Source: an optimization exercise on an open RTL-to-GDS flow (aim: small area). Production flows keep margins and buffers that such runs may drop.
RTL that was checked went through simulation tests only; none was proved equivalent to the original.
Some runs may be left out. An edit can pass the tests and still lose a function that they never use.
For run 2, only the layout was checked, not whether the RTL still works.
Power is estimated from default activity; no workload was simulated.

### run.sh
#!/bin/bash
# synth_recipe.tcl (not shown) runs the flow's synth.tcl, then flattens the netlist and writes it again
# the make line also repeats each setting of config.mk as NAME=value (left out here)
make -C /OpenROAD-flow-scripts/flow DESIGN_CONFIG=/design/flow/config.mk WORK_HOME=/design/flow/orfs CLKGATE_MAP_FILE= SYNTH_SCRIPT=/design/flow/synth_recipe.tcl finish
### config.mk
export PLATFORM = sky130hd
export DESIGN_NAME = shift_concat
export DESIGN_NICKNAME = shift_concat
export VERILOG_FILES = /design/flow/design.v
export SDC_FILE = /design/flow/constraint.sdc
export NUM_CORES = 4
export LEC_CHECK = 0
export ABC_AREA = 1
export CAP_MARGIN = 20
export CORE_MARGIN = 2
export CORE_UTILIZATION = 40
export SLEW_MARGIN = 20
### design.v
`timescale 1 ns/ 1 ps
module shift_concat(clk, rst, stall, data_in,  valid_bits, msg_fin, data_out, done);
  input clk;
  input rst;
  input stall;
  input [63:0] data_in;       	 
  input [6:0] valid_bits;     		 
  input msg_fin;              		 
  output done;                
  output [63:0] data_out;      
  reg [127:0] concatReg;     	 
  reg [5:0] totalValidBits; 			 
	reg msgFinReg;								 
	wire [127:0] shiftedZeroFilledInput;	 
	wire [127:0] ordInputWithPrevious;   
	wire [127:0] previous;										 
	wire [127:0] shiftedConcatReg;				 
	reg overflow;  															 
	wire [6:0] validAddition;									 
	wire [63:0] maskedInput	;								 
	assign shiftedZeroFilledInput = (maskedInput	 << totalValidBits);
	assign ordInputWithPrevious = shiftedZeroFilledInput | previous;
	assign previous = (overflow)? shiftedConcatReg : concatReg;
	assign shiftedConcatReg = (concatReg >> 7'd64);
	assign validAddition = ({1'b0,totalValidBits} + valid_bits);
	assign maskedInput	= data_in & ( 64'hffffffffffffffff >> (7'd64 - valid_bits));
	assign done = overflow;
	assign data_out = concatReg[63:0];
	always@(posedge clk, negedge rst) begin
    if( ~rst ) begin
			concatReg <= 128'd0;
		end else begin
			concatReg <= ordInputWithPrevious;
		end
  end
	always@(posedge clk, negedge rst) begin
    if( ~rst ) begin
			totalValidBits <= 6'd0;
		end else if(msgFinReg) begin
			totalValidBits <= valid_bits[5:0];
		end else begin
			totalValidBits <= validAddition[5:0];
		end
  end
	always@(posedge clk, negedge rst) begin
    if( ~rst ) begin
			overflow <= 1'd0;
		end else if(msgFinReg && totalValidBits != 6'd0) begin
			overflow <= 1'b1;
		end else begin
			overflow <= validAddition[6];
		end
  end
	always@(posedge clk, negedge rst) begin
    if( ~rst ) begin
			msgFinReg <= 1'd0;
		end else if (msg_fin) begin
			msgFinReg <= 1'b1;
		end else if (totalValidBits == 6'd0) begin
			msgFinReg <= 1'd0;
		end else begin
			msgFinReg <= msgFinReg ;
		end
  end
endmodule
### constraint.sdc
create_clock -name core_clock -period 5.0 [get_ports {clk}]
set_input_delay 1.0000 -clock core_clock [delete_from_list [all_inputs] [get_ports {clk}]]
set_output_delay 1.0000 -clock core_clock [all_outputs]
set_load 0.01 [all_outputs]
==> metrics.log, run 1 <==
INFO  metric max_freq = 237 MHz
INFO  metric globalRouteTotalUtil = 30.1%
INFO  metric area_fraction_of_the_dominant_cell_type_after_synthesis = 30.5%
INFO  metric yosys.area_share.xor_xnor = 0%
INFO  metric arrival_time_of_data_at_the_critical_path_endpoint = approximately 4.6 ns
INFO  metric regToRegSetupSlack = about 2.3 ns
INFO  metric holdWs = about 0.48 ns
INFO  metric end_of_flow_core_utilization = 45.7%
INFO  metric post-route-drc-count = 0
INFO  metric synth_enable_flop_cells = 0
INFO  metric portion_of_total_power_attributed_to_the_clock_network = 32.7%
INFO  metric wire_per_inst = 20.0 um
INFO  metric grt_max_degree = about 100
INFO  metric highest_delay_cell_along_the_critical_path = sky130_fd_sc_hd__clkdlybuf4s50_1
INFO  metric initial_utilization = 40.7%
INFO  metric core = approximately 30000 sq um
INFO  metric setup_tns_final = 0 ns
INFO  metric yosys.area_share.adder = 1.30%
INFO  metric mostFrequentLayoutCell = sky130_fd_sc_hd__nand3_1
INFO  metric yosysWarnings = 1
INFO  metric synth_top_cells_by_area = sky130_fd_sc_hd__nand3_1, sky130_fd_sc_hd__dfrtp_1, sky130_fd_sc_hd__nand2_1
INFO  metric placementRows = 63
INFO  metric yosysMostFrequentCell = sky130_fd_sc_hd__nand3_1
INFO  metric layout-area-overhead-vs-synth = 12.3%
INFO  metric setup_viol = 0
INFO  metric final_layout_size_suffix_gt1_share = around 4.5%
INFO  metric post-cts-setup-buffers = 0
INFO  metric synth_top_family_by_area = simple AND/OR/NAND/NOR gates
INFO  metric fp.dieH = 178 um
INFO  metric clock_tree_from_tritoncts = yes
INFO  metric detail_route.first_pass.iterations = 6
INFO  metric r2r.worst_path.cells = 9
INFO  metric synthesis.area_per_instance = 6.11 sq um
INFO  metric hold_viol = 0
INFO  metric worst-setup-path-type = input port to flop
INFO  metric min_period_over_period = 84.4%
INFO  metric antenna_violations_before_repair = 1
INFO  metric ys_seq_elements = 136
INFO  metric fin_crit = ~4.2 ns
INFO  metric seq_power_share = 34.2%
INFO  metric synthesis.nets = 2068
INFO  metric holdBufCountCts = 0
INFO  metric vias_in_the_first_global_route = 12600
INFO  metric route.layer.met1.wl = 21.0 mm
INFO  metric initialDrtViolationCount = approximately 1800
INFO  metric post-synth-top-area-cell = sky130_fd_sc_hd__nand3_1
INFO  metric power_leader = registers
INFO  metric holdPathStages = 2
INFO  metric pre_cts_slack = 0.450 ns
INFO  metric floorplan.die_area = about 32000 sq um
INFO  metric pin_count = 140
INFO  metric seq_power = 1320 uW
INFO  metric cp_num_cells = 19
INFO  metric result_of_the_run = finished clean
INFO  metric synth_async_sr_flop_share = 100%
INFO  metric netlist_area = 12100 sq um
INFO  metric fp.dieW = 178 um
INFO  metric stdcell_area = between 10000 and 15000 sq um
INFO  metric powerClk = 1270 uW
INFO  metric synth.top_cells.by_count = sky130_fd_sc_hd__nand3_1, sky130_fd_sc_hd__nand2_1, sky130_fd_sc_hd__nor2_1
INFO  metric placed_cells_incl_taps = 2321
INFO  metric num-fill-cells = ~3100
INFO  metric startpoint_type = input port
INFO  metric largest_registers = concatReg: 128 flops, totalValidBits: 6 flops
INFO  metric slowest_delay = between 0.5 and 0.6 ns
INFO  metric post_synth_mux_area_share = 0.579%
INFO  metric cp.required = about 5.4 ns
INFO  metric report.power.total = 3870 uW
INFO  metric yosys_most_used_dff = sky130_fd_sc_hd__dfrtp_1
INFO  metric crit_fanout = 7
INFO  metric insertion_delay = approximately 0.43 ns
INFO  metric path_delay_family = simple AND/OR/NAND/NOR gates
INFO  metric power.share.switching = 39.1%
INFO  metric comb_power_share = 33.1%
INFO  metric power.ir.vdd_worst = around 0.00019 V
INFO  metric total_combinational_power = around 1300 uW
INFO  metric wl_met3 = 3.20 mm
INFO  metric unrepaired_setup_endpoints_after_global_routing = false
INFO  metric fin_ws = 0.782 ns
INFO  metric htree_num_levels = 4
INFO  metric vias_per_cell = 5.79
INFO  metric path_buf_inv = 5
INFO  metric clock-root-buffer = sky130_fd_sc_hd__clkbuf_16
INFO  metric hp-class = flop to flop
INFO  metric commonest_non_fill_non_tap_cells_in_the_layout = sky130_fd_sc_hd__nand3_1, sky130_fd_sc_hd__nand2_1, sky130_fd_sc_hd__nor2_1, sky130_fd_sc_hd__clkdlybuf4s50_1, sky130_fd_sc_hd__dfrtp_1
INFO  metric timing.clock.skew = 0.0196 ns
INFO  metric cts_made_buffers = 17
INFO  metric cts_repair_resize_count = 0
INFO  metric end_kind = flop
INFO  metric synth_compound_gate_area_share = 4.87%
INFO  metric netlist-cell-type-count = 33
INFO  metric clock_sink_count = 136
INFO  metric timing_worst_slew_pin_value = 1.12 ns
INFO  metric layout.nets = approximately 2000
INFO  metric synth_sequential_area_ratio = roughly 28%
INFO  metric power.switching = 1520 uW
INFO  metric clk_pin_slew = 0.07 ns
INFO  metric stdcell_count = 2354
INFO  metric place.detailed.hpwl = 35.0 mm
INFO  metric critPathMostFrequentCell = sky130_fd_sc_hd__nand3_1
INFO  metric worst_case_clock_buffer_depth = 2
INFO  metric crit_path_cell_trace = clkdlybuf4s50_1, inv_1, ha_1, inv_1, ha_1, inv_1, nor2_1, inv_1, nand3_1, nand2_1, nor2_1, nand3_1, nand3_1, nand3_1, nand2_1, nand2_1, nand3_2, nand3_1, nand3_1
INFO  metric placed_area = 13000 sq um
INFO  metric grt_busiest_layer = met2
INFO  metric p_leak = 0.00662 uW
INFO  metric wl_met2 = 21.1 mm
-- run 1: layout make-up --
type	count	area [sq um]	share of cell area [%]
multi-input combinational	1516	7130	52.4
tap	390	488	3.59
clock inverter	15	148	1.09
timing repair buffer	155	1520	11.2
sequential	136	3410	25.1
antenna	1	2.50	0.0184
clock buffer	17	425	3.13
inverter	124	467	3.43
-- run 1: worst register-to-register path, cell delays in order (launching register included) --
cell and delay [ns]:
sky130_fd_sc_hd__dfrtp_2 0.41, sky130_fd_sc_hd__inv_2 0.66, sky130_fd_sc_hd__buf_4 0.47, sky130_fd_sc_hd__nand3_1 0.18, sky130_fd_sc_hd__nand3_1 0.12, sky130_fd_sc_hd__nand3_1 0.11, sky130_fd_sc_hd__nand2_1 0.28, sky130_fd_sc_hd__nand2_1 0.11
sky130_fd_sc_hd__nand3_1 0.12, sky130_fd_sc_hd__nand3_1 0.09
-- run 1: final timing paths --
check / startpoint / end
max in group asynchronous: rst / overflow
hold reg to reg: concatReg[109] / concatReg[109]
setup / recovery: valid_bits[1] / concatReg[54]
setup reg to reg: totalValidBits[1] / concatReg[62]
hold / removal: concatReg[109] / concatReg[109]
min in group asynchronous: rst / concatReg[116]
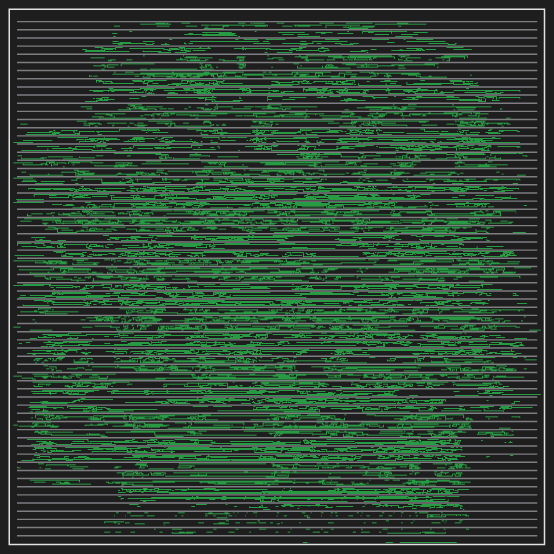
Fig. 1. Met1 routing (run 1).
Scale: 3 px per um. Supply wires on this layer in gray.
The longest straight run is 96.6 um. The wires run mostly horizontal. The layer carries 21.0 mm of wire. The layer holds 45% of the routed length.
total wire length after detailed routing: 47.1 mm
total via count in the routed design: 13600
met1 usage: 41.9%

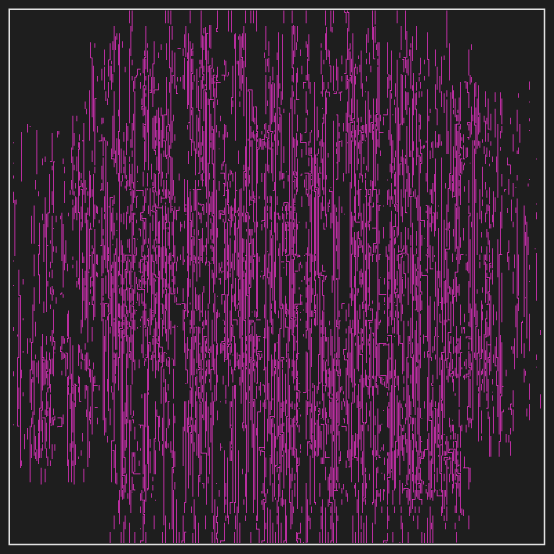
Fig. 2. The metal 2 layer (run 1).
Scale: 3 px per um.
The wires run mostly vertical. 1701 nets have wire on it. The layer carries 21.1 mm of wire. The layer holds 45% of the routed length.
GR met2 Demand/Resource: 47.6%

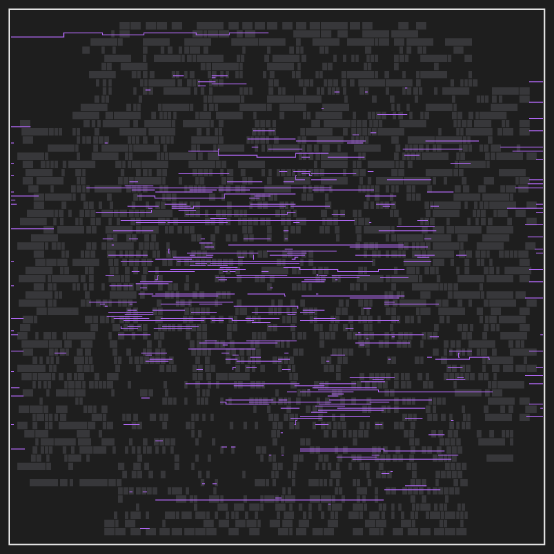
Fig. 3. Metal 3 (run 1).
Scale: 3 px per um. Cells faint in the background.
211 nets have wire on it. The longest straight run is 81.4 um. The layer holds 6.8% of the routed length.
met3 Use GR: 3.98%

## Run 2: what changed since run 1
==> design.v (replaced) <==
`timescale 1 ns/ 1 ps
module sc_stage #(parameter K = 1, parameter W = 64, parameter FILL = 1'b0) (
  input  [W-1:0]   x,
  input            s,
  input            sn,
  output [W+K-1:0] y
);
  genvar i;
  generate
    for (i = 0; i < W + K; i = i + 1) begin : g
      wire a = (i < W) ? x[i] : FILL;
      wire b = (i >= K) ? x[i-K] : FILL;
      assign y[i] = ~((a | s) & (b | sn));
    end
  endgenerate
endmodule
module shift_concat(clk, rst, stall, data_in,  valid_bits, msg_fin, data_out, done);
  input clk;
  input rst;
  input stall;
  input [63:0] data_in;
  input [6:0] valid_bits;
  input msg_fin;
  output done;
  output [63:0] data_out;
  reg [63:0] lo;             
  reg [62:0] hi;             
  reg [5:0] totalValidBits;
  reg msgFinReg;
  reg overflow;
  reg live;                  
  wire [6:0] validAddition = {1'b0, totalValidBits} + valid_bits;
  wire vbok = ~valid_bits[6] | (valid_bits[5:0] == 6'd0);
  reg [63:0] inMask;
  integer j;
  always @* begin
    for (j = 0; j < 64; j = j + 1)
      inMask[j] = vbok & (valid_bits > j);
  end
  wire [63:0] maskedInputN = ~(data_in & inMask);
  wire [5:0] t = totalValidBits;
  wire [5:0] tn = ~totalValidBits;
  wire [64:0]  s0;    
  wire [66:0]  s1;    
  wire [70:0]  s2;    
  wire [78:0]  s3;    
  wire [94:0]  s4;    
  wire [126:0] s5;    
  sc_stage #(.K(1),  .W(64), .FILL(1'b1)) u0 (.x(maskedInputN), .s(t[0]), .sn(tn[0]), .y(s0));
  sc_stage #(.K(2),  .W(65), .FILL(1'b0)) u1 (.x(s0), .s(t[1]), .sn(tn[1]), .y(s1));
  sc_stage #(.K(4),  .W(67), .FILL(1'b1)) u2 (.x(s1), .s(t[2]), .sn(tn[2]), .y(s2));
  sc_stage #(.K(8),  .W(71), .FILL(1'b0)) u3 (.x(s2), .s(t[3]), .sn(tn[3]), .y(s3));
  sc_stage #(.K(16), .W(79), .FILL(1'b1)) u4 (.x(s3), .s(t[4]), .sn(tn[4]), .y(s4));
  sc_stage #(.K(32), .W(95), .FILL(1'b0)) u5 (.x(s4), .s(t[5]), .sn(tn[5]), .y(s5));
  wire [126:0] shifted = ~s5;
  wire [63:0] previous = overflow ? {1'b0, hi} : (live ? lo : 64'd0);
  assign done = overflow;
  assign data_out = lo;
  always @(posedge clk) begin
    lo <= shifted[63:0] | previous;
    hi <= shifted[126:64];
  end
  always @(posedge clk, negedge rst) begin
    if (~rst) begin
      totalValidBits <= 6'd0;
      overflow <= 1'b0;
      msgFinReg <= 1'b0;
      live <= 1'b0;
    end else begin
      live <= 1'b1;
      totalValidBits <= msgFinReg ? valid_bits[5:0] : validAddition[5:0];
      overflow <= (msgFinReg && totalValidBits != 6'd0) ? 1'b1 : validAddition[6];
      if (msg_fin)
        msgFinReg <= 1'b1;
      else if (totalValidBits == 6'd0)
        msgFinReg <= 1'b0;
    end
  end
endmodule
--- a/config.mk
+++ b/config.mk
@@ -5,8 +5,9 @@
 export SDC_FILE = /design/flow/constraint.sdc
 export NUM_CORES = 4
 export LEC_CHECK = 0
-export ABC_AREA = 1
+export ABC_AREA = 0
 export CAP_MARGIN = 20
 export CORE_MARGIN = 2
 export CORE_UTILIZATION = 40
 export SLEW_MARGIN = 20
+export SYNTH_HIERARCHICAL = 1
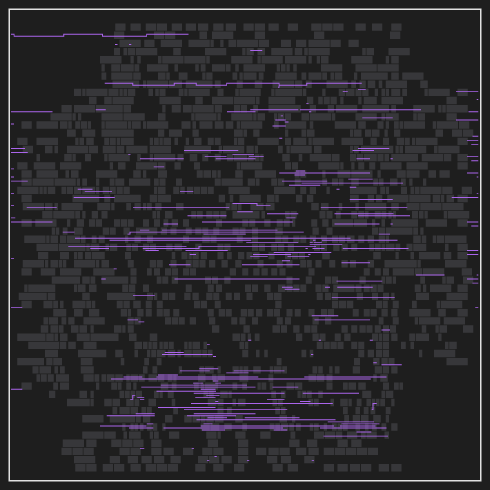
Fig. 4. Metal 3 (run 2).
Scale: 3 px per um. Cells faint in the background.
The layer carries 2350 um of wire. The layer holds 6.9% of the routed length. 155 nets have wire on it.
met3 Use GR: 5.98%
total wire length after detailed routing: 34.2 mm

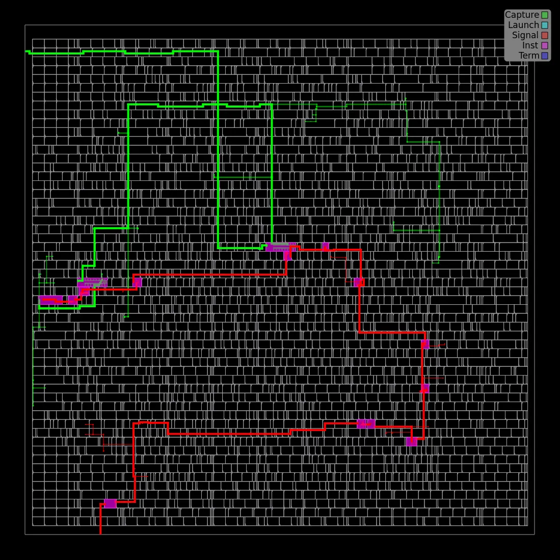
Fig. 5. The worst timing path (run 2).
setup slack of the critical path after layout: 0.610 ns
end-of-flow core utilization: 49.8%
non-filler instance count after layout: 1629
Setup TNS Final: 0 ns
minimum clock period: 4.39 ns

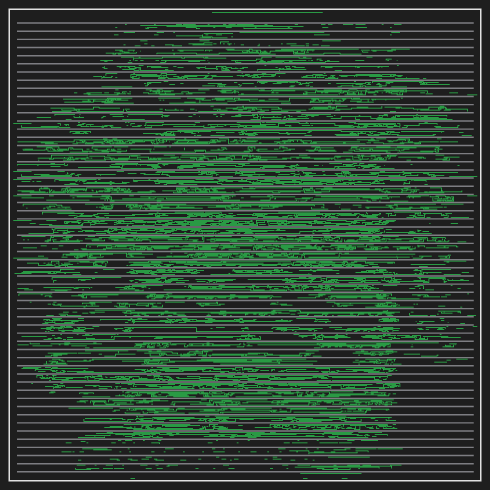
Fig. 6. Met1 routing (run 2).
Scale: 3 px per um. Supply wires on this layer in gray.
The layer carries 15600 um of wire. The longest straight run is 63.9 um. 1319 nets have wire on it. The layer holds 46% of the routed length. The wires run mostly horizontal.
total via count in the routed design: 9829
met1 usage: 38.5%

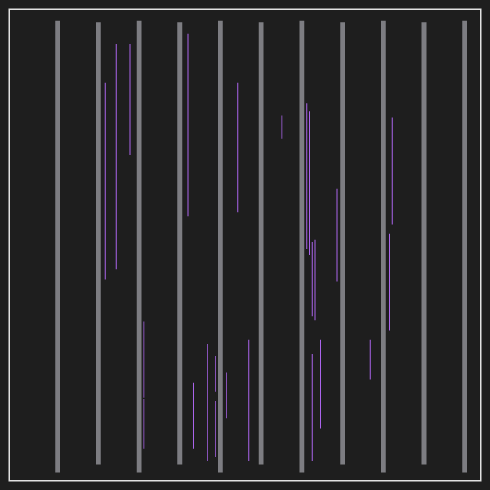
Fig. 7. Met4 routing (run 2).
Scale: 3 px per um. Supply wires on this layer in gray.
The layer carries 797 um of wire. The wires run mostly vertical. The longest straight run is 74.8 um. 22 nets have wire on it. The layer holds 2.3% of the routed length.

==> run 2 against run 1 <==
  * Sequential power barely moved
  * Critical endpoint is now lo[23]
  * Sequential share of layout area fell by 0.62 points
  * Via count fell by 28%
  * First-iteration DRC count fell by 37%
  * Register-to-register slack got worse by 0.43 ns
  * Power fell by 2.0%
  * Combinational power fell by about 10%
==> metrics.log, run 2 <==
INFO  metric result_of_the_run = finished clean
INFO  metric synthesis.nets = approximately 1300
INFO  metric synth_top_cells_by_area = sky130_fd_sc_hd__dfxtp_1, sky130_fd_sc_hd__o22ai_1, sky130_fd_sc_hd__o21ai_0
INFO  metric placed_cells_incl_taps = 1597
INFO  metric seq_power = 1300 uW
INFO  metric floorplan.die_area = ~25000 sq um
INFO  metric insertion_delay = 0.43 ns
INFO  metric worst_case_clock_buffer_depth = 2
INFO  metric hp-class = flop to flop
INFO  metric worst_hold_startpoint = lo[63]
INFO  metric highest_delay_cell_along_the_critical_path = sky130_fd_sc_hd__clkdlybuf4s50_1
INFO  metric total_combinational_power = 1150 uW
INFO  metric pre_cts_slack = 0.354 ns
INFO  metric setup.worst_path.start = valid_bits[5]
INFO  metric power_leader = the clock network
INFO  metric detail_route.first_pass.iterations = 6
INFO  metric largest_registers = lo: 64 flops, hi: 63 flops, totalValidBits: 6 flops
INFO  metric synth_sequential_area_ratio = 29.7%
INFO  metric yosys_most_used_dff = sky130_fd_sc_hd__dfxtp_1
INFO  metric yosysWarnings = 7
INFO  metric post-synth-top-area-cell = sky130_fd_sc_hd__dfxtp_1
INFO  metric post-route-drc-count = 0
INFO  metric synthesis.area_per_instance = 7.70 sq um
INFO  metric crit_path_cell_trace = clkdlybuf4s50_1, buf_4, or3_1, o311ai_0, o22ai_1, o22ai_1, o22ai_1, o21ai_0, o22ai_1, buf_4, o21ai_2, o211ai_1
INFO  metric pin_count = 140
INFO  metric report.power.total = around 3800 uW
INFO  metric slowest_delay = 0.72 ns
INFO  metric layout-area-overhead-vs-synth = 21.7%
INFO  metric area_fraction_of_the_dominant_cell_type_after_synthesis = 27.3%
INFO  metric cp.required = 5.30 ns
INFO  metric min_period_over_period = 87.8%
INFO  metric worst_setup_path_endpoint = lo[23]
INFO  metric clock_sink_count = 136
INFO  metric wire_per_inst = 21.0 um
INFO  metric grt_busiest_layer = met2
INFO  metric antenna_violations_before_repair = 0
INFO  metric htree_num_levels = 4
INFO  metric mostFrequentLayoutCell = sky130_fd_sc_hd__o22ai_1
INFO  metric layout.nets = 1385
INFO  metric antenna_cells = 0
INFO  metric portion_of_total_power_attributed_to_the_clock_network = a little over a third
INFO  metric synth_async_sr_flop_share = 6.62%
INFO  metric initialDrtViolationCount = 1122
INFO  metric setup_viol = 0
INFO  metric power.switching = 1220 uW
INFO  metric post-cts-setup-buffers = 0
INFO  metric hold-path-endpoint = lo[63]
INFO  metric vias_per_cell = between 6 and 7
INFO  metric rr_startpoint = totalValidBits[0]
INFO  metric placed_area = ~11000 sq um
INFO  metric powerClk = 1340 uW
INFO  metric ys_seq_elements = between 100 and 150
INFO  metric route.layer.met1.wl = about 16 mm
INFO  metric final_layout_size_suffix_gt1_share = 13.1%
INFO  metric clock-root-buffer = sky130_fd_sc_hd__clkbuf_16
INFO  metric hold_viol = 0
INFO  metric yosysMostFrequentCell = sky130_fd_sc_hd__o22ai_1
INFO  metric synth.top_cells.by_count = sky130_fd_sc_hd__o22ai_1, sky130_fd_sc_hd__dfxtp_1, sky130_fd_sc_hd__nand2_1
INFO  metric fp.dieW = 157 um
INFO  metric placementRows = 55
INFO  metric netlist-cell-type-count = 60
INFO  metric path_delay_family = compound AO/OA/AOI/OAI gates
INFO  metric clk_pin_slew = 0.06 ns
INFO  metric fp.dieH = ~160 um
INFO  metric vias_in_the_first_global_route = 9019
INFO  metric wl_met3 = 2.35 mm
INFO  metric critPathMostFrequentCell = sky130_fd_sc_hd__o22ai_1
INFO  metric p_leak = 0.00439 uW
INFO  metric r2r.worst_path.cells = 9
INFO  metric cp_num_cells = 12
INFO  metric holdPathStages = 2
INFO  metric num-fill-cells = about 2300
INFO  metric core = 22800 sq um
INFO  metric clock_tree_from_tritoncts = yes
INFO  metric timing_worst_slew_pin_value = 1.05 ns
INFO  metric end_kind = flop
INFO  metric place.detailed.hpwl = 25.5 mm
==> run 2: cell type report <==
cell class / count / area, sq um / area share, %
Multi-Input combinational cell: 858 / 5240 / 46.2
Sequential cell: 136 / 2780 / 24.5
Timing Repair Buffer: 216 / 2030 / 17.9
Clock buffer: 18 / 429 / 3.78
Tap cell: 313 / 392 / 3.45
Inverter: 74 / 282 / 2.48
Clock inverter: 14 / 198 / 1.74
==> run 2: worst reg2reg max path, stage by stage, from the launching register on <==
cell and delay (ns):
sky130_fd_sc_hd__dfrtp_2 0.40, sky130_fd_sc_hd__inv_1 0.58, sky130_fd_sc_hd__buf_4 0.46, sky130_fd_sc_hd__o22ai_1 0.17, sky130_fd_sc_hd__o22ai_1 0.28, sky130_fd_sc_hd__o22ai_1 0.17, sky130_fd_sc_hd__o22ai_1 0.31, sky130_fd_sc_hd__o22ai_1 0.20
sky130_fd_sc_hd__o22ai_1 0.33, sky130_fd_sc_hd__nand2_1 0.08
==> run 2: cells by family after synthesis <==
group | synth area share, %
flops | 29.7
fa+ha+maj | 1.02
xor+xnor | 0.188
mux | 0.349
compound gates | 43.4
simple gates | 11.1
buf+inv | 14.2
other cells | 0.0402
## Run 3: what changed since run 2
--- a/design.v
+++ b/design.v
@@ -8,9 +8,15 @@
   genvar i;
   generate
     for (i = 0; i < W + K; i = i + 1) begin : g
-      wire a = (i < W) ? x[i] : FILL;
-      wire b = (i >= K) ? x[i-K] : FILL;
-      assign y[i] = ~((a | s) & (b | sn));
+      if (i < K) begin : lo_fill
+        if (FILL) assign y[i] = ~x[i] & sn;
+        else      assign y[i] = ~(x[i] & sn);
+      end else if (i >= W) begin : hi_fill
+        if (FILL) assign y[i] = ~x[i-K] & s;
+        else      assign y[i] = ~(x[i-K] & s);
+      end else begin : mux
+        assign y[i] = ~((x[i] | s) & (x[i-K] | sn));
+      end
     end
   endgenerate
 endmodule
@@ -24,7 +30,7 @@
   output done;
   output [63:0] data_out;
   reg [63:0] lo;             
-  reg [62:0] hi;             
+  reg [62:0] hiN;            
   reg [5:0] totalValidBits;
   reg msgFinReg;
   reg overflow;
@@ -52,13 +58,12 @@
   sc_stage #(.K(8),  .W(71), .FILL(1'b0)) u3 (.x(s2), .s(t[3]), .sn(tn[3]), .y(s3));
   sc_stage #(.K(16), .W(79), .FILL(1'b1)) u4 (.x(s3), .s(t[4]), .sn(tn[4]), .y(s4));
   sc_stage #(.K(32), .W(95), .FILL(1'b0)) u5 (.x(s4), .s(t[5]), .sn(tn[5]), .y(s5));
-  wire [126:0] shifted = ~s5;
-  wire [63:0] previous = overflow ? {1'b0, hi} : (live ? lo : 64'd0);
+  wire [63:0] previous = overflow ? {1'b0, ~hiN} : (live ? lo : 64'd0);
   assign done = overflow;
   assign data_out = lo;
   always @(posedge clk) begin
-    lo <= shifted[63:0] | previous;
-    hi <= shifted[126:64];
+    lo <= ~s5[63:0] | previous;
+    hiN <= s5[126:64];
   end
   always @(posedge clk, negedge rst) begin
     if (~rst) begin
--- a/config.mk
+++ b/config.mk
@@ -9,5 +9,8 @@
 export CAP_MARGIN = 20
 export CORE_MARGIN = 2
 export CORE_UTILIZATION = 40
+export CTS_BUF_LIST = sky130_fd_sc_hd__clkbuf_8
+export CTS_CLUSTER_SIZE = 30
+export GPL_TIMING_DRIVEN = 0
 export SLEW_MARGIN = 20
 export SYNTH_HIERARCHICAL = 1
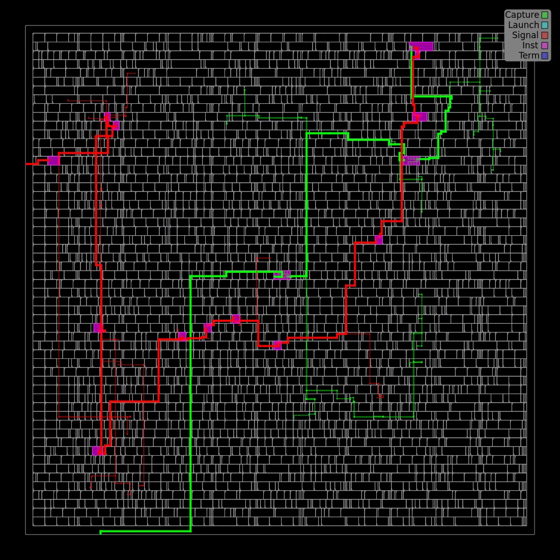
Fig. 8. The worst timing path (run 3).
setup slack of the critical path after layout: 0.238 ns
non-filler instance count after layout: 1694
end-of-flow core utilization: 49.8%
minimum clock period: 4.76 ns

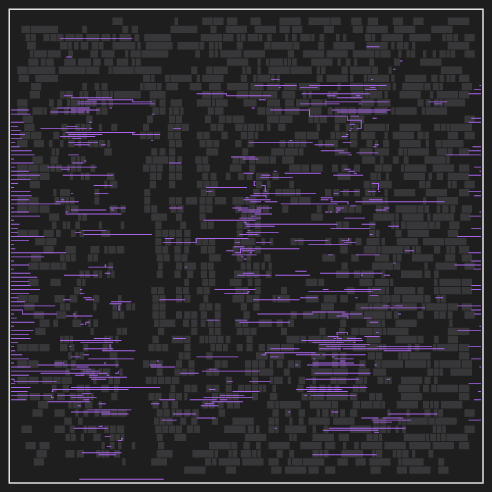
Fig. 9. Metal 3 (run 3).
Scale: 3 px per um. Cells faint in the background.
The longest straight run is 33.6 um. The layer holds 6.8% of the routed length. 306 nets have wire on it. The wires run mostly horizontal.
total via count in the routed design: 10600
total wire length after detailed routing: 42.6 mm
met3 Use GR: 4.54%

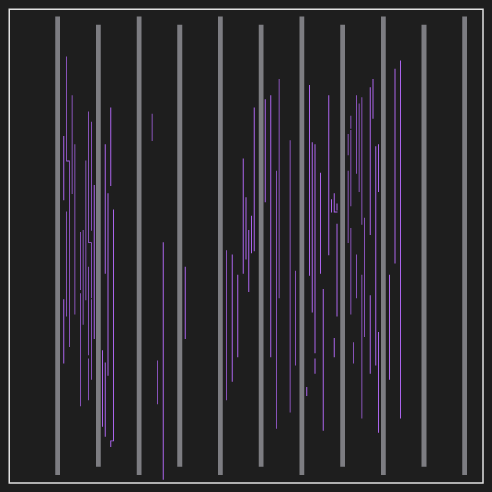
Fig. 10. Met4 routing (run 3).
Scale: 3 px per um. Supply wires on this layer in gray.
The layer carries 2760 um of wire. The longest straight run is 119 um.

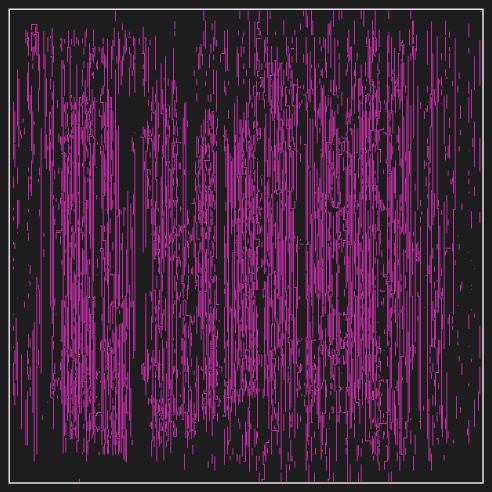
Fig. 11. The metal 2 layer (run 3).
Scale: 3 px per um.
The layer holds 46% of the routed length. The longest straight run is 101 um. 1234 nets have wire on it. The layer carries 19800 um of wire.
GR met2 Demand/Resource: 57.7%

==> run 3 against run 2 <==
  * Critical endpoint is now lo[42]
  * Via count increased by 7.8%
  * Clock power shrank 33%
  * Global-route usage is 6.2 points higher
  * First-iteration DRC count fell by 7.2%
  * Final cell count rose by 4.0%
  * Critical path depth did not move
  * Highest routed layer unchanged
  * Sequential power barely moved
  * Die area grew 0.99%
  * Power decreased by 10%
  * Register-to-register slack improved by 0.52 ns
==> metrics.log, run 3 <==
INFO  metric placed_area = 11200 sq um
INFO  metric nonClockInverterCount = 12
INFO  metric regToRegSetupSlack = between 2 and 2.5 ns
INFO  metric synth.top_cells.by_count = sky130_fd_sc_hd__o22ai_1, sky130_fd_sc_hd__nand2_1, sky130_fd_sc_hd__dfxtp_1
INFO  metric place.detailed.hpwl = about 35 mm
INFO  metric portion_of_total_power_attributed_to_the_clock_network = 26.5%
INFO  metric fp.dieH = around 160 um
INFO  metric synthesis.nets = 1287
INFO  metric slowest_delay = 0.82 ns
INFO  metric netlist-cell-type-count = 54
INFO  metric unrepaired_setup_endpoints_after_global_routing = false
INFO  metric globalRouteTotalUtil = between 30 and 40%
INFO  metric startpoint_type = input port
INFO  metric cp.required = 5.36 ns
INFO  metric rr_startpoint = totalValidBits[0]
INFO  metric grt_max_degree = 17
INFO  metric layout-area-overhead-vs-synth = 22.9%
INFO  metric crit_fanout = 10
INFO  metric setup_viol = 0
INFO  metric numSequentialCells = between 100 and 150
INFO  metric timing.clock.skew = between 0.015 and 0.02 ns
INFO  metric mostFrequentLayoutCell = sky130_fd_sc_hd__o22ai_1
INFO  metric post-cts-setup-buffers = 0
INFO  metric max_freq = 210 MHz
INFO  metric p_leak = 0.00431 uW
INFO  metric insertion_delay = 0.46 ns
INFO  metric setup.worst_path.start = valid_bits[2]
INFO  metric clk_pin_slew = 0.10 ns
INFO  metric placed_cells_incl_taps = 1662
INFO  metric multi_input_area_share = 48.5%
INFO  metric report.power.total = 3400 uW
INFO  metric synth_async_sr_flop_share = roughly 6.6%
INFO  metric stdcell_area = 11600 sq um
INFO  metric comb_power_share = 35.9%
INFO  metric antenna_violations_before_repair = 0
INFO  metric worst-setup-path-type = input port to flop
INFO  metric hold_viol = 0
INFO  metric num-fill-cells = 2347
INFO  metric power.ir.vdd_worst = 0.000120 V
INFO  metric yosys_most_used_dff = sky130_fd_sc_hd__dfxtp_1
INFO  metric highest_delay_cell_along_the_critical_path = sky130_fd_sc_hd__nor3_1
INFO  metric power.share.switching = 37.7%
INFO  metric fp.dieW = 157 um
INFO  metric wire_per_inst = 25.2 um
INFO  metric vias_in_the_first_global_route = 10100
INFO  metric n_tap_cell = 319
INFO  metric synth_enable_flop_cells = 0
INFO  metric holdPathStages = 2
INFO  metric antenna_cells = 0
INFO  metric clock-root-buffer = sky130_fd_sc_hd__clkbuf_8
INFO  metric final-clk-cell-share = 3.24%
INFO  metric cts_made_buffers = 17
INFO  metric synth_sequential_area_ratio = 29.4%
INFO  metric core = 23300 sq um
INFO  metric multi_input_area = 5620 sq um
INFO  metric hp-class = flop to flop
INFO  metric arrival_time_of_data_at_the_critical_path_endpoint = 5.13 ns
INFO  metric multi_input_comb_cells = 923
INFO  metric setup_tns_final = 0 ns
INFO  metric final_layout_size_suffix_gt1_share = 15.2%
INFO  metric largest_registers = lo: 64 flops, hiN: 63 flops, totalValidBits: 6 flops
INFO  metric worst_hold_startpoint = lo[63]
INFO  metric power.switching = 1280 uW
INFO  metric layout.area.seq = between 2000 and 3000 sq um
INFO  metric seq_share = 23.9%
INFO  metric seq_power_share = a little under two fifths
INFO  metric worst_setup_path_endpoint = lo[42]
INFO  metric synth_top_cells_by_area = sky130_fd_sc_hd__dfxtp_1, sky130_fd_sc_hd__o22ai_1, sky130_fd_sc_hd__nand2_1
INFO  metric clock_tree_from_tritoncts = yes
INFO  metric htree_num_levels = 4
INFO  metric pin_count = 140
INFO  metric critPathMostFrequentCell = sky130_fd_sc_hd__o22ai_1
INFO  metric floorplan.die_area = 24800 sq um
INFO  metric post-synth-top-area-cell = sky130_fd_sc_hd__dfxtp_1
INFO  metric crit_path_cell_trace = clkdlybuf4s50_1, buf_2, nor3_1, a21boi_0, o311ai_0, o22ai_1, o22ai_1, o22ai_1, o22ai_1, o22ai_1, o22ai_2, nand2_1
INFO  metric clock_sink_count = ~140
INFO  metric result_of_the_run = finished clean
INFO  metric vias_per_cell = around 6.3
INFO  metric initialDrtViolationCount = 1041
## run 3: cells by family (layout without fill, tap and decap cells)
family | after synthesis | after routing | synth area share [%]
AOI/OAI and AO/OA | 529 | 529 | 38.4
and+or+nand+nor | 381 | 381 | 19.7
buffers and inverters | 146 | 316 | 11.0
DFF | 136 | 136 | 29.4
adders and majority gates | 7 | 7 | 1.01
muxes | 3 | 3 | 0.345
xor gates and xnor gates | 2 | 2 | 0.186
other | 1 | 1 | 0.0398
## run 3: worst max-delay path, delay by kind of cell
family,cells,cell delay [ns]
AO/OA/AOI/OAI,8,2.22
buffers and inverters,2,1.02
AND/OR/NAND/NOR,2,0.88
## run 3: power by group through the flow
stage | Clock (uW) | Sequential, uW | Combinational (uW)
CTS | 907 | 1280 | 1190
global placement | 0 | 1300 | 1190
finish | 903 | 1280 | 1220
floorplan | 0 | 1330 | 664
global route | 960 | 1290 | 1290
detailed placement | 0 | 1300 | 1190
## run 3: per-layer routing
| layer | global-route usage, % | share of wire [%] | wire (um) |
|---|---|---|---|
| met5 | 0 | 0 | 0 |
| met3 | 4.54 | 6.8 | 2900 |
| met1 | 40.8 | 40 | 17200 |
| met2 | 57.7 | 46 | 19800 |
| met4 | 20.1 | 6.5 | 2760 |
## Run 4: what changed since run 3
--- a/config.mk
+++ b/config.mk
@@ -9,8 +9,5 @@
 export CAP_MARGIN = 20
 export CORE_MARGIN = 2
 export CORE_UTILIZATION = 40
-export CTS_BUF_LIST = sky130_fd_sc_hd__clkbuf_8
-export CTS_CLUSTER_SIZE = 30
-export GPL_TIMING_DRIVEN = 0
 export SLEW_MARGIN = 20
 export SYNTH_HIERARCHICAL = 1
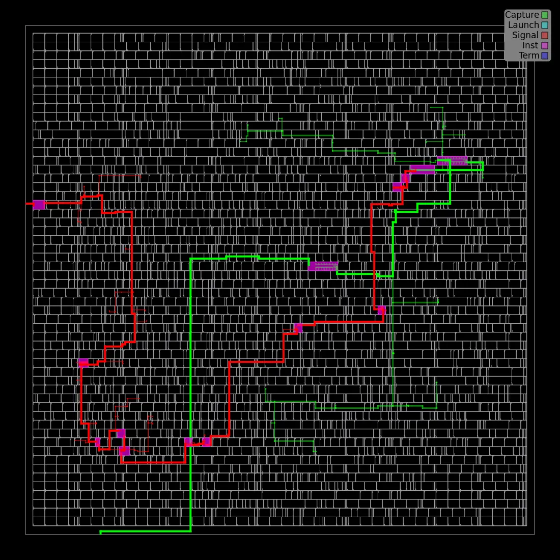
Fig. 12. The worst timing path (run 4).
non-filler instance count after layout: 1588
end-of-flow core utilization: 47.5%
setup slack of the critical path after layout: 0.860 ns

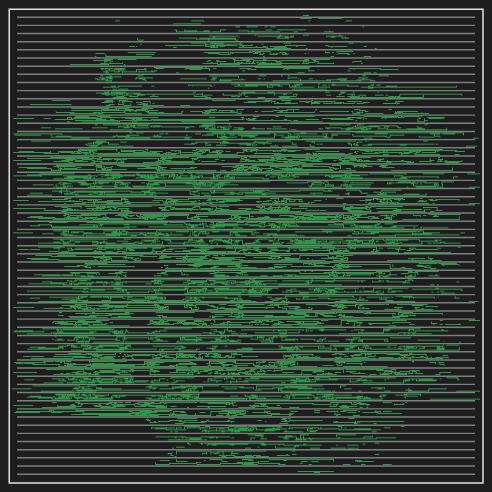
Fig. 13. Met1 routing (run 4).
Scale: 3 px per um. Supply wires on this layer in gray.
The layer carries 14700 um of wire. The longest straight run is 41.4 um. The layer holds 47% of the routed length. The wires run mostly horizontal. 1228 nets have wire on it.
total via count in the routed design: 9699
total wire length after detailed routing: 31.4 mm
met1 usage: 35.7%

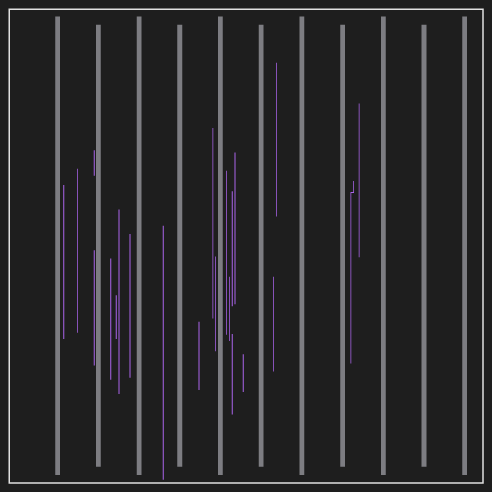
Fig. 14. Met4 routing (run 4).
Scale: 3 px per um. Supply wires on this layer in gray.
The layer holds 2.9% of the routed length. The wires run mostly vertical. The layer carries 914 um of wire. 22 nets have wire on it. The longest straight run is 84.3 um.

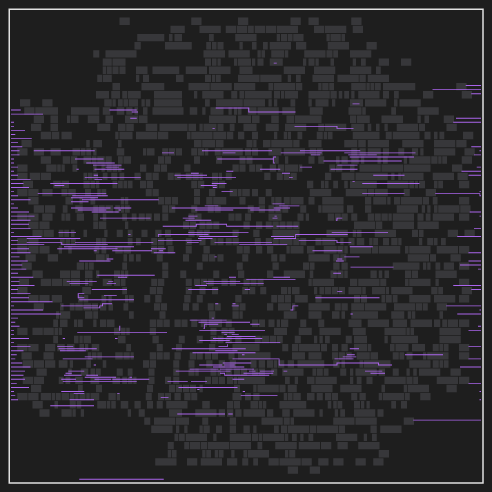
Fig. 15. Metal 3 (run 4).
Scale: 3 px per um. Cells faint in the background.
The layer carries 2420 um of wire. 259 nets have wire on it. The longest straight run is 29.7 um. The wires run mostly horizontal.
met3 Use GR: 3.83%

==> run 4 against run 3 <==
  * Still clean on timing, DRC and antenna
  * Clock power grew 43%
  * Sequential power hardly changed
  * Sequential cell count is the same
  * Combinational power decreased by 15%
  * Via count shrank 8.5%
  * Routed wire length decreased by 26%
  * Final area fell by 4.5%
  * Setup slack better by 0.62 ns
  * Fmax up 15%
  * Critical path type unchanged
  * Critical endpoint is now hiN[18]
  * Highest routed layer unchanged
==> metrics.log, run 4 <==
INFO  metric initial_utilization = about two fifths
INFO  metric setup.worst_path.start = valid_bits[6]
INFO  metric netlist-cell-type-count = 54
INFO  metric worst-setup-path-type = input port to flop
INFO  metric clock-root-buffer = sky130_fd_sc_hd__clkbuf_16
INFO  metric globalRouteTotalUtil = 24.8%
INFO  metric min_period_over_period = 82.8%
INFO  metric slowest_delay = 0.71 ns
INFO  metric vias_per_cell = 6.11
INFO  metric fp.dieW = about 160 um
INFO  metric arrival_time_of_data_at_the_critical_path_endpoint = 4.47 ns
INFO  metric insertion_delay = 0.42 ns
INFO  metric r2r_end = hiN[10]
INFO  metric placementRows = 56
INFO  metric synth_top_cells_by_area = sky130_fd_sc_hd__dfxtp_1, sky130_fd_sc_hd__o22ai_1, sky130_fd_sc_hd__nand2_1
INFO  metric fin_crit = just over 4 ns
INFO  metric result_of_the_run = finished clean
INFO  metric report.power.total = 3650 uW
INFO  metric wire_per_inst = just under 20 um
INFO  metric grt_busiest_layer = met2
INFO  metric final_layout_size_suffix_gt1_share = 10.3%
INFO  metric topRoutingLayerUsed = met4
INFO  metric layout.nets = 1338
INFO  metric post-route-drc-count = 0
INFO  metric cp.required = roughly 5.3 ns
INFO  metric fp.dieH = about 160 um
INFO  metric regToRegSetupSlack = 1.82 ns
INFO  metric placed_cells_incl_taps = ~1600
INFO  metric layout-area-overhead-vs-synth = 17.3%
INFO  metric post-synth-top-area-cell = sky130_fd_sc_hd__dfxtp_1
INFO  metric pin_count = 140
INFO  metric mostFrequentLayoutCell = sky130_fd_sc_hd__o22ai_1
INFO  metric hold_viol = 0
INFO  metric pre_cts_slack = 0.582 ns
INFO  metric largest_registers = lo: 64 flops, hiN: 63 flops, totalValidBits: 6 flops
INFO  metric clk_pin_slew = 0.06 ns
INFO  metric floorplan.die_area = about 25000 sq um
INFO  metric netlist_area = 9420 sq um
INFO  metric holdWs = approximately 0.44 ns
INFO  metric synthesis.area_per_instance = 7.82 sq um
INFO  metric r2r.worst_path.cells = 8
INFO  metric hp-class = flop to flop
INFO  metric timing.clock.skew = 0.0140 ns
INFO  metric stdcell_area = 11000 sq um
INFO  metric cts_made_buffers = 17
INFO  metric num-fill-cells = 2350
INFO  metric htree_num_levels = 4
INFO  metric wl_met2 = 13.3 mm
INFO  metric vias_in_the_first_global_route = ~8500
INFO  metric max_freq = 242 MHz
INFO  metric yosysWarnings = 7
INFO  metric end_kind = flop
INFO  metric crit_fanout = 15
INFO  metric worst_setup_path_endpoint = hiN[18]
INFO  metric rr_startpoint = totalValidBits[0]
INFO  metric yosysMostFrequentCell = sky130_fd_sc_hd__o22ai_1
INFO  metric setup_tns_final = 0 ns
INFO  metric cts_repair_resize_count = 0
INFO  metric placed_area = 10400 sq um
INFO  metric post-cts-setup-buffers = 0
INFO  metric synth_sequential_area_ratio = 29.4%
INFO  metric worst_case_clock_buffer_depth = 2
INFO  metric highest_delay_cell_along_the_critical_path = sky130_fd_sc_hd__clkdlybuf4s50_1
INFO  metric path_buf_inv = 1
INFO  metric place.detailed.hpwl = 23.2 mm
==> run 4: report_power, final <==
group | total (uW) | leakage, uW | internal, uW | switching (uW)
combinational | 1040 | 0.00250 | 465 | 573
sequential | 1310 | 0.00116 | 1220 | 93.9
clock | 1290 | 0.000293 | 811 | 483
==> run 4: cells by family after synthesis <==
kind of cell | after synthesis | synth area share [%]
buffers and inverters | 146 | 11.0
adders and majority gates | 7 | 1.01
AOI/OAI and AO/OA | 529 | 38.4
DFF | 136 | 29.4
other | 1 | 0.0398
muxes | 3 | 0.345
xor gates and xnor gates | 2 | 0.186
and+or+nand+nor | 381 | 19.7
==> run 4: final cells by class <==
type                    instances  area (sq um)  share of cell area [%]
multi-input cells             923          5630                    50.9
flip-flops and latches        136          2780                    25.2
repair buffers                166          1590                    14.4
clock buffers                  21           460                    4.17
well taps                     319           399                    3.61
clock inverters                11           146                    1.32
inverters                      12          46.3                   0.419
==> run 4: worst min-delay path: stages, from the launching register on <==
cell and delay (ns):
sky130_fd_sc_hd__dfxtp_1 0.31, sky130_fd_sc_hd__nand2_1 0.05, sky130_fd_sc_hd__nand2_1 0.04
--- run 5 (changed files replaced; the others as in run 4) ---
removed: run.sh
==> design.v <==
`timescale 1 ns/ 1 ps
module sc_stage #(parameter K = 1, parameter W = 64, parameter FILL = 1'b0) (
  input  [W-1:0]   x,
  input            s,
  input            sn,
  output [W+K-1:0] y
);
  genvar i;
  generate
    for (i = 0; i < W + K; i = i + 1) begin : g
      if (i < K) begin : lo_fill
        if (FILL) assign y[i] = ~(x[i] | s);
        else      assign y[i] = ~(x[i] & sn);
      end else if (i >= W) begin : hi_fill
        if (FILL) assign y[i] = ~(x[i-K] | sn);
        else      assign y[i] = ~(x[i-K] & s);
      end else begin : mux
        assign y[i] = ~((x[i] | s) & (x[i-K] | sn));
      end
    end
  endgenerate
endmodule
module sc_mask (
  input  [63:0] d,
  input  [7:0]  gtH,
  input  [7:0]  eqH,
  input  [7:0]  gtL,
  output [63:0] yn
);
  genvar j;
  generate
    for (j = 0; j < 64; j = j + 1) begin : g
      assign yn[j] = ~((d[j] & gtH[j/8]) | (d[j] & eqH[j/8] & gtL[j%8]));
    end
  endgenerate
endmodule
module sc_merge (
  input  [63:0] sn,
  input  [62:0] hiN,
  input  [63:0] lo,
  input         ovN,
  input         selLo,
  output [63:0] y
);
  genvar i;
  generate
    for (i = 0; i < 64; i = i + 1) begin : g
      if (i < 63) begin : with_hi
        assign y[i] = ~((ovN | hiN[i]) & sn[i] & ~(selLo & lo[i]));
      end else begin : no_hi
        assign y[i] = ~(sn[i] & ~(selLo & lo[i]));
      end
    end
  endgenerate
endmodule
module shift_concat(clk, rst, stall, data_in,  valid_bits, msg_fin, data_out, done);
  input clk;
  input rst;
  input stall;
  input [63:0] data_in;
  input [6:0] valid_bits;
  input msg_fin;
  output done;
  output [63:0] data_out;
  reg [63:0] lo;             
  reg [62:0] hiN;            
  reg [5:0] totalValidBits;
  reg msgFinReg;
  reg overflow;
  reg live;                  
  wire [6:0] validAddition = {1'b0, totalValidBits} + valid_bits;
  wire [2:0] uh = valid_bits[5:3];
  wire [2:0] ul = valid_bits[2:0];
  wire vbZero = (valid_bits[5:0] == 6'd0);
  reg [7:0] gtH, eqH, gtL;
  integer j;
  always @* begin
    for (j = 0; j < 8; j = j + 1) begin
      gtH[j] = valid_bits[6] ? vbZero : (uh > j);
      eqH[j] = ~valid_bits[6] & (uh == j);
      gtL[j] = (ul > j);
    end
  end
  wire [63:0] maskedInputN;
  sc_mask um (.d(data_in), .gtH(gtH), .eqH(eqH), .gtL(gtL), .yn(maskedInputN));
  wire [5:0] t = totalValidBits;
  wire [5:0] tn = ~totalValidBits;
  wire [64:0]  s0;    
  wire [66:0]  s1;    
  wire [70:0]  s2;    
  wire [78:0]  s3;    
  wire [94:0]  s4;    
  wire [126:0] s5;    
  sc_stage #(.K(1),  .W(64), .FILL(1'b1)) u0 (.x(maskedInputN), .s(t[0]), .sn(tn[0]), .y(s0));
  sc_stage #(.K(2),  .W(65), .FILL(1'b0)) u1 (.x(s0), .s(t[1]), .sn(tn[1]), .y(s1));
  sc_stage #(.K(4),  .W(67), .FILL(1'b1)) u2 (.x(s1), .s(t[2]), .sn(tn[2]), .y(s2));
  sc_stage #(.K(8),  .W(71), .FILL(1'b0)) u3 (.x(s2), .s(t[3]), .sn(tn[3]), .y(s3));
  sc_stage #(.K(16), .W(79), .FILL(1'b1)) u4 (.x(s3), .s(t[4]), .sn(tn[4]), .y(s4));
  sc_stage #(.K(32), .W(95), .FILL(1'b0)) u5 (.x(s4), .s(t[5]), .sn(tn[5]), .y(s5));
  wire [63:0] loNext;
  sc_merge umg (.sn(s5[63:0]), .hiN(hiN), .lo(lo), .ovN(~overflow), .selLo(~overflow & live), .y(loNext));
  assign done = overflow;
  assign data_out = lo;
  always @(posedge clk) begin
    lo <= loNext;
    hiN <= s5[126:64];
  end
  always @(posedge clk, negedge rst) begin
    if (~rst) begin
      totalValidBits <= 6'd0;
      overflow <= 1'b0;
      msgFinReg <= 1'b0;
      live <= 1'b0;
    end else begin
      live <= 1'b1;
      totalValidBits <= msgFinReg ? valid_bits[5:0] : validAddition[5:0];
      overflow <= (msgFinReg && totalValidBits != 6'd0) ? 1'b1 : validAddition[6];
      if (msg_fin)
        msgFinReg <= 1'b1;
      else if (totalValidBits == 6'd0)
        msgFinReg <= 1'b0;
    end
  end
endmodule
==> flow/run.sh <==
#!/bin/bash
# Layout flow: the standard layout (standard.sh) with these changes:
#  - synthesis is the standard flow's own script (synth_recipe.tcl) with ABC's mapping step
#    run as an area-oriented script (flow/abc_area_map.script); the registers
#    and their names are those of the standard synthesis;
#  - the input and output ports are buffered with buf_1 cells;
#  - clock tree synthesis uses clkbuf_8 buffers and no dummy loads.
# Each ORFS step writes its full log under orfs/logs/; make's own output goes
# to layout.log in the work folder.
set -euo pipefail
W=$(pwd)
F=$W/flow
{ sed "s#@ABC_SCRIPT@#$F/abc_area_map.script#" "$F/abc_override.tcl"; cat "$W/synth_recipe.tcl"; } > "$W/synth_area.tcl"
sed "s#SYNTH_SCRIPT=[^ ]*#SYNTH_SCRIPT=$W/synth_area.tcl#" "$W/standard.sh" > "$W/layout.sh"
grep -q "SYNTH_SCRIPT=$W/synth_area.tcl" "$W/layout.sh"
export BUFFER_PORTS_ARGS="-buffer_cell sky130_fd_sc_hd__buf_1"
export CTS_ARGS="-sink_clustering_enable -repair_clock_nets -dont_use_dummy_load -buf_list sky130_fd_sc_hd__clkbuf_8"
bash "$W/layout.sh" finish > "$W/layout.log" 2>&1
==> flow/abc_area_map.script <==
strash
dch
map -a
==> flow/abc_override.tcl <==
proc abc {args} {
  set i [lsearch -exact $args -script]
  if {$i >= 0} { lset args [expr {$i + 1}] @ABC_SCRIPT@ }
  yosys abc {*}$args
}
==> standard.sh <==
#!/bin/bash
# synth_recipe.tcl (not shown) runs the flow's synth.tcl, then flattens the netlist and writes it again
# the make line also repeats each setting of config.mk as NAME=value (left out here)
make -C /OpenROAD-flow-scripts/flow DESIGN_CONFIG=/design/flow/config.mk WORK_HOME=/design/flow/orfs CLKGATE_MAP_FILE= SYNTH_SCRIPT=/design/flow/synth_recipe.tcl "${@:-finish}"
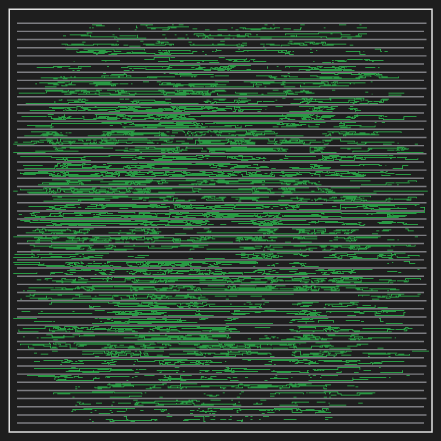
Fig. 16. Met1 routing (run 5).
Scale: 3 px per um. Supply wires on this layer in gray.
The longest straight run is 45.5 um. The layer carries 12300 um of wire. The wires run mostly horizontal. 1147 nets have wire on it.
total wire length after detailed routing: 26.7 mm
total via count in the routed design: 8761

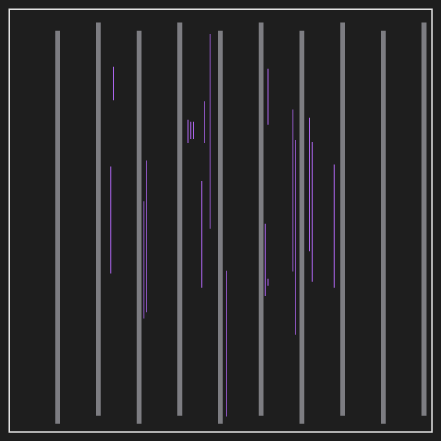
Fig. 17. Met4 routing (run 5).
Scale: 3 px per um. Supply wires on this layer in gray.
The layer carries 609 um of wire. The wires run mostly vertical. The longest straight run is 64.6 um. The layer holds 2.3% of the routed length.

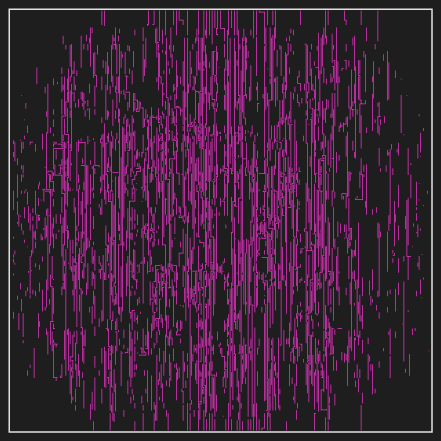
Fig. 18. The metal 2 layer (run 5).
Scale: 3 px per um.
The layer holds 44% of the routed length. The wires run mostly vertical. 1057 nets have wire on it.
GR met2 Demand/Resource: 40.6%

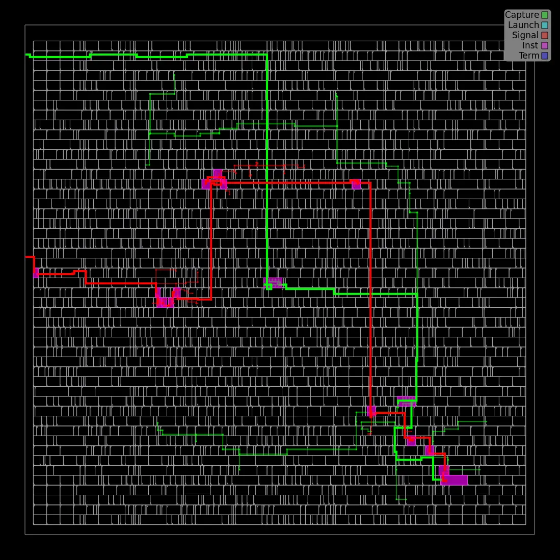
Fig. 19. The worst timing path (run 5).
end-of-flow core utilization: 47.5%
setup slack of the critical path after layout: 1.25 ns

==> run 5 against run 4 <==
  * Still clean on timing, DRC and antenna
  * Fmax increased by 10%
  * Final area decreased by 22%
  * Clock power decreased by 49%
  * Clock skew increased by 0.0049 ns
  * Largest power group unchanged
==> metrics.log, run 5 <==
INFO  metric critPathMostFrequentCell = sky130_fd_sc_hd__o22ai_1
INFO  metric yosys.area_share.adder = 1.28%
INFO  metric commonest_non_fill_non_tap_cells_in_the_layout = sky130_fd_sc_hd__o22ai_1, sky130_fd_sc_hd__nand2_1, sky130_fd_sc_hd__buf_1, sky130_fd_sc_hd__dfxtp_1, sky130_fd_sc_hd__nor2_1
INFO  metric stdcell_count = between 1000 and 1500
INFO  metric min_period_over_period = about three quarters
INFO  metric clock_sink_count = 136
INFO  metric wire_per_inst = 19.0 um
INFO  metric route.layer.met1.wl = 12.3 mm
INFO  metric crit_path_cell_trace = buf_1, nor2_1, clkinv_1, nor2_1, clkinv_1, nor3_1, o21ai_0, o22ai_1, o22ai_1, o22ai_1, o22ai_1, o22ai_1, o22ai_1, o211ai_1
INFO  metric post-cts-setup-buffers = 0
INFO  metric yosys.area_share.xor_xnor = 0.471%
INFO  metric antenna_cells = 0
INFO  metric holdPathStages = 1
INFO  metric end_kind = flop
INFO  metric wl_met3 = 2.06 mm
INFO  metric vias_in_the_first_global_route = 7585
INFO  metric path_buf_inv = 3
INFO  metric portion_of_total_power_attributed_to_the_clock_network = 24.4%
INFO  metric p_leak = 0.00271 uW
INFO  metric core = 18100 sq um
INFO  metric fp.dieH = 140 um
INFO  metric largest_registers = lo: 64 flops, hiN: 63 flops, totalValidBits: 6 flops
INFO  metric placed_area = 8360 sq um
INFO  metric insertion_delay = 0.45 ns
INFO  metric r2r_end = lo[58]
INFO  metric post-synth-top-area-cell = sky130_fd_sc_hd__dfxtp_1
INFO  metric ys_seq_elements = between 100 and 150
INFO  metric r2r.worst_path.cells = 8
INFO  metric cp.required = 5.38 ns
INFO  metric synth_sequential_area_ratio = 37.2%
INFO  metric arrival_time_of_data_at_the_critical_path_endpoint = 4.13 ns
INFO  metric yosys_most_used_dff = sky130_fd_sc_hd__dfxtp_1
INFO  metric final_layout_size_suffix_gt1_share = 3.49%
INFO  metric hp-class = flop to flop
INFO  metric htree_num_levels = 4
INFO  metric synthesis.nets = 1090
INFO  metric antenna_violations_before_repair = 0
INFO  metric stdcell_area = 8600 sq um
INFO  metric crit_fanout = 8
INFO  metric rr_startpoint = totalValidBits[0]
INFO  metric place.detailed.hpwl = 19.4 mm
INFO  metric pin_count = 140
INFO  metric grt_util_met3 = 5.20%
INFO  metric post-route-drc-count = 0
INFO  metric power.ir.vdd_worst = 0.000152 V
INFO  metric floorplan.die_area = around 20000 sq um
INFO  metric fp.dieW = 140 um
INFO  metric clock-root-buffer = sky130_fd_sc_hd__clkbuf_8
INFO  metric result_of_the_run = finished clean
INFO  metric post_synth_mux_area_share = 0%
INFO  metric grt_busiest_layer = met2
INFO  metric worst-setup-path-type = input port to flop
INFO  metric grt_use_met1 = about 38%
INFO  metric initial_utilization = 41.2%
INFO  metric num-fill-cells = 1923
INFO  metric grt_max_degree = 80
INFO  metric highest_delay_cell_along_the_critical_path = sky130_fd_sc_hd__nor3_1
INFO  metric cts_repair_resize_count = 0
INFO  metric timing.clock.skew = 0.0189 ns
INFO  metric vias_per_cell = slightly above 6
INFO  metric synth_compound_gate_area_share = 43.9%
INFO  metric topRoutingLayerUsed = met4
INFO  metric worst_hold_startpoint = hiN[8]
INFO  metric placementRows = 49
INFO  metric max_freq = around 270 MHz
INFO  metric yosysWarnings = 7
INFO  metric power.share.switching = between 30% and 40%
INFO  metric netlist-cell-type-count = 21
INFO  metric setup_tns_final = 0 ns
INFO  metric clk_pin_slew = around 0.080 ns
INFO  metric netlist_area = 7440 sq um
INFO  metric startpoint_type = input port
INFO  metric synthesis.area_per_instance = 7.38 sq um
INFO  metric seq_power_share = a little under half
INFO  metric synth_top_cells_by_area = sky130_fd_sc_hd__dfxtp_1, sky130_fd_sc_hd__o22ai_1, sky130_fd_sc_hd__nand2_1
INFO  metric report.power.total = 2710 uW
INFO  metric pre_cts_slack = 0.947 ns
INFO  metric holdBufCountCts = 0
INFO  metric clock_tree_from_tritoncts = yes
INFO  metric hold_viol = 0
INFO  metric hold-path-endpoint = lo[8]
INFO  metric slowest_delay = 0.68 ns
INFO  metric setup_viol = 0
INFO  metric cell_internal_pwr = between 1500 and 2000 uW
INFO  metric placed_cells_incl_taps = between 1000 and 1500
INFO  metric yosysMostFrequentCell = sky130_fd_sc_hd__o22ai_1
INFO  metric cts_made_buffers = 17
INFO  metric holdWs = between 0.3 and 0.4 ns
INFO  metric worst_case_clock_buffer_depth = 2
INFO  metric fin_crit = roughly 3.7 ns
INFO  metric layout.nets = around 1300
INFO  metric wl_met2 = 11.7 mm
run 5: how the worst max path moves through the flow:
stage / from / end / cells past startpoint
after global routing: valid_bits[1] / lo[51] / 12
after CTS: valid_bits[5] / lo[57] / 14
after floorplan: totalValidBits[5] / lo[32] / 3
after global placement: valid_bits[5] / lo[57] / 14
final: valid_bits[5] / lo[57] / 14
after detailed placement: valid_bits[5] / lo[57] / 14
run 5: layout make-up:
cell class	instances	area, sq um	share of cell area, %
well taps	229	287	3.33
multi-input cells	832	4530	52.7
inverters	39	148	1.72
flip-flops and latches	136	2780	32.3
clock buffers	17	234	2.72
repair buffers	152	623	7.25
run 5: power by group through the flow:
stage / registers (uW) / logic [uW] / clock network, uW
floorplan: 1370 / 436 / 0
global placement: 1300 / 749 / 0
detailed placement: 1300 / 752 / 0
CTS: 1280 / 755 / 690
global route: 1290 / 838 / 734
finish: 1280 / 769 / 662
run 5: per-module statistics from Yosys (local to each module, per instance), excerpt:
module | times used | area, sq um | flip-flops and latches
sc_merge | 1 | 717 | 0
shift_concat | 1 | 3270 | 136
sc_mask | 1 | 621 | 0
## Run 6: what changed since run 5
--- a/design.v
+++ b/design.v
@@ -23,14 +23,18 @@
 module sc_mask (
   input  [63:0] d,
   input  [7:0]  gtH,
-  input  [7:0]  eqH,
-  input  [7:0]  gtL,
+  input  [7:0]  geH,
+  input  [6:0]  gtL,
   output [63:0] yn
 );
   genvar j;
   generate
     for (j = 0; j < 64; j = j + 1) begin : g
-      assign yn[j] = ~((d[j] & gtH[j/8]) | (d[j] & eqH[j/8] & gtL[j%8]));
+      if (j % 8 == 7) begin : top
+        assign yn[j] = ~(d[j] & gtH[j/8]);
+      end else begin : mid
+        assign yn[j] = ~(d[j] & geH[j/8] & (gtH[j/8] | gtL[j%8]));
+      end
     end
   endgenerate
 endmodule
@@ -72,17 +76,19 @@
   wire [2:0] uh = valid_bits[5:3];
   wire [2:0] ul = valid_bits[2:0];
   wire vbZero = (valid_bits[5:0] == 6'd0);
-  reg [7:0] gtH, eqH, gtL;
+  reg [7:0] gtH, geH;
+  reg [6:0] gtL;
   integer j;
   always @* begin
     for (j = 0; j < 8; j = j + 1) begin
       gtH[j] = valid_bits[6] ? vbZero : (uh > j);
-      eqH[j] = ~valid_bits[6] & (uh == j);
+      geH[j] = valid_bits[6] ? vbZero : (uh >= j);
+    end
+    for (j = 0; j < 7; j = j + 1)
       gtL[j] = (ul > j);
-    end
   end
   wire [63:0] maskedInputN;
-  sc_mask um (.d(data_in), .gtH(gtH), .eqH(eqH), .gtL(gtL), .yn(maskedInputN));
+  sc_mask um (.d(data_in), .gtH(gtH), .geH(geH), .gtL(gtL), .yn(maskedInputN));
   wire [5:0] t = totalValidBits;
   wire [5:0] tn = ~totalValidBits;
   wire [64:0]  s0;    
--- a/flow/run.sh
+++ b/flow/run.sh
@@ -4,7 +4,7 @@
 #    run as an area-oriented script (flow/abc_area_map.script); the registers
 #    and their names are those of the standard synthesis;
 #  - the input and output ports are buffered with buf_1 cells;
-#  - clock tree synthesis uses clkbuf_8 buffers and no dummy loads.
+#  - clock tree synthesis uses clkbuf_8 buffers, clusters of up to 40 sinks and no dummy loads.
 # Each ORFS step writes its full log under orfs/logs/; make's own output goes
 # to layout.log in the work folder.
 set -euo pipefail
@@ -14,5 +14,5 @@
 sed "s#SYNTH_SCRIPT=[^ ]*#SYNTH_SCRIPT=$W/synth_area.tcl#" "$W/standard.sh" > "$W/layout.sh"
 grep -q "SYNTH_SCRIPT=$W/synth_area.tcl" "$W/layout.sh"
 export BUFFER_PORTS_ARGS="-buffer_cell sky130_fd_sc_hd__buf_1"
-export CTS_ARGS="-sink_clustering_enable -repair_clock_nets -dont_use_dummy_load -buf_list sky130_fd_sc_hd__clkbuf_8"
+export CTS_ARGS="-sink_clustering_enable -repair_clock_nets -dont_use_dummy_load -buf_list sky130_fd_sc_hd__clkbuf_8 -sink_clustering_size 40 -sink_clustering_max_diameter 200"
 bash "$W/layout.sh" finish > "$W/layout.log" 2>&1
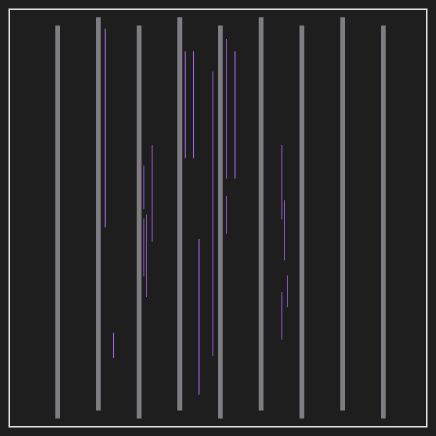
Fig. 20. Met4 routing (run 6).
Scale: 3 px per um. Supply wires on this layer in gray.
The longest straight run is 94.5 um. The wires run mostly vertical. The layer holds 2.2% of the routed length. The layer carries 554 um of wire. 15 nets have wire on it.
total via count in the routed design: 8435
total wire length after detailed routing: 25.0 mm

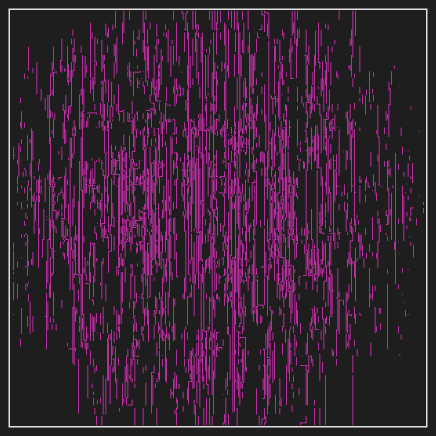
Fig. 21. The metal 2 layer (run 6).
Scale: 3 px per um.
The wires run mostly vertical. The layer carries 10400 um of wire.
GR met2 Demand/Resource: 36.8%

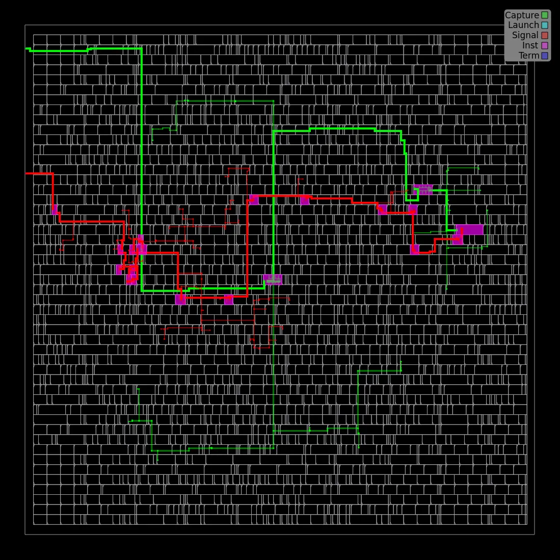
Fig. 22. The worst timing path (run 6).
setup slack of the critical path after layout: 1.11 ns
minimum clock period: 3.89 ns
end-of-flow core utilization: 47.2%
non-filler instance count after layout: 1324

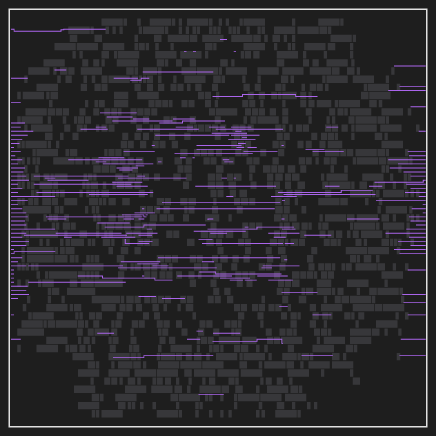
Fig. 23. Metal 3 (run 6).
Scale: 3 px per um. Cells faint in the background.
The layer holds 8.3% of the routed length. 194 nets have wire on it. The longest straight run is 40.5 um.
met3 Use GR: 4.49%

==> run 6 against run 5 <==
  * Synthesized cell count decreased by 8.2%
  * Via count down 3.7%
  * Die area down 2.5%
  * Final area shrank 1.7%
==> metrics.log, run 6 <==
INFO  metric yosys_most_used_dff = sky130_fd_sc_hd__dfxtp_1
INFO  metric fp.dieH = approximately 140 um
INFO  metric path_buf_inv = 4
INFO  metric synth_top_cells_by_area = sky130_fd_sc_hd__dfxtp_1, sky130_fd_sc_hd__o22ai_1, sky130_fd_sc_hd__o211ai_1
INFO  metric synth_async_sr_flop_share = 6.62%
INFO  metric initial_utilization = around 40%
INFO  metric globalplace.congestion = 1.04
INFO  metric area_fraction_of_the_dominant_cell_type_after_synthesis = 35.0%
INFO  metric holdBufCountCts = 0
INFO  metric count_of_clock_buffers_in_the_final_design = 17
INFO  metric slew_headroom = 28.6%
INFO  metric htree_num_levels = 4
INFO  metric wire_per_inst = 18.9 um
INFO  metric commonest_non_fill_non_tap_cells_in_the_layout = sky130_fd_sc_hd__o22ai_1, sky130_fd_sc_hd__nand2_1, sky130_fd_sc_hd__buf_1, sky130_fd_sc_hd__dfxtp_1, sky130_fd_sc_hd__o211ai_1
INFO  metric clock_sink_count = ~140
INFO  metric synth_enable_flop_cells = 0
INFO  metric max_freq = around 260 MHz
INFO  metric cts_made_buffers = 17
INFO  metric ys_seq_elements = 136
INFO  metric power.share.switching = between 30 and 40%
INFO  metric largest_registers = lo: 64 flops, hiN: 63 flops, totalValidBits: 6 flops
INFO  metric crit_path_cell_trace = buf_1, nor2_1, nand2_1, nor2_1, clkinv_1, nor2_1, buf_4, clkinv_1, nand2_1, o211ai_1, o22ai_1, o22ai_1, o22ai_1, o22ai_1, o22ai_1, o22ai_1, o211ai_1
INFO  metric path_delay_family = compound AO/OA/AOI/OAI gates
INFO  metric post-cts-setup-buffers = 0
INFO  metric layout.area.seq = 2780 sq um
INFO  metric synth.top_cells.by_count = sky130_fd_sc_hd__o22ai_1, sky130_fd_sc_hd__nand2_1, sky130_fd_sc_hd__dfxtp_1
INFO  metric portion_of_total_power_attributed_to_the_clock_network = roughly a quarter
INFO  metric setup_tns_final = 0 ns
INFO  metric seq_power_share = between 40% and 50%
INFO  metric synthesis.nets = ~1000
INFO  metric worst_case_clock_buffer_depth = 2
INFO  metric result_of_the_run = finished clean
INFO  metric num-fill-cells = between 1500 and 2000
INFO  metric synth_sequential_area_ratio = roughly two fifths
INFO  metric critPathMostFrequentCell = sky130_fd_sc_hd__o22ai_1
INFO  metric cell_internal_pwr = about 1800 uW
INFO  metric insertion_delay = 0.44 ns
INFO  metric multi_input_area_share = about half
INFO  metric nonClockInverterCount = 23
INFO  metric cts_repair_resize_count = 0
INFO  metric ratio_of_total_power_to_cell_area = 315 nW/um^2
INFO  metric clock-root-buffer = sky130_fd_sc_hd__clkbuf_8
INFO  metric mostFrequentLayoutCell = sky130_fd_sc_hd__o22ai_1
INFO  metric layout.nets = approximately 1200
INFO  metric wl_met3 = roughly 2.1 mm
INFO  metric vias_per_cell = roughly 6.4
INFO  metric post-route-drc-count = 0
INFO  metric route.layer.met1.wl = 11.9 mm
INFO  metric netlist-cell-type-count = 20
INFO  metric comb_power_share = 27.1%
INFO  metric holdWs = approximately 0.4 ns
INFO  metric post-synth-top-area-cell = sky130_fd_sc_hd__dfxtp_1
INFO  metric clk_pin_slew = 0.07 ns
INFO  metric grt_overflow_total = 0
INFO  metric unrepaired_setup_endpoints_after_global_routing = false
INFO  metric topRoutingLayerUsed = met4
INFO  metric vias_in_the_first_global_route = 7454
INFO  metric slowest_delay = 0.46 ns
INFO  metric hp-class = flop to flop
INFO  metric antenna_cells = 0
INFO  metric power.ir.vdd_worst = 0.000151 V
INFO  metric pre_cts_slack = between 0.6 and 0.7 ns
INFO  metric layout-area-overhead-vs-synth = 16.6%
INFO  metric detail_route.first_pass.iterations = 5
INFO  metric largest_register_ffs = 64
INFO  metric power.switching = 888 uW
INFO  metric post_synth_inst_count = ~930
INFO  metric multi_input_comb_cells = 758
INFO  metric min_period_over_period = 77.8%
INFO  metric seq_share = between 30% and 40%
INFO  metric signal_buffer_area_fraction = around 8.2%
INFO  metric drv_slew = 0
INFO  metric clock_tree_from_tritoncts = yes
INFO  metric grt_busiest_layer = met1
INFO  metric layout.cells.largest_class = multi-input gates
INFO  metric initialDrtViolationCount = 762
INFO  metric startpoint_type = input port
INFO  metric stdcell_area = between 8000 and 9000 sq um
INFO  metric core = 17900 sq um
INFO  metric netlist_area = roughly 7300 sq um
INFO  metric place.detailed.hpwl = 18.3 mm
INFO  metric multi_input_area = around 4400 sq um
INFO  metric yosysWarnings = 7
INFO  metric floorplan.die_area = 19200 sq um
INFO  metric globalRouteTotalUtil = 25.0%
INFO  metric grt_use_met1 = 37.0%
INFO  metric placed_cells_incl_taps = 1306
INFO  metric final-clk-cell-share = about 2.8%
INFO  metric numSequentialCells = approximately 140
INFO  metric crit_fanout = 15
INFO  metric signal_buffers = 161
INFO  metric end_kind = flop
INFO  metric report.power.total = between 2000 and 3000 uW
INFO  metric grt_pass1_wl = 38.8 mm
INFO  metric highest_delay_cell_along_the_critical_path = sky130_fd_sc_hd__nand2_1
INFO  metric worst-setup-path-type = input port to flop
INFO  metric cp.required = between 5 and 6 ns
INFO  metric register_ranked_first_by_flip_flop_count = lo
INFO  metric fp.dieW = around 140 um
INFO  metric hold_viol = 0
INFO  metric yosysMostFrequentCell = sky130_fd_sc_hd__o22ai_1
INFO  metric timing_worst_slew_pin_value = 1.07 ns
INFO  metric maxCapViolations = 0
INFO  metric pin_count = 140
INFO  metric setup_viol = 0
INFO  metric antenna_violating_nets_post_route = 0
INFO  metric placed_area = between 8000 and 9000 sq um
INFO  metric arrival_time_of_data_at_the_critical_path_endpoint = around 4.3 ns
INFO  metric synthesis.area_per_instance = 7.84 sq um
INFO  metric timing.clock.skew = 0.0211 ns
INFO  metric grt_max_degree = 80
INFO  metric n_tap_cell = 229
INFO  metric p_leak = 0.00257 uW
INFO  metric port_buffers = 138
INFO  metric final_layout_size_suffix_gt1_share = roughly 4.6%
INFO  metric wl_met2 = 10.4 mm
INFO  metric placementRows = between 40 and 50
INFO  metric antenna_violations_before_repair = 0
==> run 6: cell count changes after synthesis, sizes merged, moves of 3 or more <==
cell    delta
buf        +7
clkinv    -16
nand2      +8
nor2      -69
nor3       -3
o211ai    +56
o21ai     -63
==> run 6: power groups by stage <==
stage | combinational, uW | clock, uW | sequential (uW)
6_report | 723 | 652 | 1290
5_1_grt | 791 | 725 | 1310
4_1_cts | 710 | 680 | 1290
3_5_place_dp | 707 | 0 | 1310
3_3_place_gp | 703 | 0 | 1310
2_1_floorplan | 418 | 0 | 1370
==> run 6: worst paths after layout <==
| check | from | end | slack (ns) | cells after the start |
|---|---|---|---|---|
| hold / removal | hiN[30] | lo[30] | 0.41 | 1 |
| max in group asynchronous | rst | totalValidBits[1] | 4.13 | 1 |
| hold reg to reg | hiN[30] | lo[30] | 0.41 | 1 |
| setup reg to reg | totalValidBits[0] | lo[33] | 1.88 | 9 |
| min in group asynchronous | rst | totalValidBits[5] | 0.50 | 1 |
| setup / recovery | valid_bits[4] | lo[33] | 1.11 | 17 |
==> run 6: cell families after synthesis <==
logic type,share of synthesized area [%]
flops,38.2
xor+xnor,0.483
simple gates,11.8
other cells,0.0517
compound gates,46.6
fa+ha+maj,1.31
buf+inv,1.60
## Run 7: what changed since run 6
--- a/flow/run.sh
+++ b/flow/run.sh
@@ -14,5 +14,5 @@
 sed "s#SYNTH_SCRIPT=[^ ]*#SYNTH_SCRIPT=$W/synth_area.tcl#" "$W/standard.sh" > "$W/layout.sh"
 grep -q "SYNTH_SCRIPT=$W/synth_area.tcl" "$W/layout.sh"
 export BUFFER_PORTS_ARGS="-buffer_cell sky130_fd_sc_hd__buf_1"
-export CTS_ARGS="-sink_clustering_enable -repair_clock_nets -dont_use_dummy_load -buf_list sky130_fd_sc_hd__clkbuf_8 -sink_clustering_size 40 -sink_clustering_max_diameter 200"
+export CTS_ARGS="-sink_clustering_enable -repair_clock_nets -dont_use_dummy_load -buf_list sky130_fd_sc_hd__clkbuf_4"
 bash "$W/layout.sh" finish > "$W/layout.log" 2>&1
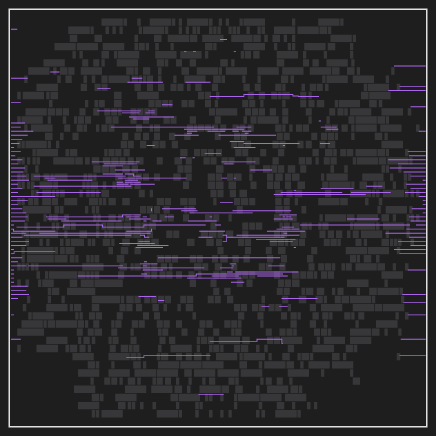
Fig. 24. Metal 3 (run 7).
Scale: 3 px per um. Cells faint in the background.
186 nets have wire on it. The wires run mostly horizontal.
total wire length after detailed routing: 24.9 mm
total via count in the routed design: 8465

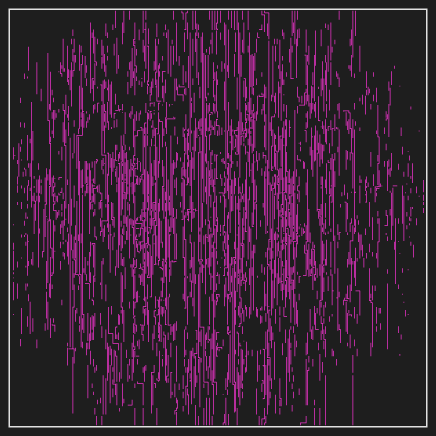
Fig. 25. The metal 2 layer (run 7).
Scale: 3 px per um.
The longest straight run is 69.7 um. 1027 nets have wire on it. The layer holds 42% of the routed length. The layer carries 10500 um of wire. The wires run mostly vertical.
GR met2 Demand/Resource: 36.6%

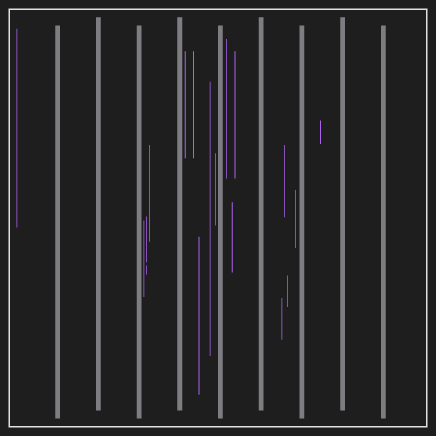
Fig. 26. Met4 routing (run 7).
Scale: 3 px per um. Supply wires on this layer in gray.
The longest straight run is 91.1 um. The wires run mostly vertical. 16 nets have wire on it. The layer holds 2.3% of the routed length.

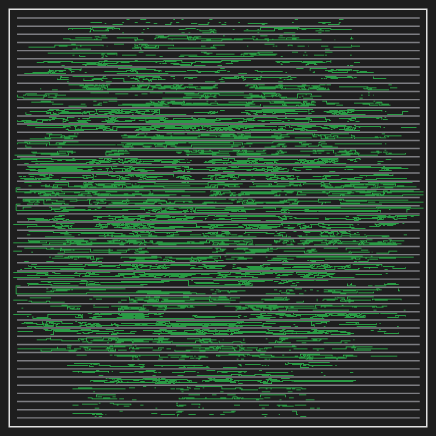
Fig. 27. Met1 routing (run 7).
Scale: 3 px per um. Supply wires on this layer in gray.
The wires run mostly horizontal. The layer holds 48% of the routed length. 1062 nets have wire on it. The layer carries 12000 um of wire. The longest straight run is 49.2 um.
met1 usage: 37.2%

==> run 7 against run 6 <==
  * Largest cell class unchanged
  * Critical path depth unchanged
  * Sequential cell count unchanged
  * Hold slack worse by 0.0091 ns
  * Critical endpoint is now lo[59]
  * First-iteration DRC count rose by 6.0%
==> metrics.log, run 7 <==
INFO  metric setup_viol = 0
INFO  metric yosys_most_used_dff = sky130_fd_sc_hd__dfxtp_1
INFO  metric startpoint_type = input port
INFO  metric layout-area-overhead-vs-synth = 15.1%
INFO  metric fin_ws = 1.19 ns
INFO  metric highest_delay_cell_along_the_critical_path = sky130_fd_sc_hd__nand2_1
INFO  metric worst-setup-path-type = input port to flop
INFO  metric unrepaired_setup_endpoints_after_global_routing = false
INFO  metric clk_pin_slew = about 0.090 ns
INFO  metric placementRows = 49
INFO  metric initialDrtViolationCount = between 800 and 900
INFO  metric grt_pass1_wl = 38.8 mm
INFO  metric htree_num_levels = 4
INFO  metric post-route-drc-count = 0
INFO  metric post_synth_mux_area_share = 0%
INFO  metric slowest_delay = 0.48 ns
INFO  metric pre_cts_slack = 0.639 ns
INFO  metric initial_utilization = 40.5%
INFO  metric wire_per_inst = 18.8 um
INFO  metric fp.dieW = 139 um
INFO  metric post_synth_inst_count = 925
INFO  metric register_ranked_first_by_flip_flop_count = lo
INFO  metric regToRegSetupSlack = 1.92 ns
INFO  metric synth_async_sr_flop_share = 6.62%
INFO  metric slew_headroom = 28.8%
INFO  metric synth_compound_gate_area_share = 46.6%
INFO  metric route.layer.met1.wl = 12.0 mm
INFO  metric core = 17900 sq um
INFO  metric final_layout_size_suffix_gt1_share = 4.57%
INFO  metric grt_busiest_layer = met1
INFO  metric maxCapViolations = 0
INFO  metric placed_cells_incl_taps = 1306
INFO  metric clock-root-buffer = sky130_fd_sc_hd__clkbuf_4
INFO  metric crit_fanout = 15
INFO  metric synth_sequential_area_ratio = 38.2%
INFO  metric topRoutingLayerUsed = met4
INFO  metric netlist_area = 7250 sq um
INFO  metric synth_top_cells_by_area = sky130_fd_sc_hd__dfxtp_1, sky130_fd_sc_hd__o22ai_1, sky130_fd_sc_hd__o211ai_1
INFO  metric place.detailed.hpwl = 18.3 mm
INFO  metric wl_met3 = 1.84 mm
INFO  metric floorplan.die_area = 19200 sq um
INFO  metric r2r.worst_path.cells = 9
INFO  metric clock_sink_count = 136
INFO  metric detail_route.first_pass.iterations = 6
INFO  metric synth_enable_flop_cells = 0
INFO  metric p_leak = 0.00252 uW
INFO  metric globalplace.congestion = 1.04
INFO  metric commonest_non_fill_non_tap_cells_in_the_layout = sky130_fd_sc_hd__o22ai_1, sky130_fd_sc_hd__nand2_1, sky130_fd_sc_hd__buf_1, sky130_fd_sc_hd__dfxtp_1, sky130_fd_sc_hd__o211ai_1
INFO  metric wl_met2 = 10.5 mm
INFO  metric yosys.area_share.xor_xnor = 0.483%
INFO  metric end_kind = flop
INFO  metric worst_case_clock_buffer_depth = 2
INFO  metric vias_in_the_first_global_route = 7438
INFO  metric grt_util_met3 = around 4.5%
INFO  metric crit_path_cell_trace = buf_1, nor2_1, nand2_1, nor2_1, clkinv_1, nor2_1, buf_4, clkinv_1, nand2_1, o211ai_1, o22ai_1, o22ai_1, o22ai_1, o22ai_1, o22ai_1, o22ai_1, o211ai_1
INFO  metric largest_register_ffs = 64
INFO  metric power.ir.vdd_worst = roughly 0.00014 V
INFO  metric synthesis.nets = 1007
INFO  metric min_period_over_period = around 76%
INFO  metric stdcell_count = 1325
INFO  metric worst_setup_path_endpoint = lo[59]
INFO  metric insertion_delay = ~0.54 ns
INFO  metric arrival_time_of_data_at_the_critical_path_endpoint = about 4.3 ns
INFO  metric clock_tree_from_tritoncts = yes
INFO  metric hold_viol = 0
INFO  metric holdBufCountCts = 0
INFO  metric setup_tns_final = 0 ns
INFO  metric timing_worst_slew_pin_value = 1.07 ns
INFO  metric result_of_the_run = finished clean
INFO  metric yosysMostFrequentCell = sky130_fd_sc_hd__o22ai_1
INFO  metric synth.top_cells.by_count = sky130_fd_sc_hd__o22ai_1, sky130_fd_sc_hd__nand2_1, sky130_fd_sc_hd__dfxtp_1
INFO  metric port_buffers = 138
INFO  metric path_buf_inv = 4
INFO  metric grt_overflow_total = 0
INFO  metric post-synth-top-area-cell = sky130_fd_sc_hd__dfxtp_1
INFO  metric yosys.area_share.simple = 11.8%
INFO  metric post-cts-setup-buffers = 0
INFO  metric mostFrequentLayoutCell = sky130_fd_sc_hd__o22ai_1
INFO  metric ratio_of_total_power_to_cell_area = 299 nW/um^2
INFO  metric synthesis.area_per_instance = slightly below 8 sq um
INFO  metric globalRouteTotalUtil = 25.0%
INFO  metric cp.required = about 5.5 ns
INFO  metric layout.nets = 1179
INFO  metric yosysWarnings = 7
INFO  metric fin_crit = about 3.8 ns
INFO  metric hp-class = input port to async pin
INFO  metric ys_seq_elements = 136
INFO  metric antenna_violations_before_repair = 1
INFO  metric cts_repair_resize_count = 0
INFO  metric setup.worst_path.start = valid_bits[4]
INFO  metric r2r_end = lo[49]
INFO  metric report.power.total = around 2500 uW
INFO  metric netlist-cell-type-count = 20
INFO  metric placed_area = just over 8000 sq um
INFO  metric path_delay_family = compound AO/OA/AOI/OAI gates
INFO  metric cts_made_buffers = 17
INFO  metric area_fraction_of_the_dominant_cell_type_after_synthesis = between 30% and 40%
INFO  metric yosys.area_share.adder = 1.31%
INFO  metric antenna_violating_nets_post_route = 0
INFO  metric critPathMostFrequentCell = sky130_fd_sc_hd__o22ai_1
INFO  metric pin_count = 140
INFO  metric holdWs = 0.403 ns
INFO  metric cp_num_cells = 17
INFO  metric synth_top_family_by_area = compound AO/OA/AOI/OAI gates
INFO  metric fp.dieH = 139 um
==> run 7: power by group <==
| part | leakage (uW) | internal, uW | switching [uW] | total (uW) |
|---|---|---|---|---|
| sequential | 0.00116 | 1210 | 72.2 | 1290 |
| combinational | 0.00129 | 260 | 463 | 723 |
| clock | 0.0000782 | 155 | 334 | 489 |
==> run 7: how the worst min path moves through the flow <==
| stage | startpoint | end | slack (ns) |
|---|---|---|---|
| 2_1_floorplan | hiN[10] | lo[10] | 0.41 |
| 4_1_cts | rst | totalValidBits[5] | 0.38 |
| 3_3_place_gp | hiN[50] | lo[50] | 0.41 |
| 5_1_grt | rst | totalValidBits[5] | 0.39 |
| 3_5_place_dp | hiN[49] | lo[49] | 0.42 |
| 6_report | rst | live | 0.40 |
==> run 7: layout make-up <==
type,count,area [sq um]
inverters,23,87.6
diodes,1,2.50
clock buffers,17,128
repair buffers,161,691
flip-flops and latches,136,2780
multi-input cells,758,4380
well taps,229,287
fillers,1902,9550
==> run 7: Yosys stat by module, one instance, submodules excluded, excerpt <==
module / cells inside / flip-flops and latches
sc_mask: 64 / 0
sc_merge: 128 / 0
shift_concat: 229 / 136
## Run 8: what changed since run 7
--- a/flow/run.sh
+++ b/flow/run.sh
@@ -14,5 +14,5 @@
 sed "s#SYNTH_SCRIPT=[^ ]*#SYNTH_SCRIPT=$W/synth_area.tcl#" "$W/standard.sh" > "$W/layout.sh"
 grep -q "SYNTH_SCRIPT=$W/synth_area.tcl" "$W/layout.sh"
 export BUFFER_PORTS_ARGS="-buffer_cell sky130_fd_sc_hd__buf_1"
-export CTS_ARGS="-sink_clustering_enable -repair_clock_nets -dont_use_dummy_load -buf_list sky130_fd_sc_hd__clkbuf_4"
+export CTS_ARGS="-sink_clustering_enable -repair_clock_nets -dont_use_dummy_load -root_buf sky130_fd_sc_hd__clkbuf_8 -buf_list sky130_fd_sc_hd__clkbuf_4"
 bash "$W/layout.sh" finish > "$W/layout.log" 2>&1
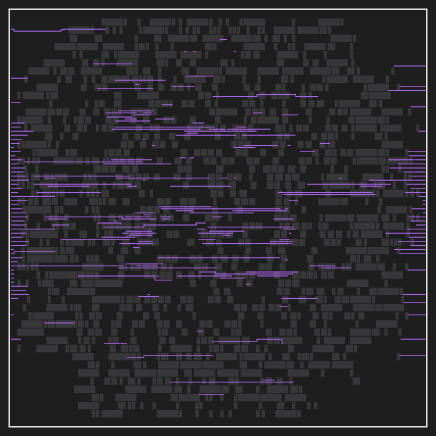
Fig. 28. Metal 3 (run 8).
Scale: 3 px per um. Cells faint in the background.
The longest straight run is 40.9 um. The layer carries 1990 um of wire. 176 nets have wire on it. The wires run mostly horizontal.
total via count in the routed design: 8391
total wire length after detailed routing: 24.9 mm

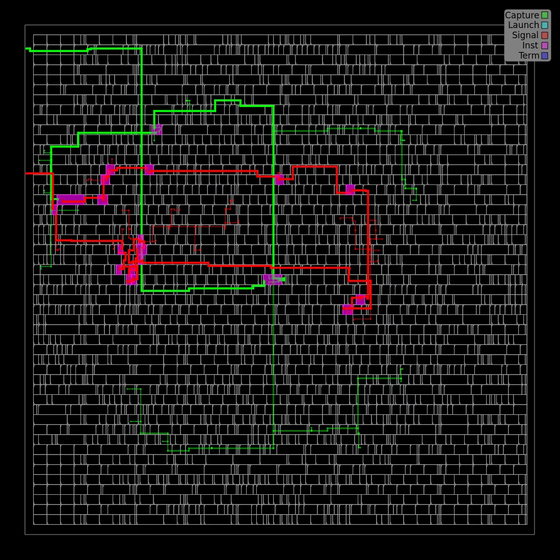
Fig. 29. The worst timing path (run 8).
minimum clock period: 3.93 ns
end-of-flow core utilization: 46.7%
setup slack of the critical path after layout: 1.07 ns

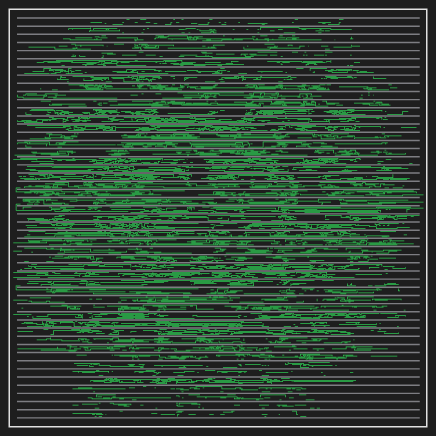
Fig. 30. Met1 routing (run 8).
Scale: 3 px per um. Supply wires on this layer in gray.
1057 nets have wire on it. The longest straight run is 49.7 um. The layer holds 48% of the routed length. The wires run mostly horizontal. The layer carries 11900 um of wire.
met1 usage: 37.2%

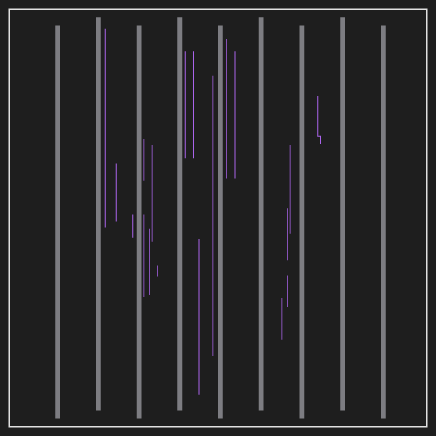
Fig. 31. Met4 routing (run 8).
Scale: 3 px per um. Supply wires on this layer in gray.
17 nets have wire on it. The wires run mostly vertical.

==> run 8 against run 7 <==
  * Synthesized cell count unchanged
  * Non-clock buffer count unchanged
  * Utilization barely moved
  * Routed wire length hardly changed
  * Critical path depth stayed put
  * Clock power increased by 3%
  * Critical path type unchanged
  * Critical endpoint is now lo[51]
  * Largest power group unchanged
  * Highest routed layer unchanged
==> metrics.log, run 8 <==
INFO  metric timing_worst_slew_pin_value = 1.07 ns
INFO  metric synth_sequential_area_ratio = 38.2%
INFO  metric commonest_non_fill_non_tap_cells_in_the_layout = sky130_fd_sc_hd__o22ai_1, sky130_fd_sc_hd__nand2_1, sky130_fd_sc_hd__buf_1, sky130_fd_sc_hd__dfxtp_1, sky130_fd_sc_hd__o211ai_1
INFO  metric grt_busiest_layer = met1
INFO  metric yosysWarnings = 7
INFO  metric post-cts-setup-buffers = 0
INFO  metric post-synth-top-area-cell = sky130_fd_sc_hd__dfxtp_1
INFO  metric core = 17900 sq um
INFO  metric detail_route.first_pass.iterations = 5
INFO  metric place.detailed.hpwl = 18.3 mm
INFO  metric path_buf_inv = 4
INFO  metric post_synth_mux_area_share = 0%
INFO  metric synth_top_family_by_area = compound AO/OA/AOI/OAI gates
INFO  metric synthesis.nets = 1007
INFO  metric fp.dieW = 139 um
INFO  metric placed_cells_incl_taps = 1306
INFO  metric cp.required = 5.34 ns
INFO  metric vias_in_the_first_global_route = about 7400
INFO  metric yosys.area_share.xor_xnor = 0.483%
INFO  metric timing.clock.skew = 0.0393 ns
INFO  metric power.ir.vdd_worst = 0.000140 V
INFO  metric topRoutingLayerUsed = met4
INFO  metric htree_num_levels = 4
INFO  metric antenna_violations_before_repair = 0
INFO  metric critPathMostFrequentCell = sky130_fd_sc_hd__o22ai_1
INFO  metric register_ranked_first_by_flip_flop_count = lo
INFO  metric maxCapViolations = 0
INFO  metric min_period_over_period = 78.6%
INFO  metric holdPathStages = 1
INFO  metric synth_enable_flop_cells = 0
INFO  metric insertion_delay = 0.43 ns
INFO  metric pre_cts_slack = 0.639 ns
INFO  metric netlist-cell-type-count = 20
INFO  metric fp.dieH = 139 um
INFO  metric layout-area-overhead-vs-synth = 15.2%
INFO  metric floorplan.die_area = 19200 sq um
INFO  metric regToRegSetupSlack = 1.91 ns
INFO  metric result_of_the_run = finished clean
INFO  metric clock_tree_from_tritoncts = yes
INFO  metric yosysMostFrequentCell = sky130_fd_sc_hd__o22ai_1
INFO  metric grt_max_degree = 80
INFO  metric report.power.total = 2510 uW
INFO  metric arrival_time_of_data_at_the_critical_path_endpoint = 4.27 ns
INFO  metric wl_met2 = 10.4 mm
INFO  metric ratio_of_total_power_to_cell_area = roughly 300 nW/um^2
INFO  metric hold-path-endpoint = lo[30]
INFO  metric placementRows = 49
INFO  metric globalRouteTotalUtil = 25.0%
INFO  metric synthesis.area_per_instance = just under 8 sq um
INFO  metric area_fraction_of_the_dominant_cell_type_after_synthesis = between 30% and 40%
INFO  metric hp-class = flop to flop
INFO  metric mostFrequentLayoutCell = sky130_fd_sc_hd__o22ai_1
INFO  metric max_freq = 254 MHz
INFO  metric setup_tns_final = 0 ns
INFO  metric worst_hold_startpoint = hiN[30]
INFO  metric antenna_violating_nets_post_route = 0
INFO  metric wire_per_inst = 18.8 um
INFO  metric initialDrtViolationCount = a little under 800
INFO  metric vias_per_cell = 6.34
INFO  metric grt_pass1_wl = 38.8 mm
INFO  metric grt_overflow_total = 0
INFO  metric ys_seq_elements = between 100 and 150
==> run 8: cell counts after synthesis <==
Identical to the previous run, type by type.
==> run 8: final cells by class <==
| cell class | instances | area [sq um] |
|---|---|---|
| sequential | 136 | 2780 |
| tap | 229 | 287 |
| multi-input combinational | 758 | 4380 |
| inverter | 23 | 87.6 |
| fill | 1901 | 9550 |
| clock buffer | 17 | 134 |
| timing repair buffer | 161 | 691 |
==> run 8: worst max-delay path by stage <==
stage | startpoint | end | slack [ns] | depth (start not counted)
2_1_floorplan | totalValidBits[5] | lo[32] | 0.38 | 3
3_3_place_gp | valid_bits[1] | lo[48] | 0.68 | 17
3_5_place_dp | valid_bits[1] | lo[59] | 0.64 | 17
4_1_cts | valid_bits[1] | lo[59] | 1.08 | 17
5_1_grt | valid_bits[1] | lo[48] | 0.79 | 17
6_report | valid_bits[4] | lo[51] | 1.07 | 17
==> run 8: worst register-to-register path, delay by kind of cell, from the launching register on <==
kind	cells	cell delay, ns
AO/OA/AOI/OAI	7	1.45
buffers and inverters	2	1.22
flip-flops	1	0.37
==> run 8: power by group <==
part | switching (uW) | internal (uW)
Combinational | 462 | 260
Sequential | 71.9 | 1210
Clock | 336 | 167
## Run 9: what changed since run 8
--- a/config.mk
+++ b/config.mk
@@ -8,6 +8,6 @@
 export ABC_AREA = 0
 export CAP_MARGIN = 20
 export CORE_MARGIN = 2
-export CORE_UTILIZATION = 40
+export CORE_UTILIZATION = 60
 export SLEW_MARGIN = 20
 export SYNTH_HIERARCHICAL = 1
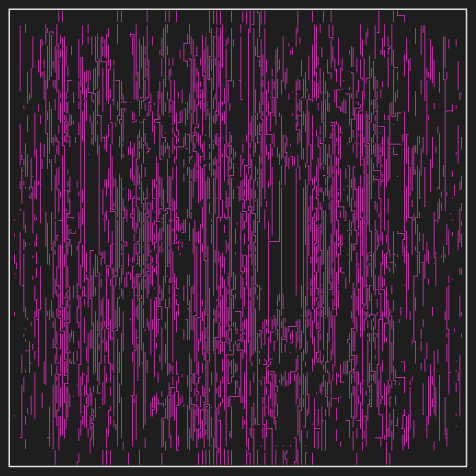
Fig. 32. The metal 2 layer (run 9).
Scale: 4 px per um.
The layer holds 43% of the routed length. The wires run mostly vertical.
total wire length after detailed routing: 23.8 mm
GR met2 Demand/Resource: 54.8%

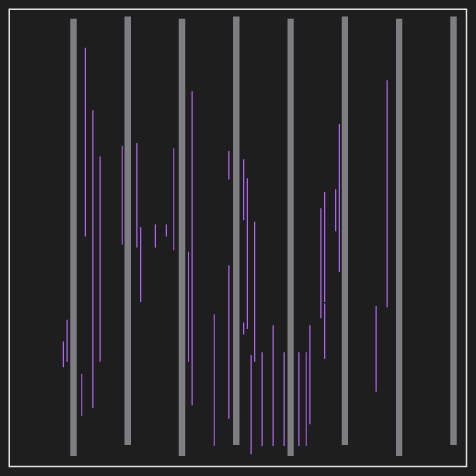
Fig. 33. Met4 routing (run 9).
Scale: 4 px per um. Supply wires on this layer in gray.
The layer carries 937 um of wire. The wires run mostly vertical. The longest straight run is 78.2 um.
total via count in the routed design: 8669

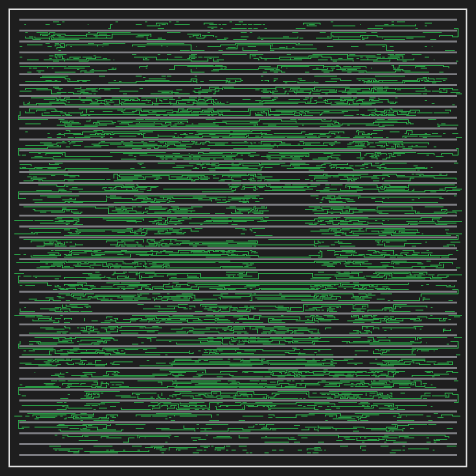
Fig. 34. Met1 routing (run 9).
Scale: 4 px per um. Supply wires on this layer in gray.
The longest straight run is 47.4 um. The layer carries 10200 um of wire.
met1 usage: 48.4%

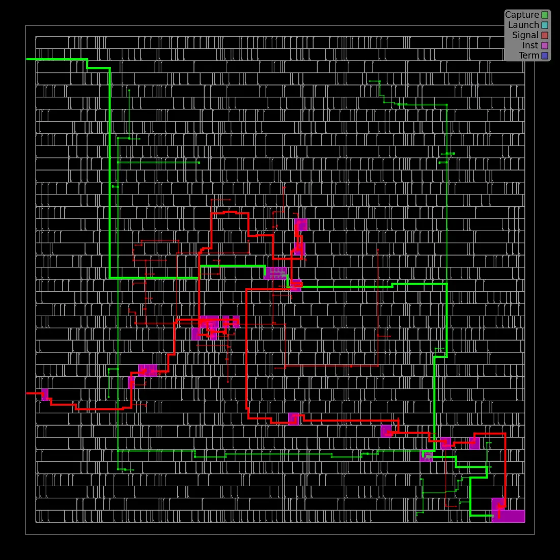
Fig. 35. The worst timing path (run 9).
minimum clock period: 4.24 ns
setup slack of the critical path after layout: 0.761 ns
non-filler instance count after layout: 1241
end-of-flow core utilization: 69.2%

==> run 9 against run 8 <==
  * Die area shrank 32%
  * Clock-buffer cell count is the same
  * Fmax shrank 7.3%
  * Sequential cell count is the same
  * Still clean on timing, DRC and antenna
  * Via count grew 3.3%
  * Setup slack lost 0.31 ns
  * Sequential share of layout area grew 0.46 points
  * Routed wire length shrank 4.2%
  * Clock skew shrank 0.014 ns
  * Largest power group unchanged
  * Synthesized cell count is the same
==> metrics.log, run 9 <==
INFO  metric result_of_the_run = finished clean
INFO  metric placed_area = 8110 sq um
INFO  metric worst_hold_startpoint = hiN[1]
INFO  metric cp_num_cells = 18
INFO  metric unrepaired_setup_endpoints_after_global_routing = false
INFO  metric crit_fanout = 15
INFO  metric globalRouteTotalUtil = about 36%
INFO  metric antenna_violating_nets_post_route = 0
INFO  metric synth_enable_flop_cells = 0
INFO  metric comb_power_share = 29.4%
INFO  metric netlist_area = 7250 sq um
INFO  metric htree_num_levels = 4
INFO  metric startpoint_type = input port
INFO  metric hp-class = flop to flop
INFO  metric final_layout_size_suffix_gt1_share = 4.39%
INFO  metric synth_top_cells_by_area = sky130_fd_sc_hd__dfxtp_1, sky130_fd_sc_hd__o22ai_1, sky130_fd_sc_hd__o211ai_1
INFO  metric pin_count = 140
INFO  metric core = 11900 sq um
INFO  metric port_buffers = 138
INFO  metric seq_power = 1270 uW
INFO  metric cts_made_buffers = 17
INFO  metric ratio_of_total_power_to_cell_area = 305 nW/um^2
INFO  metric yosys_most_used_dff = sky130_fd_sc_hd__dfxtp_1
INFO  metric r2r.worst_path.cells = 10
INFO  metric post_synth_inst_count = 925
INFO  metric grt_pass1_wl = 36.6 mm
INFO  metric ys_seq_elements = 136
INFO  metric register_ranked_first_by_flip_flop_count = lo
INFO  metric grt_overflow_total = 0
INFO  metric clock-root-buffer = sky130_fd_sc_hd__clkbuf_8
INFO  metric synth.top_cells.by_count = sky130_fd_sc_hd__o22ai_1, sky130_fd_sc_hd__nand2_1, sky130_fd_sc_hd__dfxtp_1
INFO  metric portion_of_total_power_attributed_to_the_clock_network = 19.9%
INFO  metric total_combinational_power = 740 uW
INFO  metric fp.dieW = 114 um
INFO  metric grt_util_met3 = 7.81%
INFO  metric path_buf_inv = 5
INFO  metric post-synth-top-area-cell = sky130_fd_sc_hd__dfxtp_1
INFO  metric initial_utilization = ~60%
INFO  metric synthesis.area_per_instance = between 7 and 8 sq um
INFO  metric critPathMostFrequentCell = sky130_fd_sc_hd__o22ai_1
INFO  metric yosysWarnings = 7
INFO  metric vias_in_the_first_global_route = 7393
INFO  metric power.switching = 873 uW
INFO  metric stdcell_area = 8240 sq um
INFO  metric yosysMostFrequentCell = sky130_fd_sc_hd__o22ai_1
INFO  metric floorplan.die_area = 13000 sq um
INFO  metric clock_tree_from_tritoncts = yes
INFO  metric timing_worst_slew_pin_value = 1.06 ns
INFO  metric antenna_cells = 0
INFO  metric cell_internal_pwr = 1640 uW
INFO  metric initialDrtViolationCount = 934
INFO  metric grt_busiest_layer = met2
INFO  metric antenna_violations_before_repair = 0
INFO  metric post-cts-setup-buffers = 0
INFO  metric post-route-drc-count = 0
INFO  metric hold_viol = 0
INFO  metric slew_headroom = between 20% and 30%
INFO  metric drv_slew = 0
INFO  metric pre_cts_slack = roughly 0.51 ns
INFO  metric slowest_delay = 0.61 ns
INFO  metric synth_async_sr_flop_share = around 6.6%
INFO  metric end_kind = flop
INFO  metric synth_sequential_area_ratio = 38.2%
INFO  metric report.power.total = ~2500 uW
INFO  metric holdBufCountCts = 0
INFO  metric crit_path_cell_trace = buf_1, nor2_1, nand2_1, buf_4, nor2_1, clkinv_1, nor2_1, buf_4, clkinv_1, o21ai_1, o211ai_1, o22ai_1, o22ai_1, o22ai_1, o22ai_1, o22ai_1, o22ai_1, o211ai_1
INFO  metric holdPathStages = 1
INFO  metric area_fraction_of_the_dominant_cell_type_after_synthesis = 35.0%
INFO  metric cts_repair_resize_count = 0
INFO  metric power_leader = registers
INFO  metric worst-setup-path-type = input port to flop
INFO  metric placementRows = 40
INFO  metric detail_route.first_pass.iterations = 6
INFO  metric layout.nets = between 1000 and 1500
INFO  metric max_freq = between 200 and 250 MHz
INFO  metric setup_viol = 0
INFO  metric place.detailed.hpwl = ~17 mm
INFO  metric min_period_over_period = 84.8%
INFO  metric netlist-cell-type-count = 20
INFO  metric powerClk = 501 uW
INFO  metric arrival_time_of_data_at_the_critical_path_endpoint = 4.60 ns
INFO  metric cp.required = roughly 5.4 ns
INFO  metric largest_register_ffs = 64
INFO  metric rr_startpoint = totalValidBits[0]
INFO  metric p_leak = 0.00252 uW
INFO  metric clock_sink_count = about 140
INFO  metric seq_power_share = 50.7%
INFO  metric power.ir.vdd_worst = 0.000245 V
INFO  metric path_delay_family = compound AO/OA/AOI/OAI gates
INFO  metric power.share.switching = 34.7%
INFO  metric mostFrequentLayoutCell = sky130_fd_sc_hd__o22ai_1
INFO  metric grt_max_degree = 89
INFO  metric insertion_delay = 0.44 ns
INFO  metric vias_per_cell = 6.99
INFO  metric commonest_non_fill_non_tap_cells_in_the_layout = sky130_fd_sc_hd__o22ai_1, sky130_fd_sc_hd__nand2_1, sky130_fd_sc_hd__buf_1, sky130_fd_sc_hd__dfxtp_1, sky130_fd_sc_hd__o211ai_1
INFO  metric largest_registers = lo: 64 flops, hiN: 63 flops, totalValidBits: 6 flops
INFO  metric timing.clock.skew = 0.0258 ns
INFO  metric worst_case_clock_buffer_depth = 2
INFO  metric globalplace.congestion = 0.994
INFO  metric holdWs = 0.404 ns
INFO  metric layout-area-overhead-vs-synth = 13.6%
INFO  metric wire_per_inst = 19.2 um
INFO  metric clk_pin_slew = 0.11 ns
INFO  metric highest_delay_cell_along_the_critical_path = sky130_fd_sc_hd__o21ai_1
INFO  metric placed_cells_incl_taps = 1224
INFO  metric setup.worst_path.start = valid_bits[1]
INFO  metric setup_tns_final = 0 ns
INFO  metric fp.dieH = 114 um
INFO  metric synthesis.nets = 1007
INFO  metric maxCapViolations = 0
-- run 9: cell counts after synthesis --
Identical to the previous run, type by type.
-- run 9: cells by family after synthesis --
group           count (synthesis)  synth area share [%]
simple gates                  227                  11.8
fa+ha+maj                       7                  1.31
compound gates                519                  46.6
buf+inv                        31                  1.60
xor+xnor                        4                 0.483
other cells                     1                0.0517
flops                         136                  38.2
-- run 9: metal layers --
layer  share of wire [%]  routed length (um)  vias to the layer above
li1                    -                   -                     4188
met3                 9.9                2360                       79
met2                  43               10300                      493
met1                  43               10200                     3909
met4                 3.9                 937                        0
met5                   0                   0                        -
-- run 9: layout make-up --
type | count | area (sq um)
Clock buffer | 17 | 134
Fill cell | 1071 | 3670
Inverter | 23 | 87.6
Multi-Input combinational cell | 758 | 4380
Sequential cell | 136 | 2780
Tap cell | 147 | 184
Timing Repair Buffer | 160 | 683
-- run 9: final timing paths --
| path | end | slack (ns) |
|---|---|---|
| worst max-delay path | lo[60] | 0.76 |
| worst max register to register | lo[54] | 1.31 |
| max in group asynchronous | totalValidBits[0] | 4.14 |
| worst min register to register | lo[1] | 0.40 |
| worst min-delay path | lo[1] | 0.40 |
| min in group asynchronous | totalValidBits[3] | 0.51 |
## Run 10: what changed since run 9
--- a/flow/run.sh
+++ b/flow/run.sh
@@ -4,7 +4,7 @@
 #    run as an area-oriented script (flow/abc_area_map.script); the registers
 #    and their names are those of the standard synthesis;
 #  - the input and output ports are buffered with buf_1 cells;
-#  - clock tree synthesis uses clkbuf_8 buffers, clusters of up to 40 sinks and no dummy loads.
+#  - clock tree synthesis uses a clkbuf_8 root, clkbuf_4 buffers below it and no dummy loads.
 # Each ORFS step writes its full log under orfs/logs/; make's own output goes
 # to layout.log in the work folder.
 set -euo pipefail
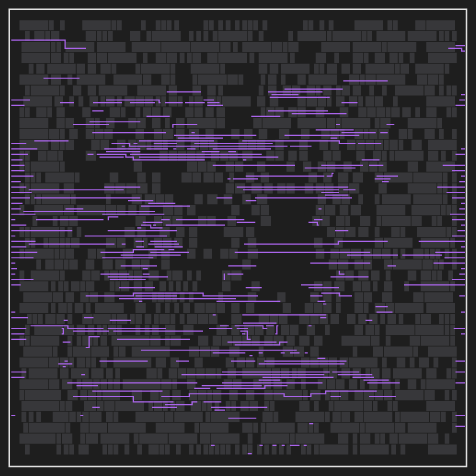
Fig. 36. Metal 3 (run 10).
Scale: 4 px per um. Cells faint in the background.
The layer holds 9.9% of the routed length. The layer carries 2360 um of wire. The longest straight run is 39.3 um. The wires run mostly horizontal. 230 nets have wire on it.
met3 Use GR: 7.81%

==> run 10 against run 9 <==
  * Sequential cell count unchanged
  * Hold slack is the same
  * First-iteration DRC count is the same
  * Via count did not move
  * Routed wire length unchanged
  * Sequential power barely moved
  * Combinational power about the same
  * Sequential share of layout area unchanged
  * Global-route usage unchanged
  * Synthesized cell count stayed put
  * Critical path depth is the same
==> metrics.log, run 10 <==
INFO  metric unrepaired_setup_endpoints_after_global_routing = false
INFO  metric fp.dieH = between 100 and 150 um
INFO  metric wl_met2 = a little over 10 mm
INFO  metric placed_area = 8110 sq um
INFO  metric port_buffers = 138
INFO  metric holdWs = between 0.4 and 0.5 ns
INFO  metric clk_pin_slew = 0.11 ns
INFO  metric synth.top_cells.by_count = sky130_fd_sc_hd__o22ai_1, sky130_fd_sc_hd__nand2_1, sky130_fd_sc_hd__dfxtp_1
INFO  metric antenna_cells = 0
INFO  metric signal_buffer_area_fraction = 8.29%
INFO  metric max_freq = 236 MHz
INFO  metric critPathMostFrequentCell = sky130_fd_sc_hd__o22ai_1
INFO  metric wl_met3 = 2.36 mm
INFO  metric arrival_time_of_data_at_the_critical_path_endpoint = 4.60 ns
INFO  metric ys_seq_elements = 136
INFO  metric worst_case_clock_buffer_depth = 2
INFO  metric layout.cells.largest_class = multi-input gates
INFO  metric startpoint_type = input port
INFO  metric num-fill-cells = 1071
INFO  metric post-cts-setup-buffers = 0
INFO  metric largest_register_ffs = 64
INFO  metric report.power.total = 2510 uW
INFO  metric synth_top_cells_by_area = sky130_fd_sc_hd__dfxtp_1, sky130_fd_sc_hd__o22ai_1, sky130_fd_sc_hd__o211ai_1
INFO  metric path_buf_inv = 5
INFO  metric powerClk = 501 uW
INFO  metric cts_repair_resize_count = 0
INFO  metric slowest_delay = 0.61 ns
INFO  metric pin_count = 140
INFO  metric register_ranked_first_by_flip_flop_count = lo
INFO  metric pre_cts_slack = 0.508 ns
INFO  metric initialDrtViolationCount = 934
INFO  metric setup_viol = 0
INFO  metric detail_route.first_pass.iterations = 6
INFO  metric yosys_most_used_dff = sky130_fd_sc_hd__dfxtp_1
INFO  metric synthesis.area_per_instance = roughly 8 sq um
INFO  metric result_of_the_run = finished clean
INFO  metric post-synth-top-area-cell = sky130_fd_sc_hd__dfxtp_1
INFO  metric signal_buffers = 160
INFO  metric hold_viol = 0
INFO  metric comb_power_share = 29.4%
INFO  metric grt_use_met1 = 48.4%
INFO  metric numSequentialCells = 136
INFO  metric timing.clock.skew = about 0.026 ns
INFO  metric nonClockInverterCount = 23
INFO  metric mostFrequentLayoutCell = sky130_fd_sc_hd__o22ai_1
INFO  metric seq_share = 33.7%
INFO  metric crit_path_cell_trace = buf_1, nor2_1, nand2_1, buf_4, nor2_1, clkinv_1, nor2_1, buf_4, clkinv_1, o21ai_1, o211ai_1, o22ai_1, o22ai_1, o22ai_1, o22ai_1, o22ai_1, o22ai_1, o211ai_1
INFO  metric topRoutingLayerUsed = met4
INFO  metric grt_max_degree = a little under 90
INFO  metric ratio_of_total_power_to_cell_area = 305 nW/um^2
INFO  metric multi_input_comb_cells = 758
INFO  metric wire_per_inst = 19.2 um
INFO  metric yosys.area_share.xor_xnor = 0.483%
INFO  metric worst-setup-path-type = input port to flop
INFO  metric place.detailed.hpwl = 16.7 mm
INFO  metric globalRouteMet2Util = a little over half
INFO  metric end_of_flow_core_utilization = 69.2%
INFO  metric synthesis.nets = 1007
INFO  metric area_fraction_of_the_dominant_cell_type_after_synthesis = 35.0%
INFO  metric power.share.switching = 34.7%
INFO  metric stdcell_count = 1241
INFO  metric core = 11900 sq um
INFO  metric power_leader = registers
INFO  metric antenna_violating_nets_post_route = 0
INFO  metric power.ir.vdd_worst = 0.000245 V
INFO  metric floorplan.die_area = 13000 sq um
INFO  metric yosysMostFrequentCell = sky130_fd_sc_hd__o22ai_1
INFO  metric final-clk-cell-share = ~1.6%
INFO  metric yosys.area_share.simple = 11.8%
INFO  metric placementRows = 40
INFO  metric synth_async_sr_flop_share = 6.62%
INFO  metric grt_busiest_layer = met2
INFO  metric clock-root-buffer = sky130_fd_sc_hd__clkbuf_8
INFO  metric synth_enable_flop_cells = 0
INFO  metric count_of_clock_buffers_in_the_final_design = 17
INFO  metric drv_slew = 0
INFO  metric maxCapViolations = 0
INFO  metric clock_tree_from_tritoncts = yes
INFO  metric fin_ws = 0.761 ns
INFO  metric total_combinational_power = 740 uW
INFO  metric post_synth_inst_count = ~930
INFO  metric layout.nets = 1178
INFO  metric globalRouteTotalUtil = 35.9%
INFO  metric netlist-cell-type-count = 20
INFO  metric final_layout_size_suffix_gt1_share = 4.39%
INFO  metric hp-class = flop to flop
INFO  metric synth_sequential_area_ratio = 38.2%
INFO  metric stdcell_area = 8240 sq um
INFO  metric path_delay_family = compound AO/OA/AOI/OAI gates
INFO  metric post-route-drc-count = 0
INFO  metric synth_top_family_by_area = compound AO/OA/AOI/OAI gates
INFO  metric layout-area-overhead-vs-synth = 13.6%
INFO  metric htree_num_levels = 4
INFO  metric post_synth_mux_area_share = 0%
## run 10: cell counts in the layout (fill, tap and decap cells not counted)
Identical to the previous run, type by type.
## run 10: worst reg2reg max path, cell delays in order, from the launching register on
cell,delay (ns)
sky130_fd_sc_hd__dfrtp_2,0.34
sky130_fd_sc_hd__buf_4,0.51
sky130_fd_sc_hd__clkinv_1,0.66
sky130_fd_sc_hd__buf_4,0.48
sky130_fd_sc_hd__o22ai_1,0.33
sky130_fd_sc_hd__o22ai_1,0.17
sky130_fd_sc_hd__o22ai_1,0.41
sky130_fd_sc_hd__o22ai_1,0.16
sky130_fd_sc_hd__o22ai_1,0.29
sky130_fd_sc_hd__o22ai_1,0.15
sky130_fd_sc_hd__o211ai_1,0.13
## run 10: worst paths after layout
path,from,endpoint,slack [ns],depth (start not counted)
worst max-delay path,valid_bits[1],lo[60],0.76,18
worst min-delay path,hiN[1],lo[1],0.40,1
worst max register to register,totalValidBits[0],lo[54],1.31,10
worst min register to register,hiN[1],lo[1],0.40,1
max in group asynchronous,rst,totalValidBits[0],4.14,1
min in group asynchronous,rst,totalValidBits[3],0.51,1
## Run 11: what changed since run 10
--- a/config.mk
+++ b/config.mk
@@ -6,8 +6,8 @@
 export NUM_CORES = 4
 export LEC_CHECK = 0
 export ABC_AREA = 0
-export CAP_MARGIN = 20
+export CAP_MARGIN = 0
 export CORE_MARGIN = 2
 export CORE_UTILIZATION = 60
-export SLEW_MARGIN = 20
+export SLEW_MARGIN = 0
 export SYNTH_HIERARCHICAL = 1
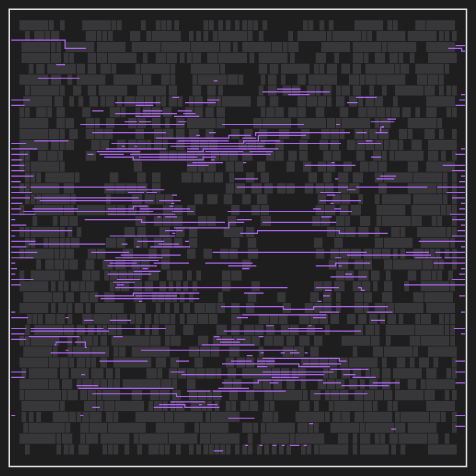
Fig. 37. Metal 3 (run 11).
Scale: 4 px per um. Cells faint in the background.
The layer holds 9.8% of the routed length. 231 nets have wire on it. The layer carries 2320 um of wire. The wires run mostly horizontal. The longest straight run is 42.8 um.
total wire length after detailed routing: 23.7 mm
total via count in the routed design: 8643

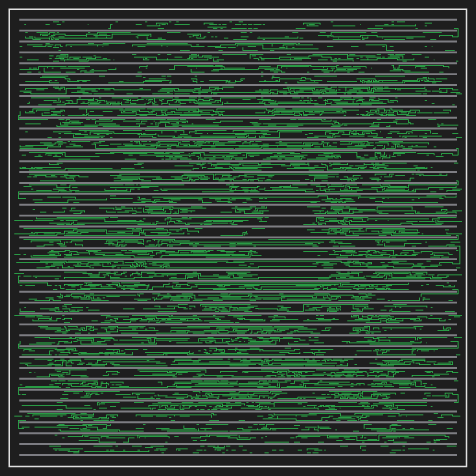
Fig. 38. Met1 routing (run 11).
Scale: 4 px per um. Supply wires on this layer in gray.
1086 nets have wire on it. The wires run mostly horizontal. The layer holds 43% of the routed length. The longest straight run is 47.4 um.

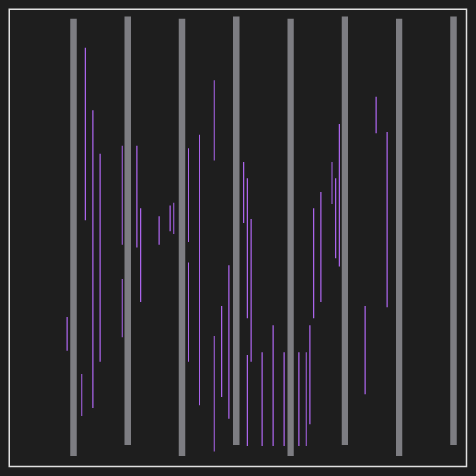
Fig. 39. Met4 routing (run 11).
Scale: 4 px per um. Supply wires on this layer in gray.
32 nets have wire on it. The layer holds 4.1% of the routed length. The longest straight run is 74.1 um.

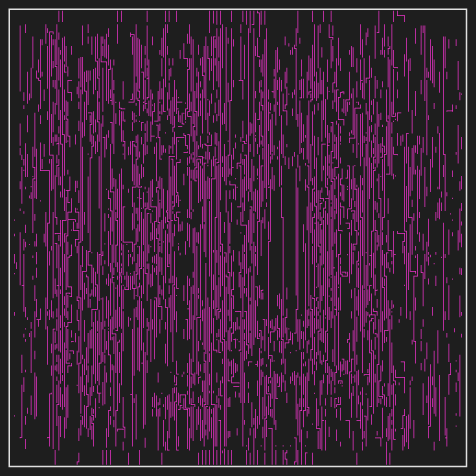
Fig. 40. The metal 2 layer (run 11).
Scale: 4 px per um.
The longest straight run is 43.5 um. The wires run mostly vertical.

==> run 11 against run 10 <==
  * Die area did not move
  * Final cell count unchanged
  * Clock-buffer cell count unchanged
  * Clock power about the same
  * Critical path depth stayed put
==> metrics.log, run 11 <==
INFO  metric antenna_violations_before_repair = 0
INFO  metric max_freq = 237 MHz
INFO  metric grt_pass1_wl = 36.6 mm
INFO  metric grt_util_met3 = 7.81%
INFO  metric post_synth_inst_count = 925
INFO  metric globalplace.congestion = 0.994
INFO  metric portion_of_total_power_attributed_to_the_clock_network = 20.0%
INFO  metric initial_utilization = 60.9%
INFO  metric p_leak = 0.00252 uW
INFO  metric crit_path_cell_trace = buf_1, nor2_1, nand2_1, buf_4, nor2_1, clkinv_1, nor2_1, buf_4, clkinv_1, o21ai_1, o211ai_1, o22ai_1, o22ai_1, o22ai_1, o22ai_1, o22ai_1, o22ai_1, o211ai_1
INFO  metric placementRows = 40
INFO  metric post_synth_mux_area_share = 0%
INFO  metric grt_use_met1 = 48.4%
INFO  metric maxCapViolations = 0
INFO  metric synth_top_family_by_area = compound AO/OA/AOI/OAI gates
INFO  metric seq_power_share = 50.6%
INFO  metric layout.nets = 1178
INFO  metric yosys.area_share.simple = 11.8%
INFO  metric timing_worst_slew_pin_value = 1.27 ns
INFO  metric comb_power_share = 29.4%
INFO  metric startpoint_type = input port
INFO  metric synthesis.area_per_instance = 7.84 sq um
INFO  metric report.power.total = 2520 uW
INFO  metric mostFrequentLayoutCell = sky130_fd_sc_hd__o22ai_1
INFO  metric fp.dieW = 114 um
INFO  metric ratio_of_total_power_to_cell_area = 305 nW/um^2
INFO  metric synth_compound_gate_area_share = 46.6%
INFO  metric synth.top_cells.by_count = sky130_fd_sc_hd__o22ai_1, sky130_fd_sc_hd__nand2_1, sky130_fd_sc_hd__dfxtp_1
INFO  metric post-cts-setup-buffers = 0
INFO  metric insertion_delay = 0.45 ns
INFO  metric path_delay_family = compound AO/OA/AOI/OAI gates
INFO  metric stdcell_count = between 1000 and 1500
INFO  metric seq_power = 1270 uW
INFO  metric netlist_area = 7250 sq um
INFO  metric synth_enable_flop_cells = 0
INFO  metric ys_seq_elements = roughly 140
INFO  metric topRoutingLayerUsed = met4
INFO  metric hold_viol = 0
INFO  metric place.detailed.hpwl = 16.7 mm
INFO  metric setup_viol = 0
INFO  metric yosysWarnings = 7
INFO  metric cts_repair_resize_count = 0
INFO  metric slew_headroom = approximately 16%
INFO  metric worst-setup-path-type = input port to flop
INFO  metric largest_registers = lo: 64 flops, hiN: 63 flops, totalValidBits: 6 flops
INFO  metric globalRouteMet2Util = 54.8%
INFO  metric clk_pin_slew = 0.11 ns
INFO  metric yosys.area_share.adder = 1.31%
INFO  metric total_combinational_power = 739 uW
INFO  metric holdWs = 0.399 ns
INFO  metric yosys_most_used_dff = sky130_fd_sc_hd__dfxtp_1
INFO  metric wl_met3 = 2.32 mm
INFO  metric synth_top_cells_by_area = sky130_fd_sc_hd__dfxtp_1, sky130_fd_sc_hd__o22ai_1, sky130_fd_sc_hd__o211ai_1
INFO  metric synthesis.nets = 1007
INFO  metric slowest_delay = ~0.61 ns
INFO  metric drv_slew = 0
INFO  metric vias_per_cell = around 7.0
INFO  metric cts_made_buffers = 17
INFO  metric holdBufCountCts = 0
INFO  metric end_of_flow_core_utilization = between 60 and 70%
INFO  metric largest_register_ffs = 64
INFO  metric core = 11900 sq um
INFO  metric grt_max_degree = 89
INFO  metric grt_overflow_total = 0
INFO  metric power.ir.vdd_worst = 0.000245 V
INFO  metric fp.dieH = 114 um
INFO  metric stdcell_area = around 8200 sq um
INFO  metric power_leader = registers
INFO  metric globalRouteTotalUtil = 35.9%
INFO  metric highest_delay_cell_along_the_critical_path = sky130_fd_sc_hd__o21ai_1
INFO  metric post-synth-top-area-cell = sky130_fd_sc_hd__dfxtp_1
INFO  metric pin_count = 140
INFO  metric yosysMostFrequentCell = sky130_fd_sc_hd__o22ai_1
INFO  metric result_of_the_run = finished clean
INFO  metric timing.clock.skew = 0.0264 ns
INFO  metric unrepaired_setup_endpoints_after_global_routing = false
INFO  metric antenna_cells = 0
INFO  metric fin_ws = 0.787 ns
INFO  metric setup_tns_final = 0 ns
-- run 11: cell counts after synthesis --
No cell type changed its count.
-- run 11: worst register-to-register path: cells and delay by family, from the launching register on --
family	cells	cell delay (ns)
buf+inv	3	1.65
flops	1	0.34
compound gates	7	1.58
-- run 11: final timing paths --
| path | cells after the start | end | slack, ns | start |
|---|---|---|---|---|
| setup / recovery | 18 | lo[60] | 0.79 | valid_bits[1] |
| hold / removal | 1 | lo[1] | 0.40 | hiN[1] |
| setup reg to reg | 10 | lo[54] | 1.37 | totalValidBits[0] |
| hold reg to reg | 1 | lo[1] | 0.40 | hiN[1] |
| max in group asynchronous | 1 | totalValidBits[0] | 4.14 | rst |
| min in group asynchronous | 1 | totalValidBits[3] | 0.50 | rst |
-- run 11: area by class of cell --
type	count	area, sq um
multi-input cells	758	4380
fillers	1070	3670
flip-flops and latches	136	2780
repair buffers	160	683
well taps	147	184
clock buffers	17	134
inverters	23	86.3
-- run 11: modules after synthesis, one instance, submodules excluded, a selection --
module        flip-flops and latches  copies in the design  cell area (sq um)
shift_concat                     136                     1               3250
sc_merge                           0                     1                717
sc_mask                            0                     1                450

==> screenshots <==
The metal 2 layer.
Scale: 3 px per um.
panel A
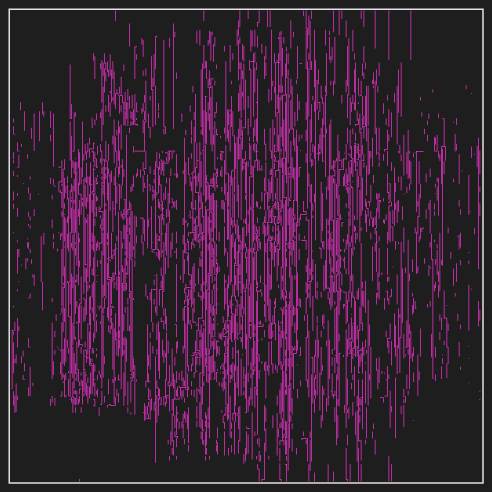
panel B
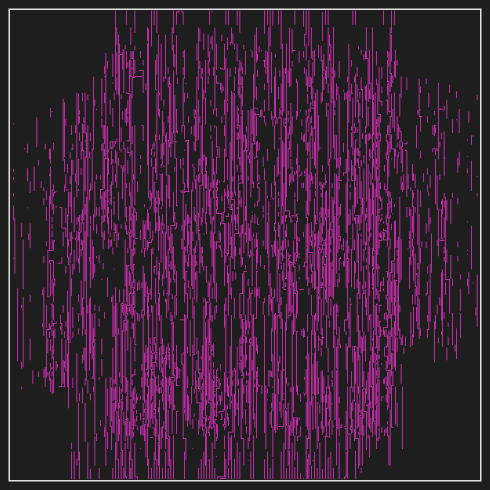
panel C
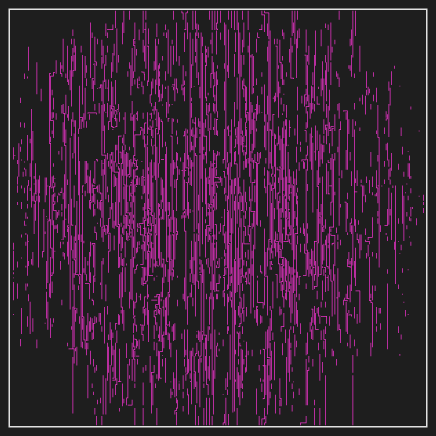
panel B: run 2
panel A: run 4
panel C: run 8
The one with the smallest die is panel C.

Key to panel B:
The layer carries 15500 um of wire. The longest straight run is 61.2 um. 1200 nets have wire on it. The layer holds 45% of the routed length.


## Gallery

The worst timing path.
(a)
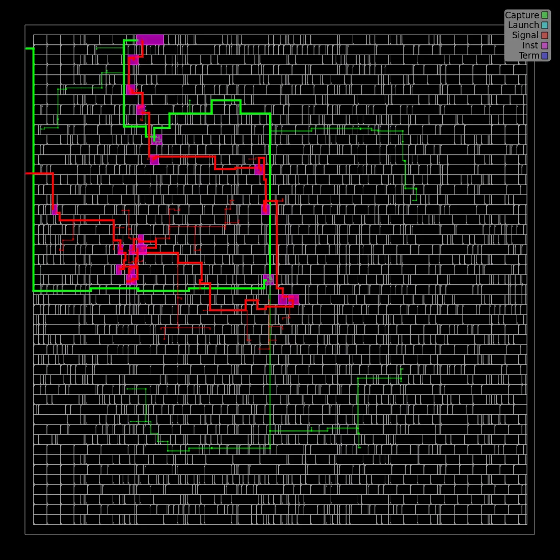
(b)
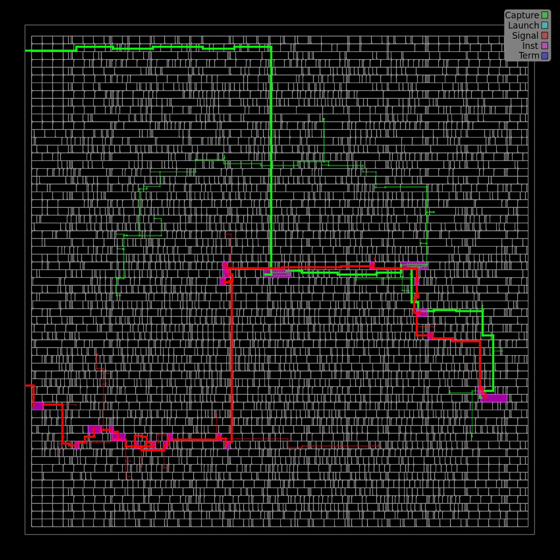
For run 1, see (b).
For run 7, see (a).
The one with the most cells is (b).

-- what the ideal ports hide --
The results above use ideal ports. As a check the final layouts listed here were re-extracted and re-timed, cells and wires unchanged. Step 1 sets driving cells, clkbuf_16 on the clock port and buf_2 on the other inputs (assumed; they add their load-dependent delay and slew). Step 2 also shifts input and output timing later by t, the mid clock arrival at the registers, as if the neighbouring blocks saw the same clock. a / b / c = ideal ports / drivers / drivers and shift; a / b = the first two.
run	shift t [ns]	setup WS [ns]	worst setup path at the end	worst data-port slew with drivers (ns)
run 1	0.478	0.782 / 0.810 / 0.332	input to register	0.04
run 2	0.467	0.610 / 0.631 / 0.165	input to register	0.05
run 3	0.502	0.238 / 0.259 / -0.242	input to register	0.06
run 4	0.466	0.860 / 0.889 / 0.423	input to register	0.04
run 5	0.481	1.252 / 1.273 / 0.792	input to register	0.03
run 6	0.473	1.110 / 1.124 / 0.651	input to register	0.04
run 7	0.561	1.190 / 1.202 / 0.641	input to register	0.04
run 8	0.454	1.070 / 1.084 / 0.630	input to register	0.04
run 9	0.463	0.761 / 0.781 / 0.319	input to register	0.04
run 10	0.463	0.761 / 0.781 / 0.319	input to register	0.04
run 11	0.469	0.787 / 0.805 / 0.336	input to register	0.04
Met with ideal ports but missed after step 2: setup timing in run 3. For run 7, which loses most, drivers alone change the setup slack by +0.012 ns; drivers and shift together by -0.549 ns.
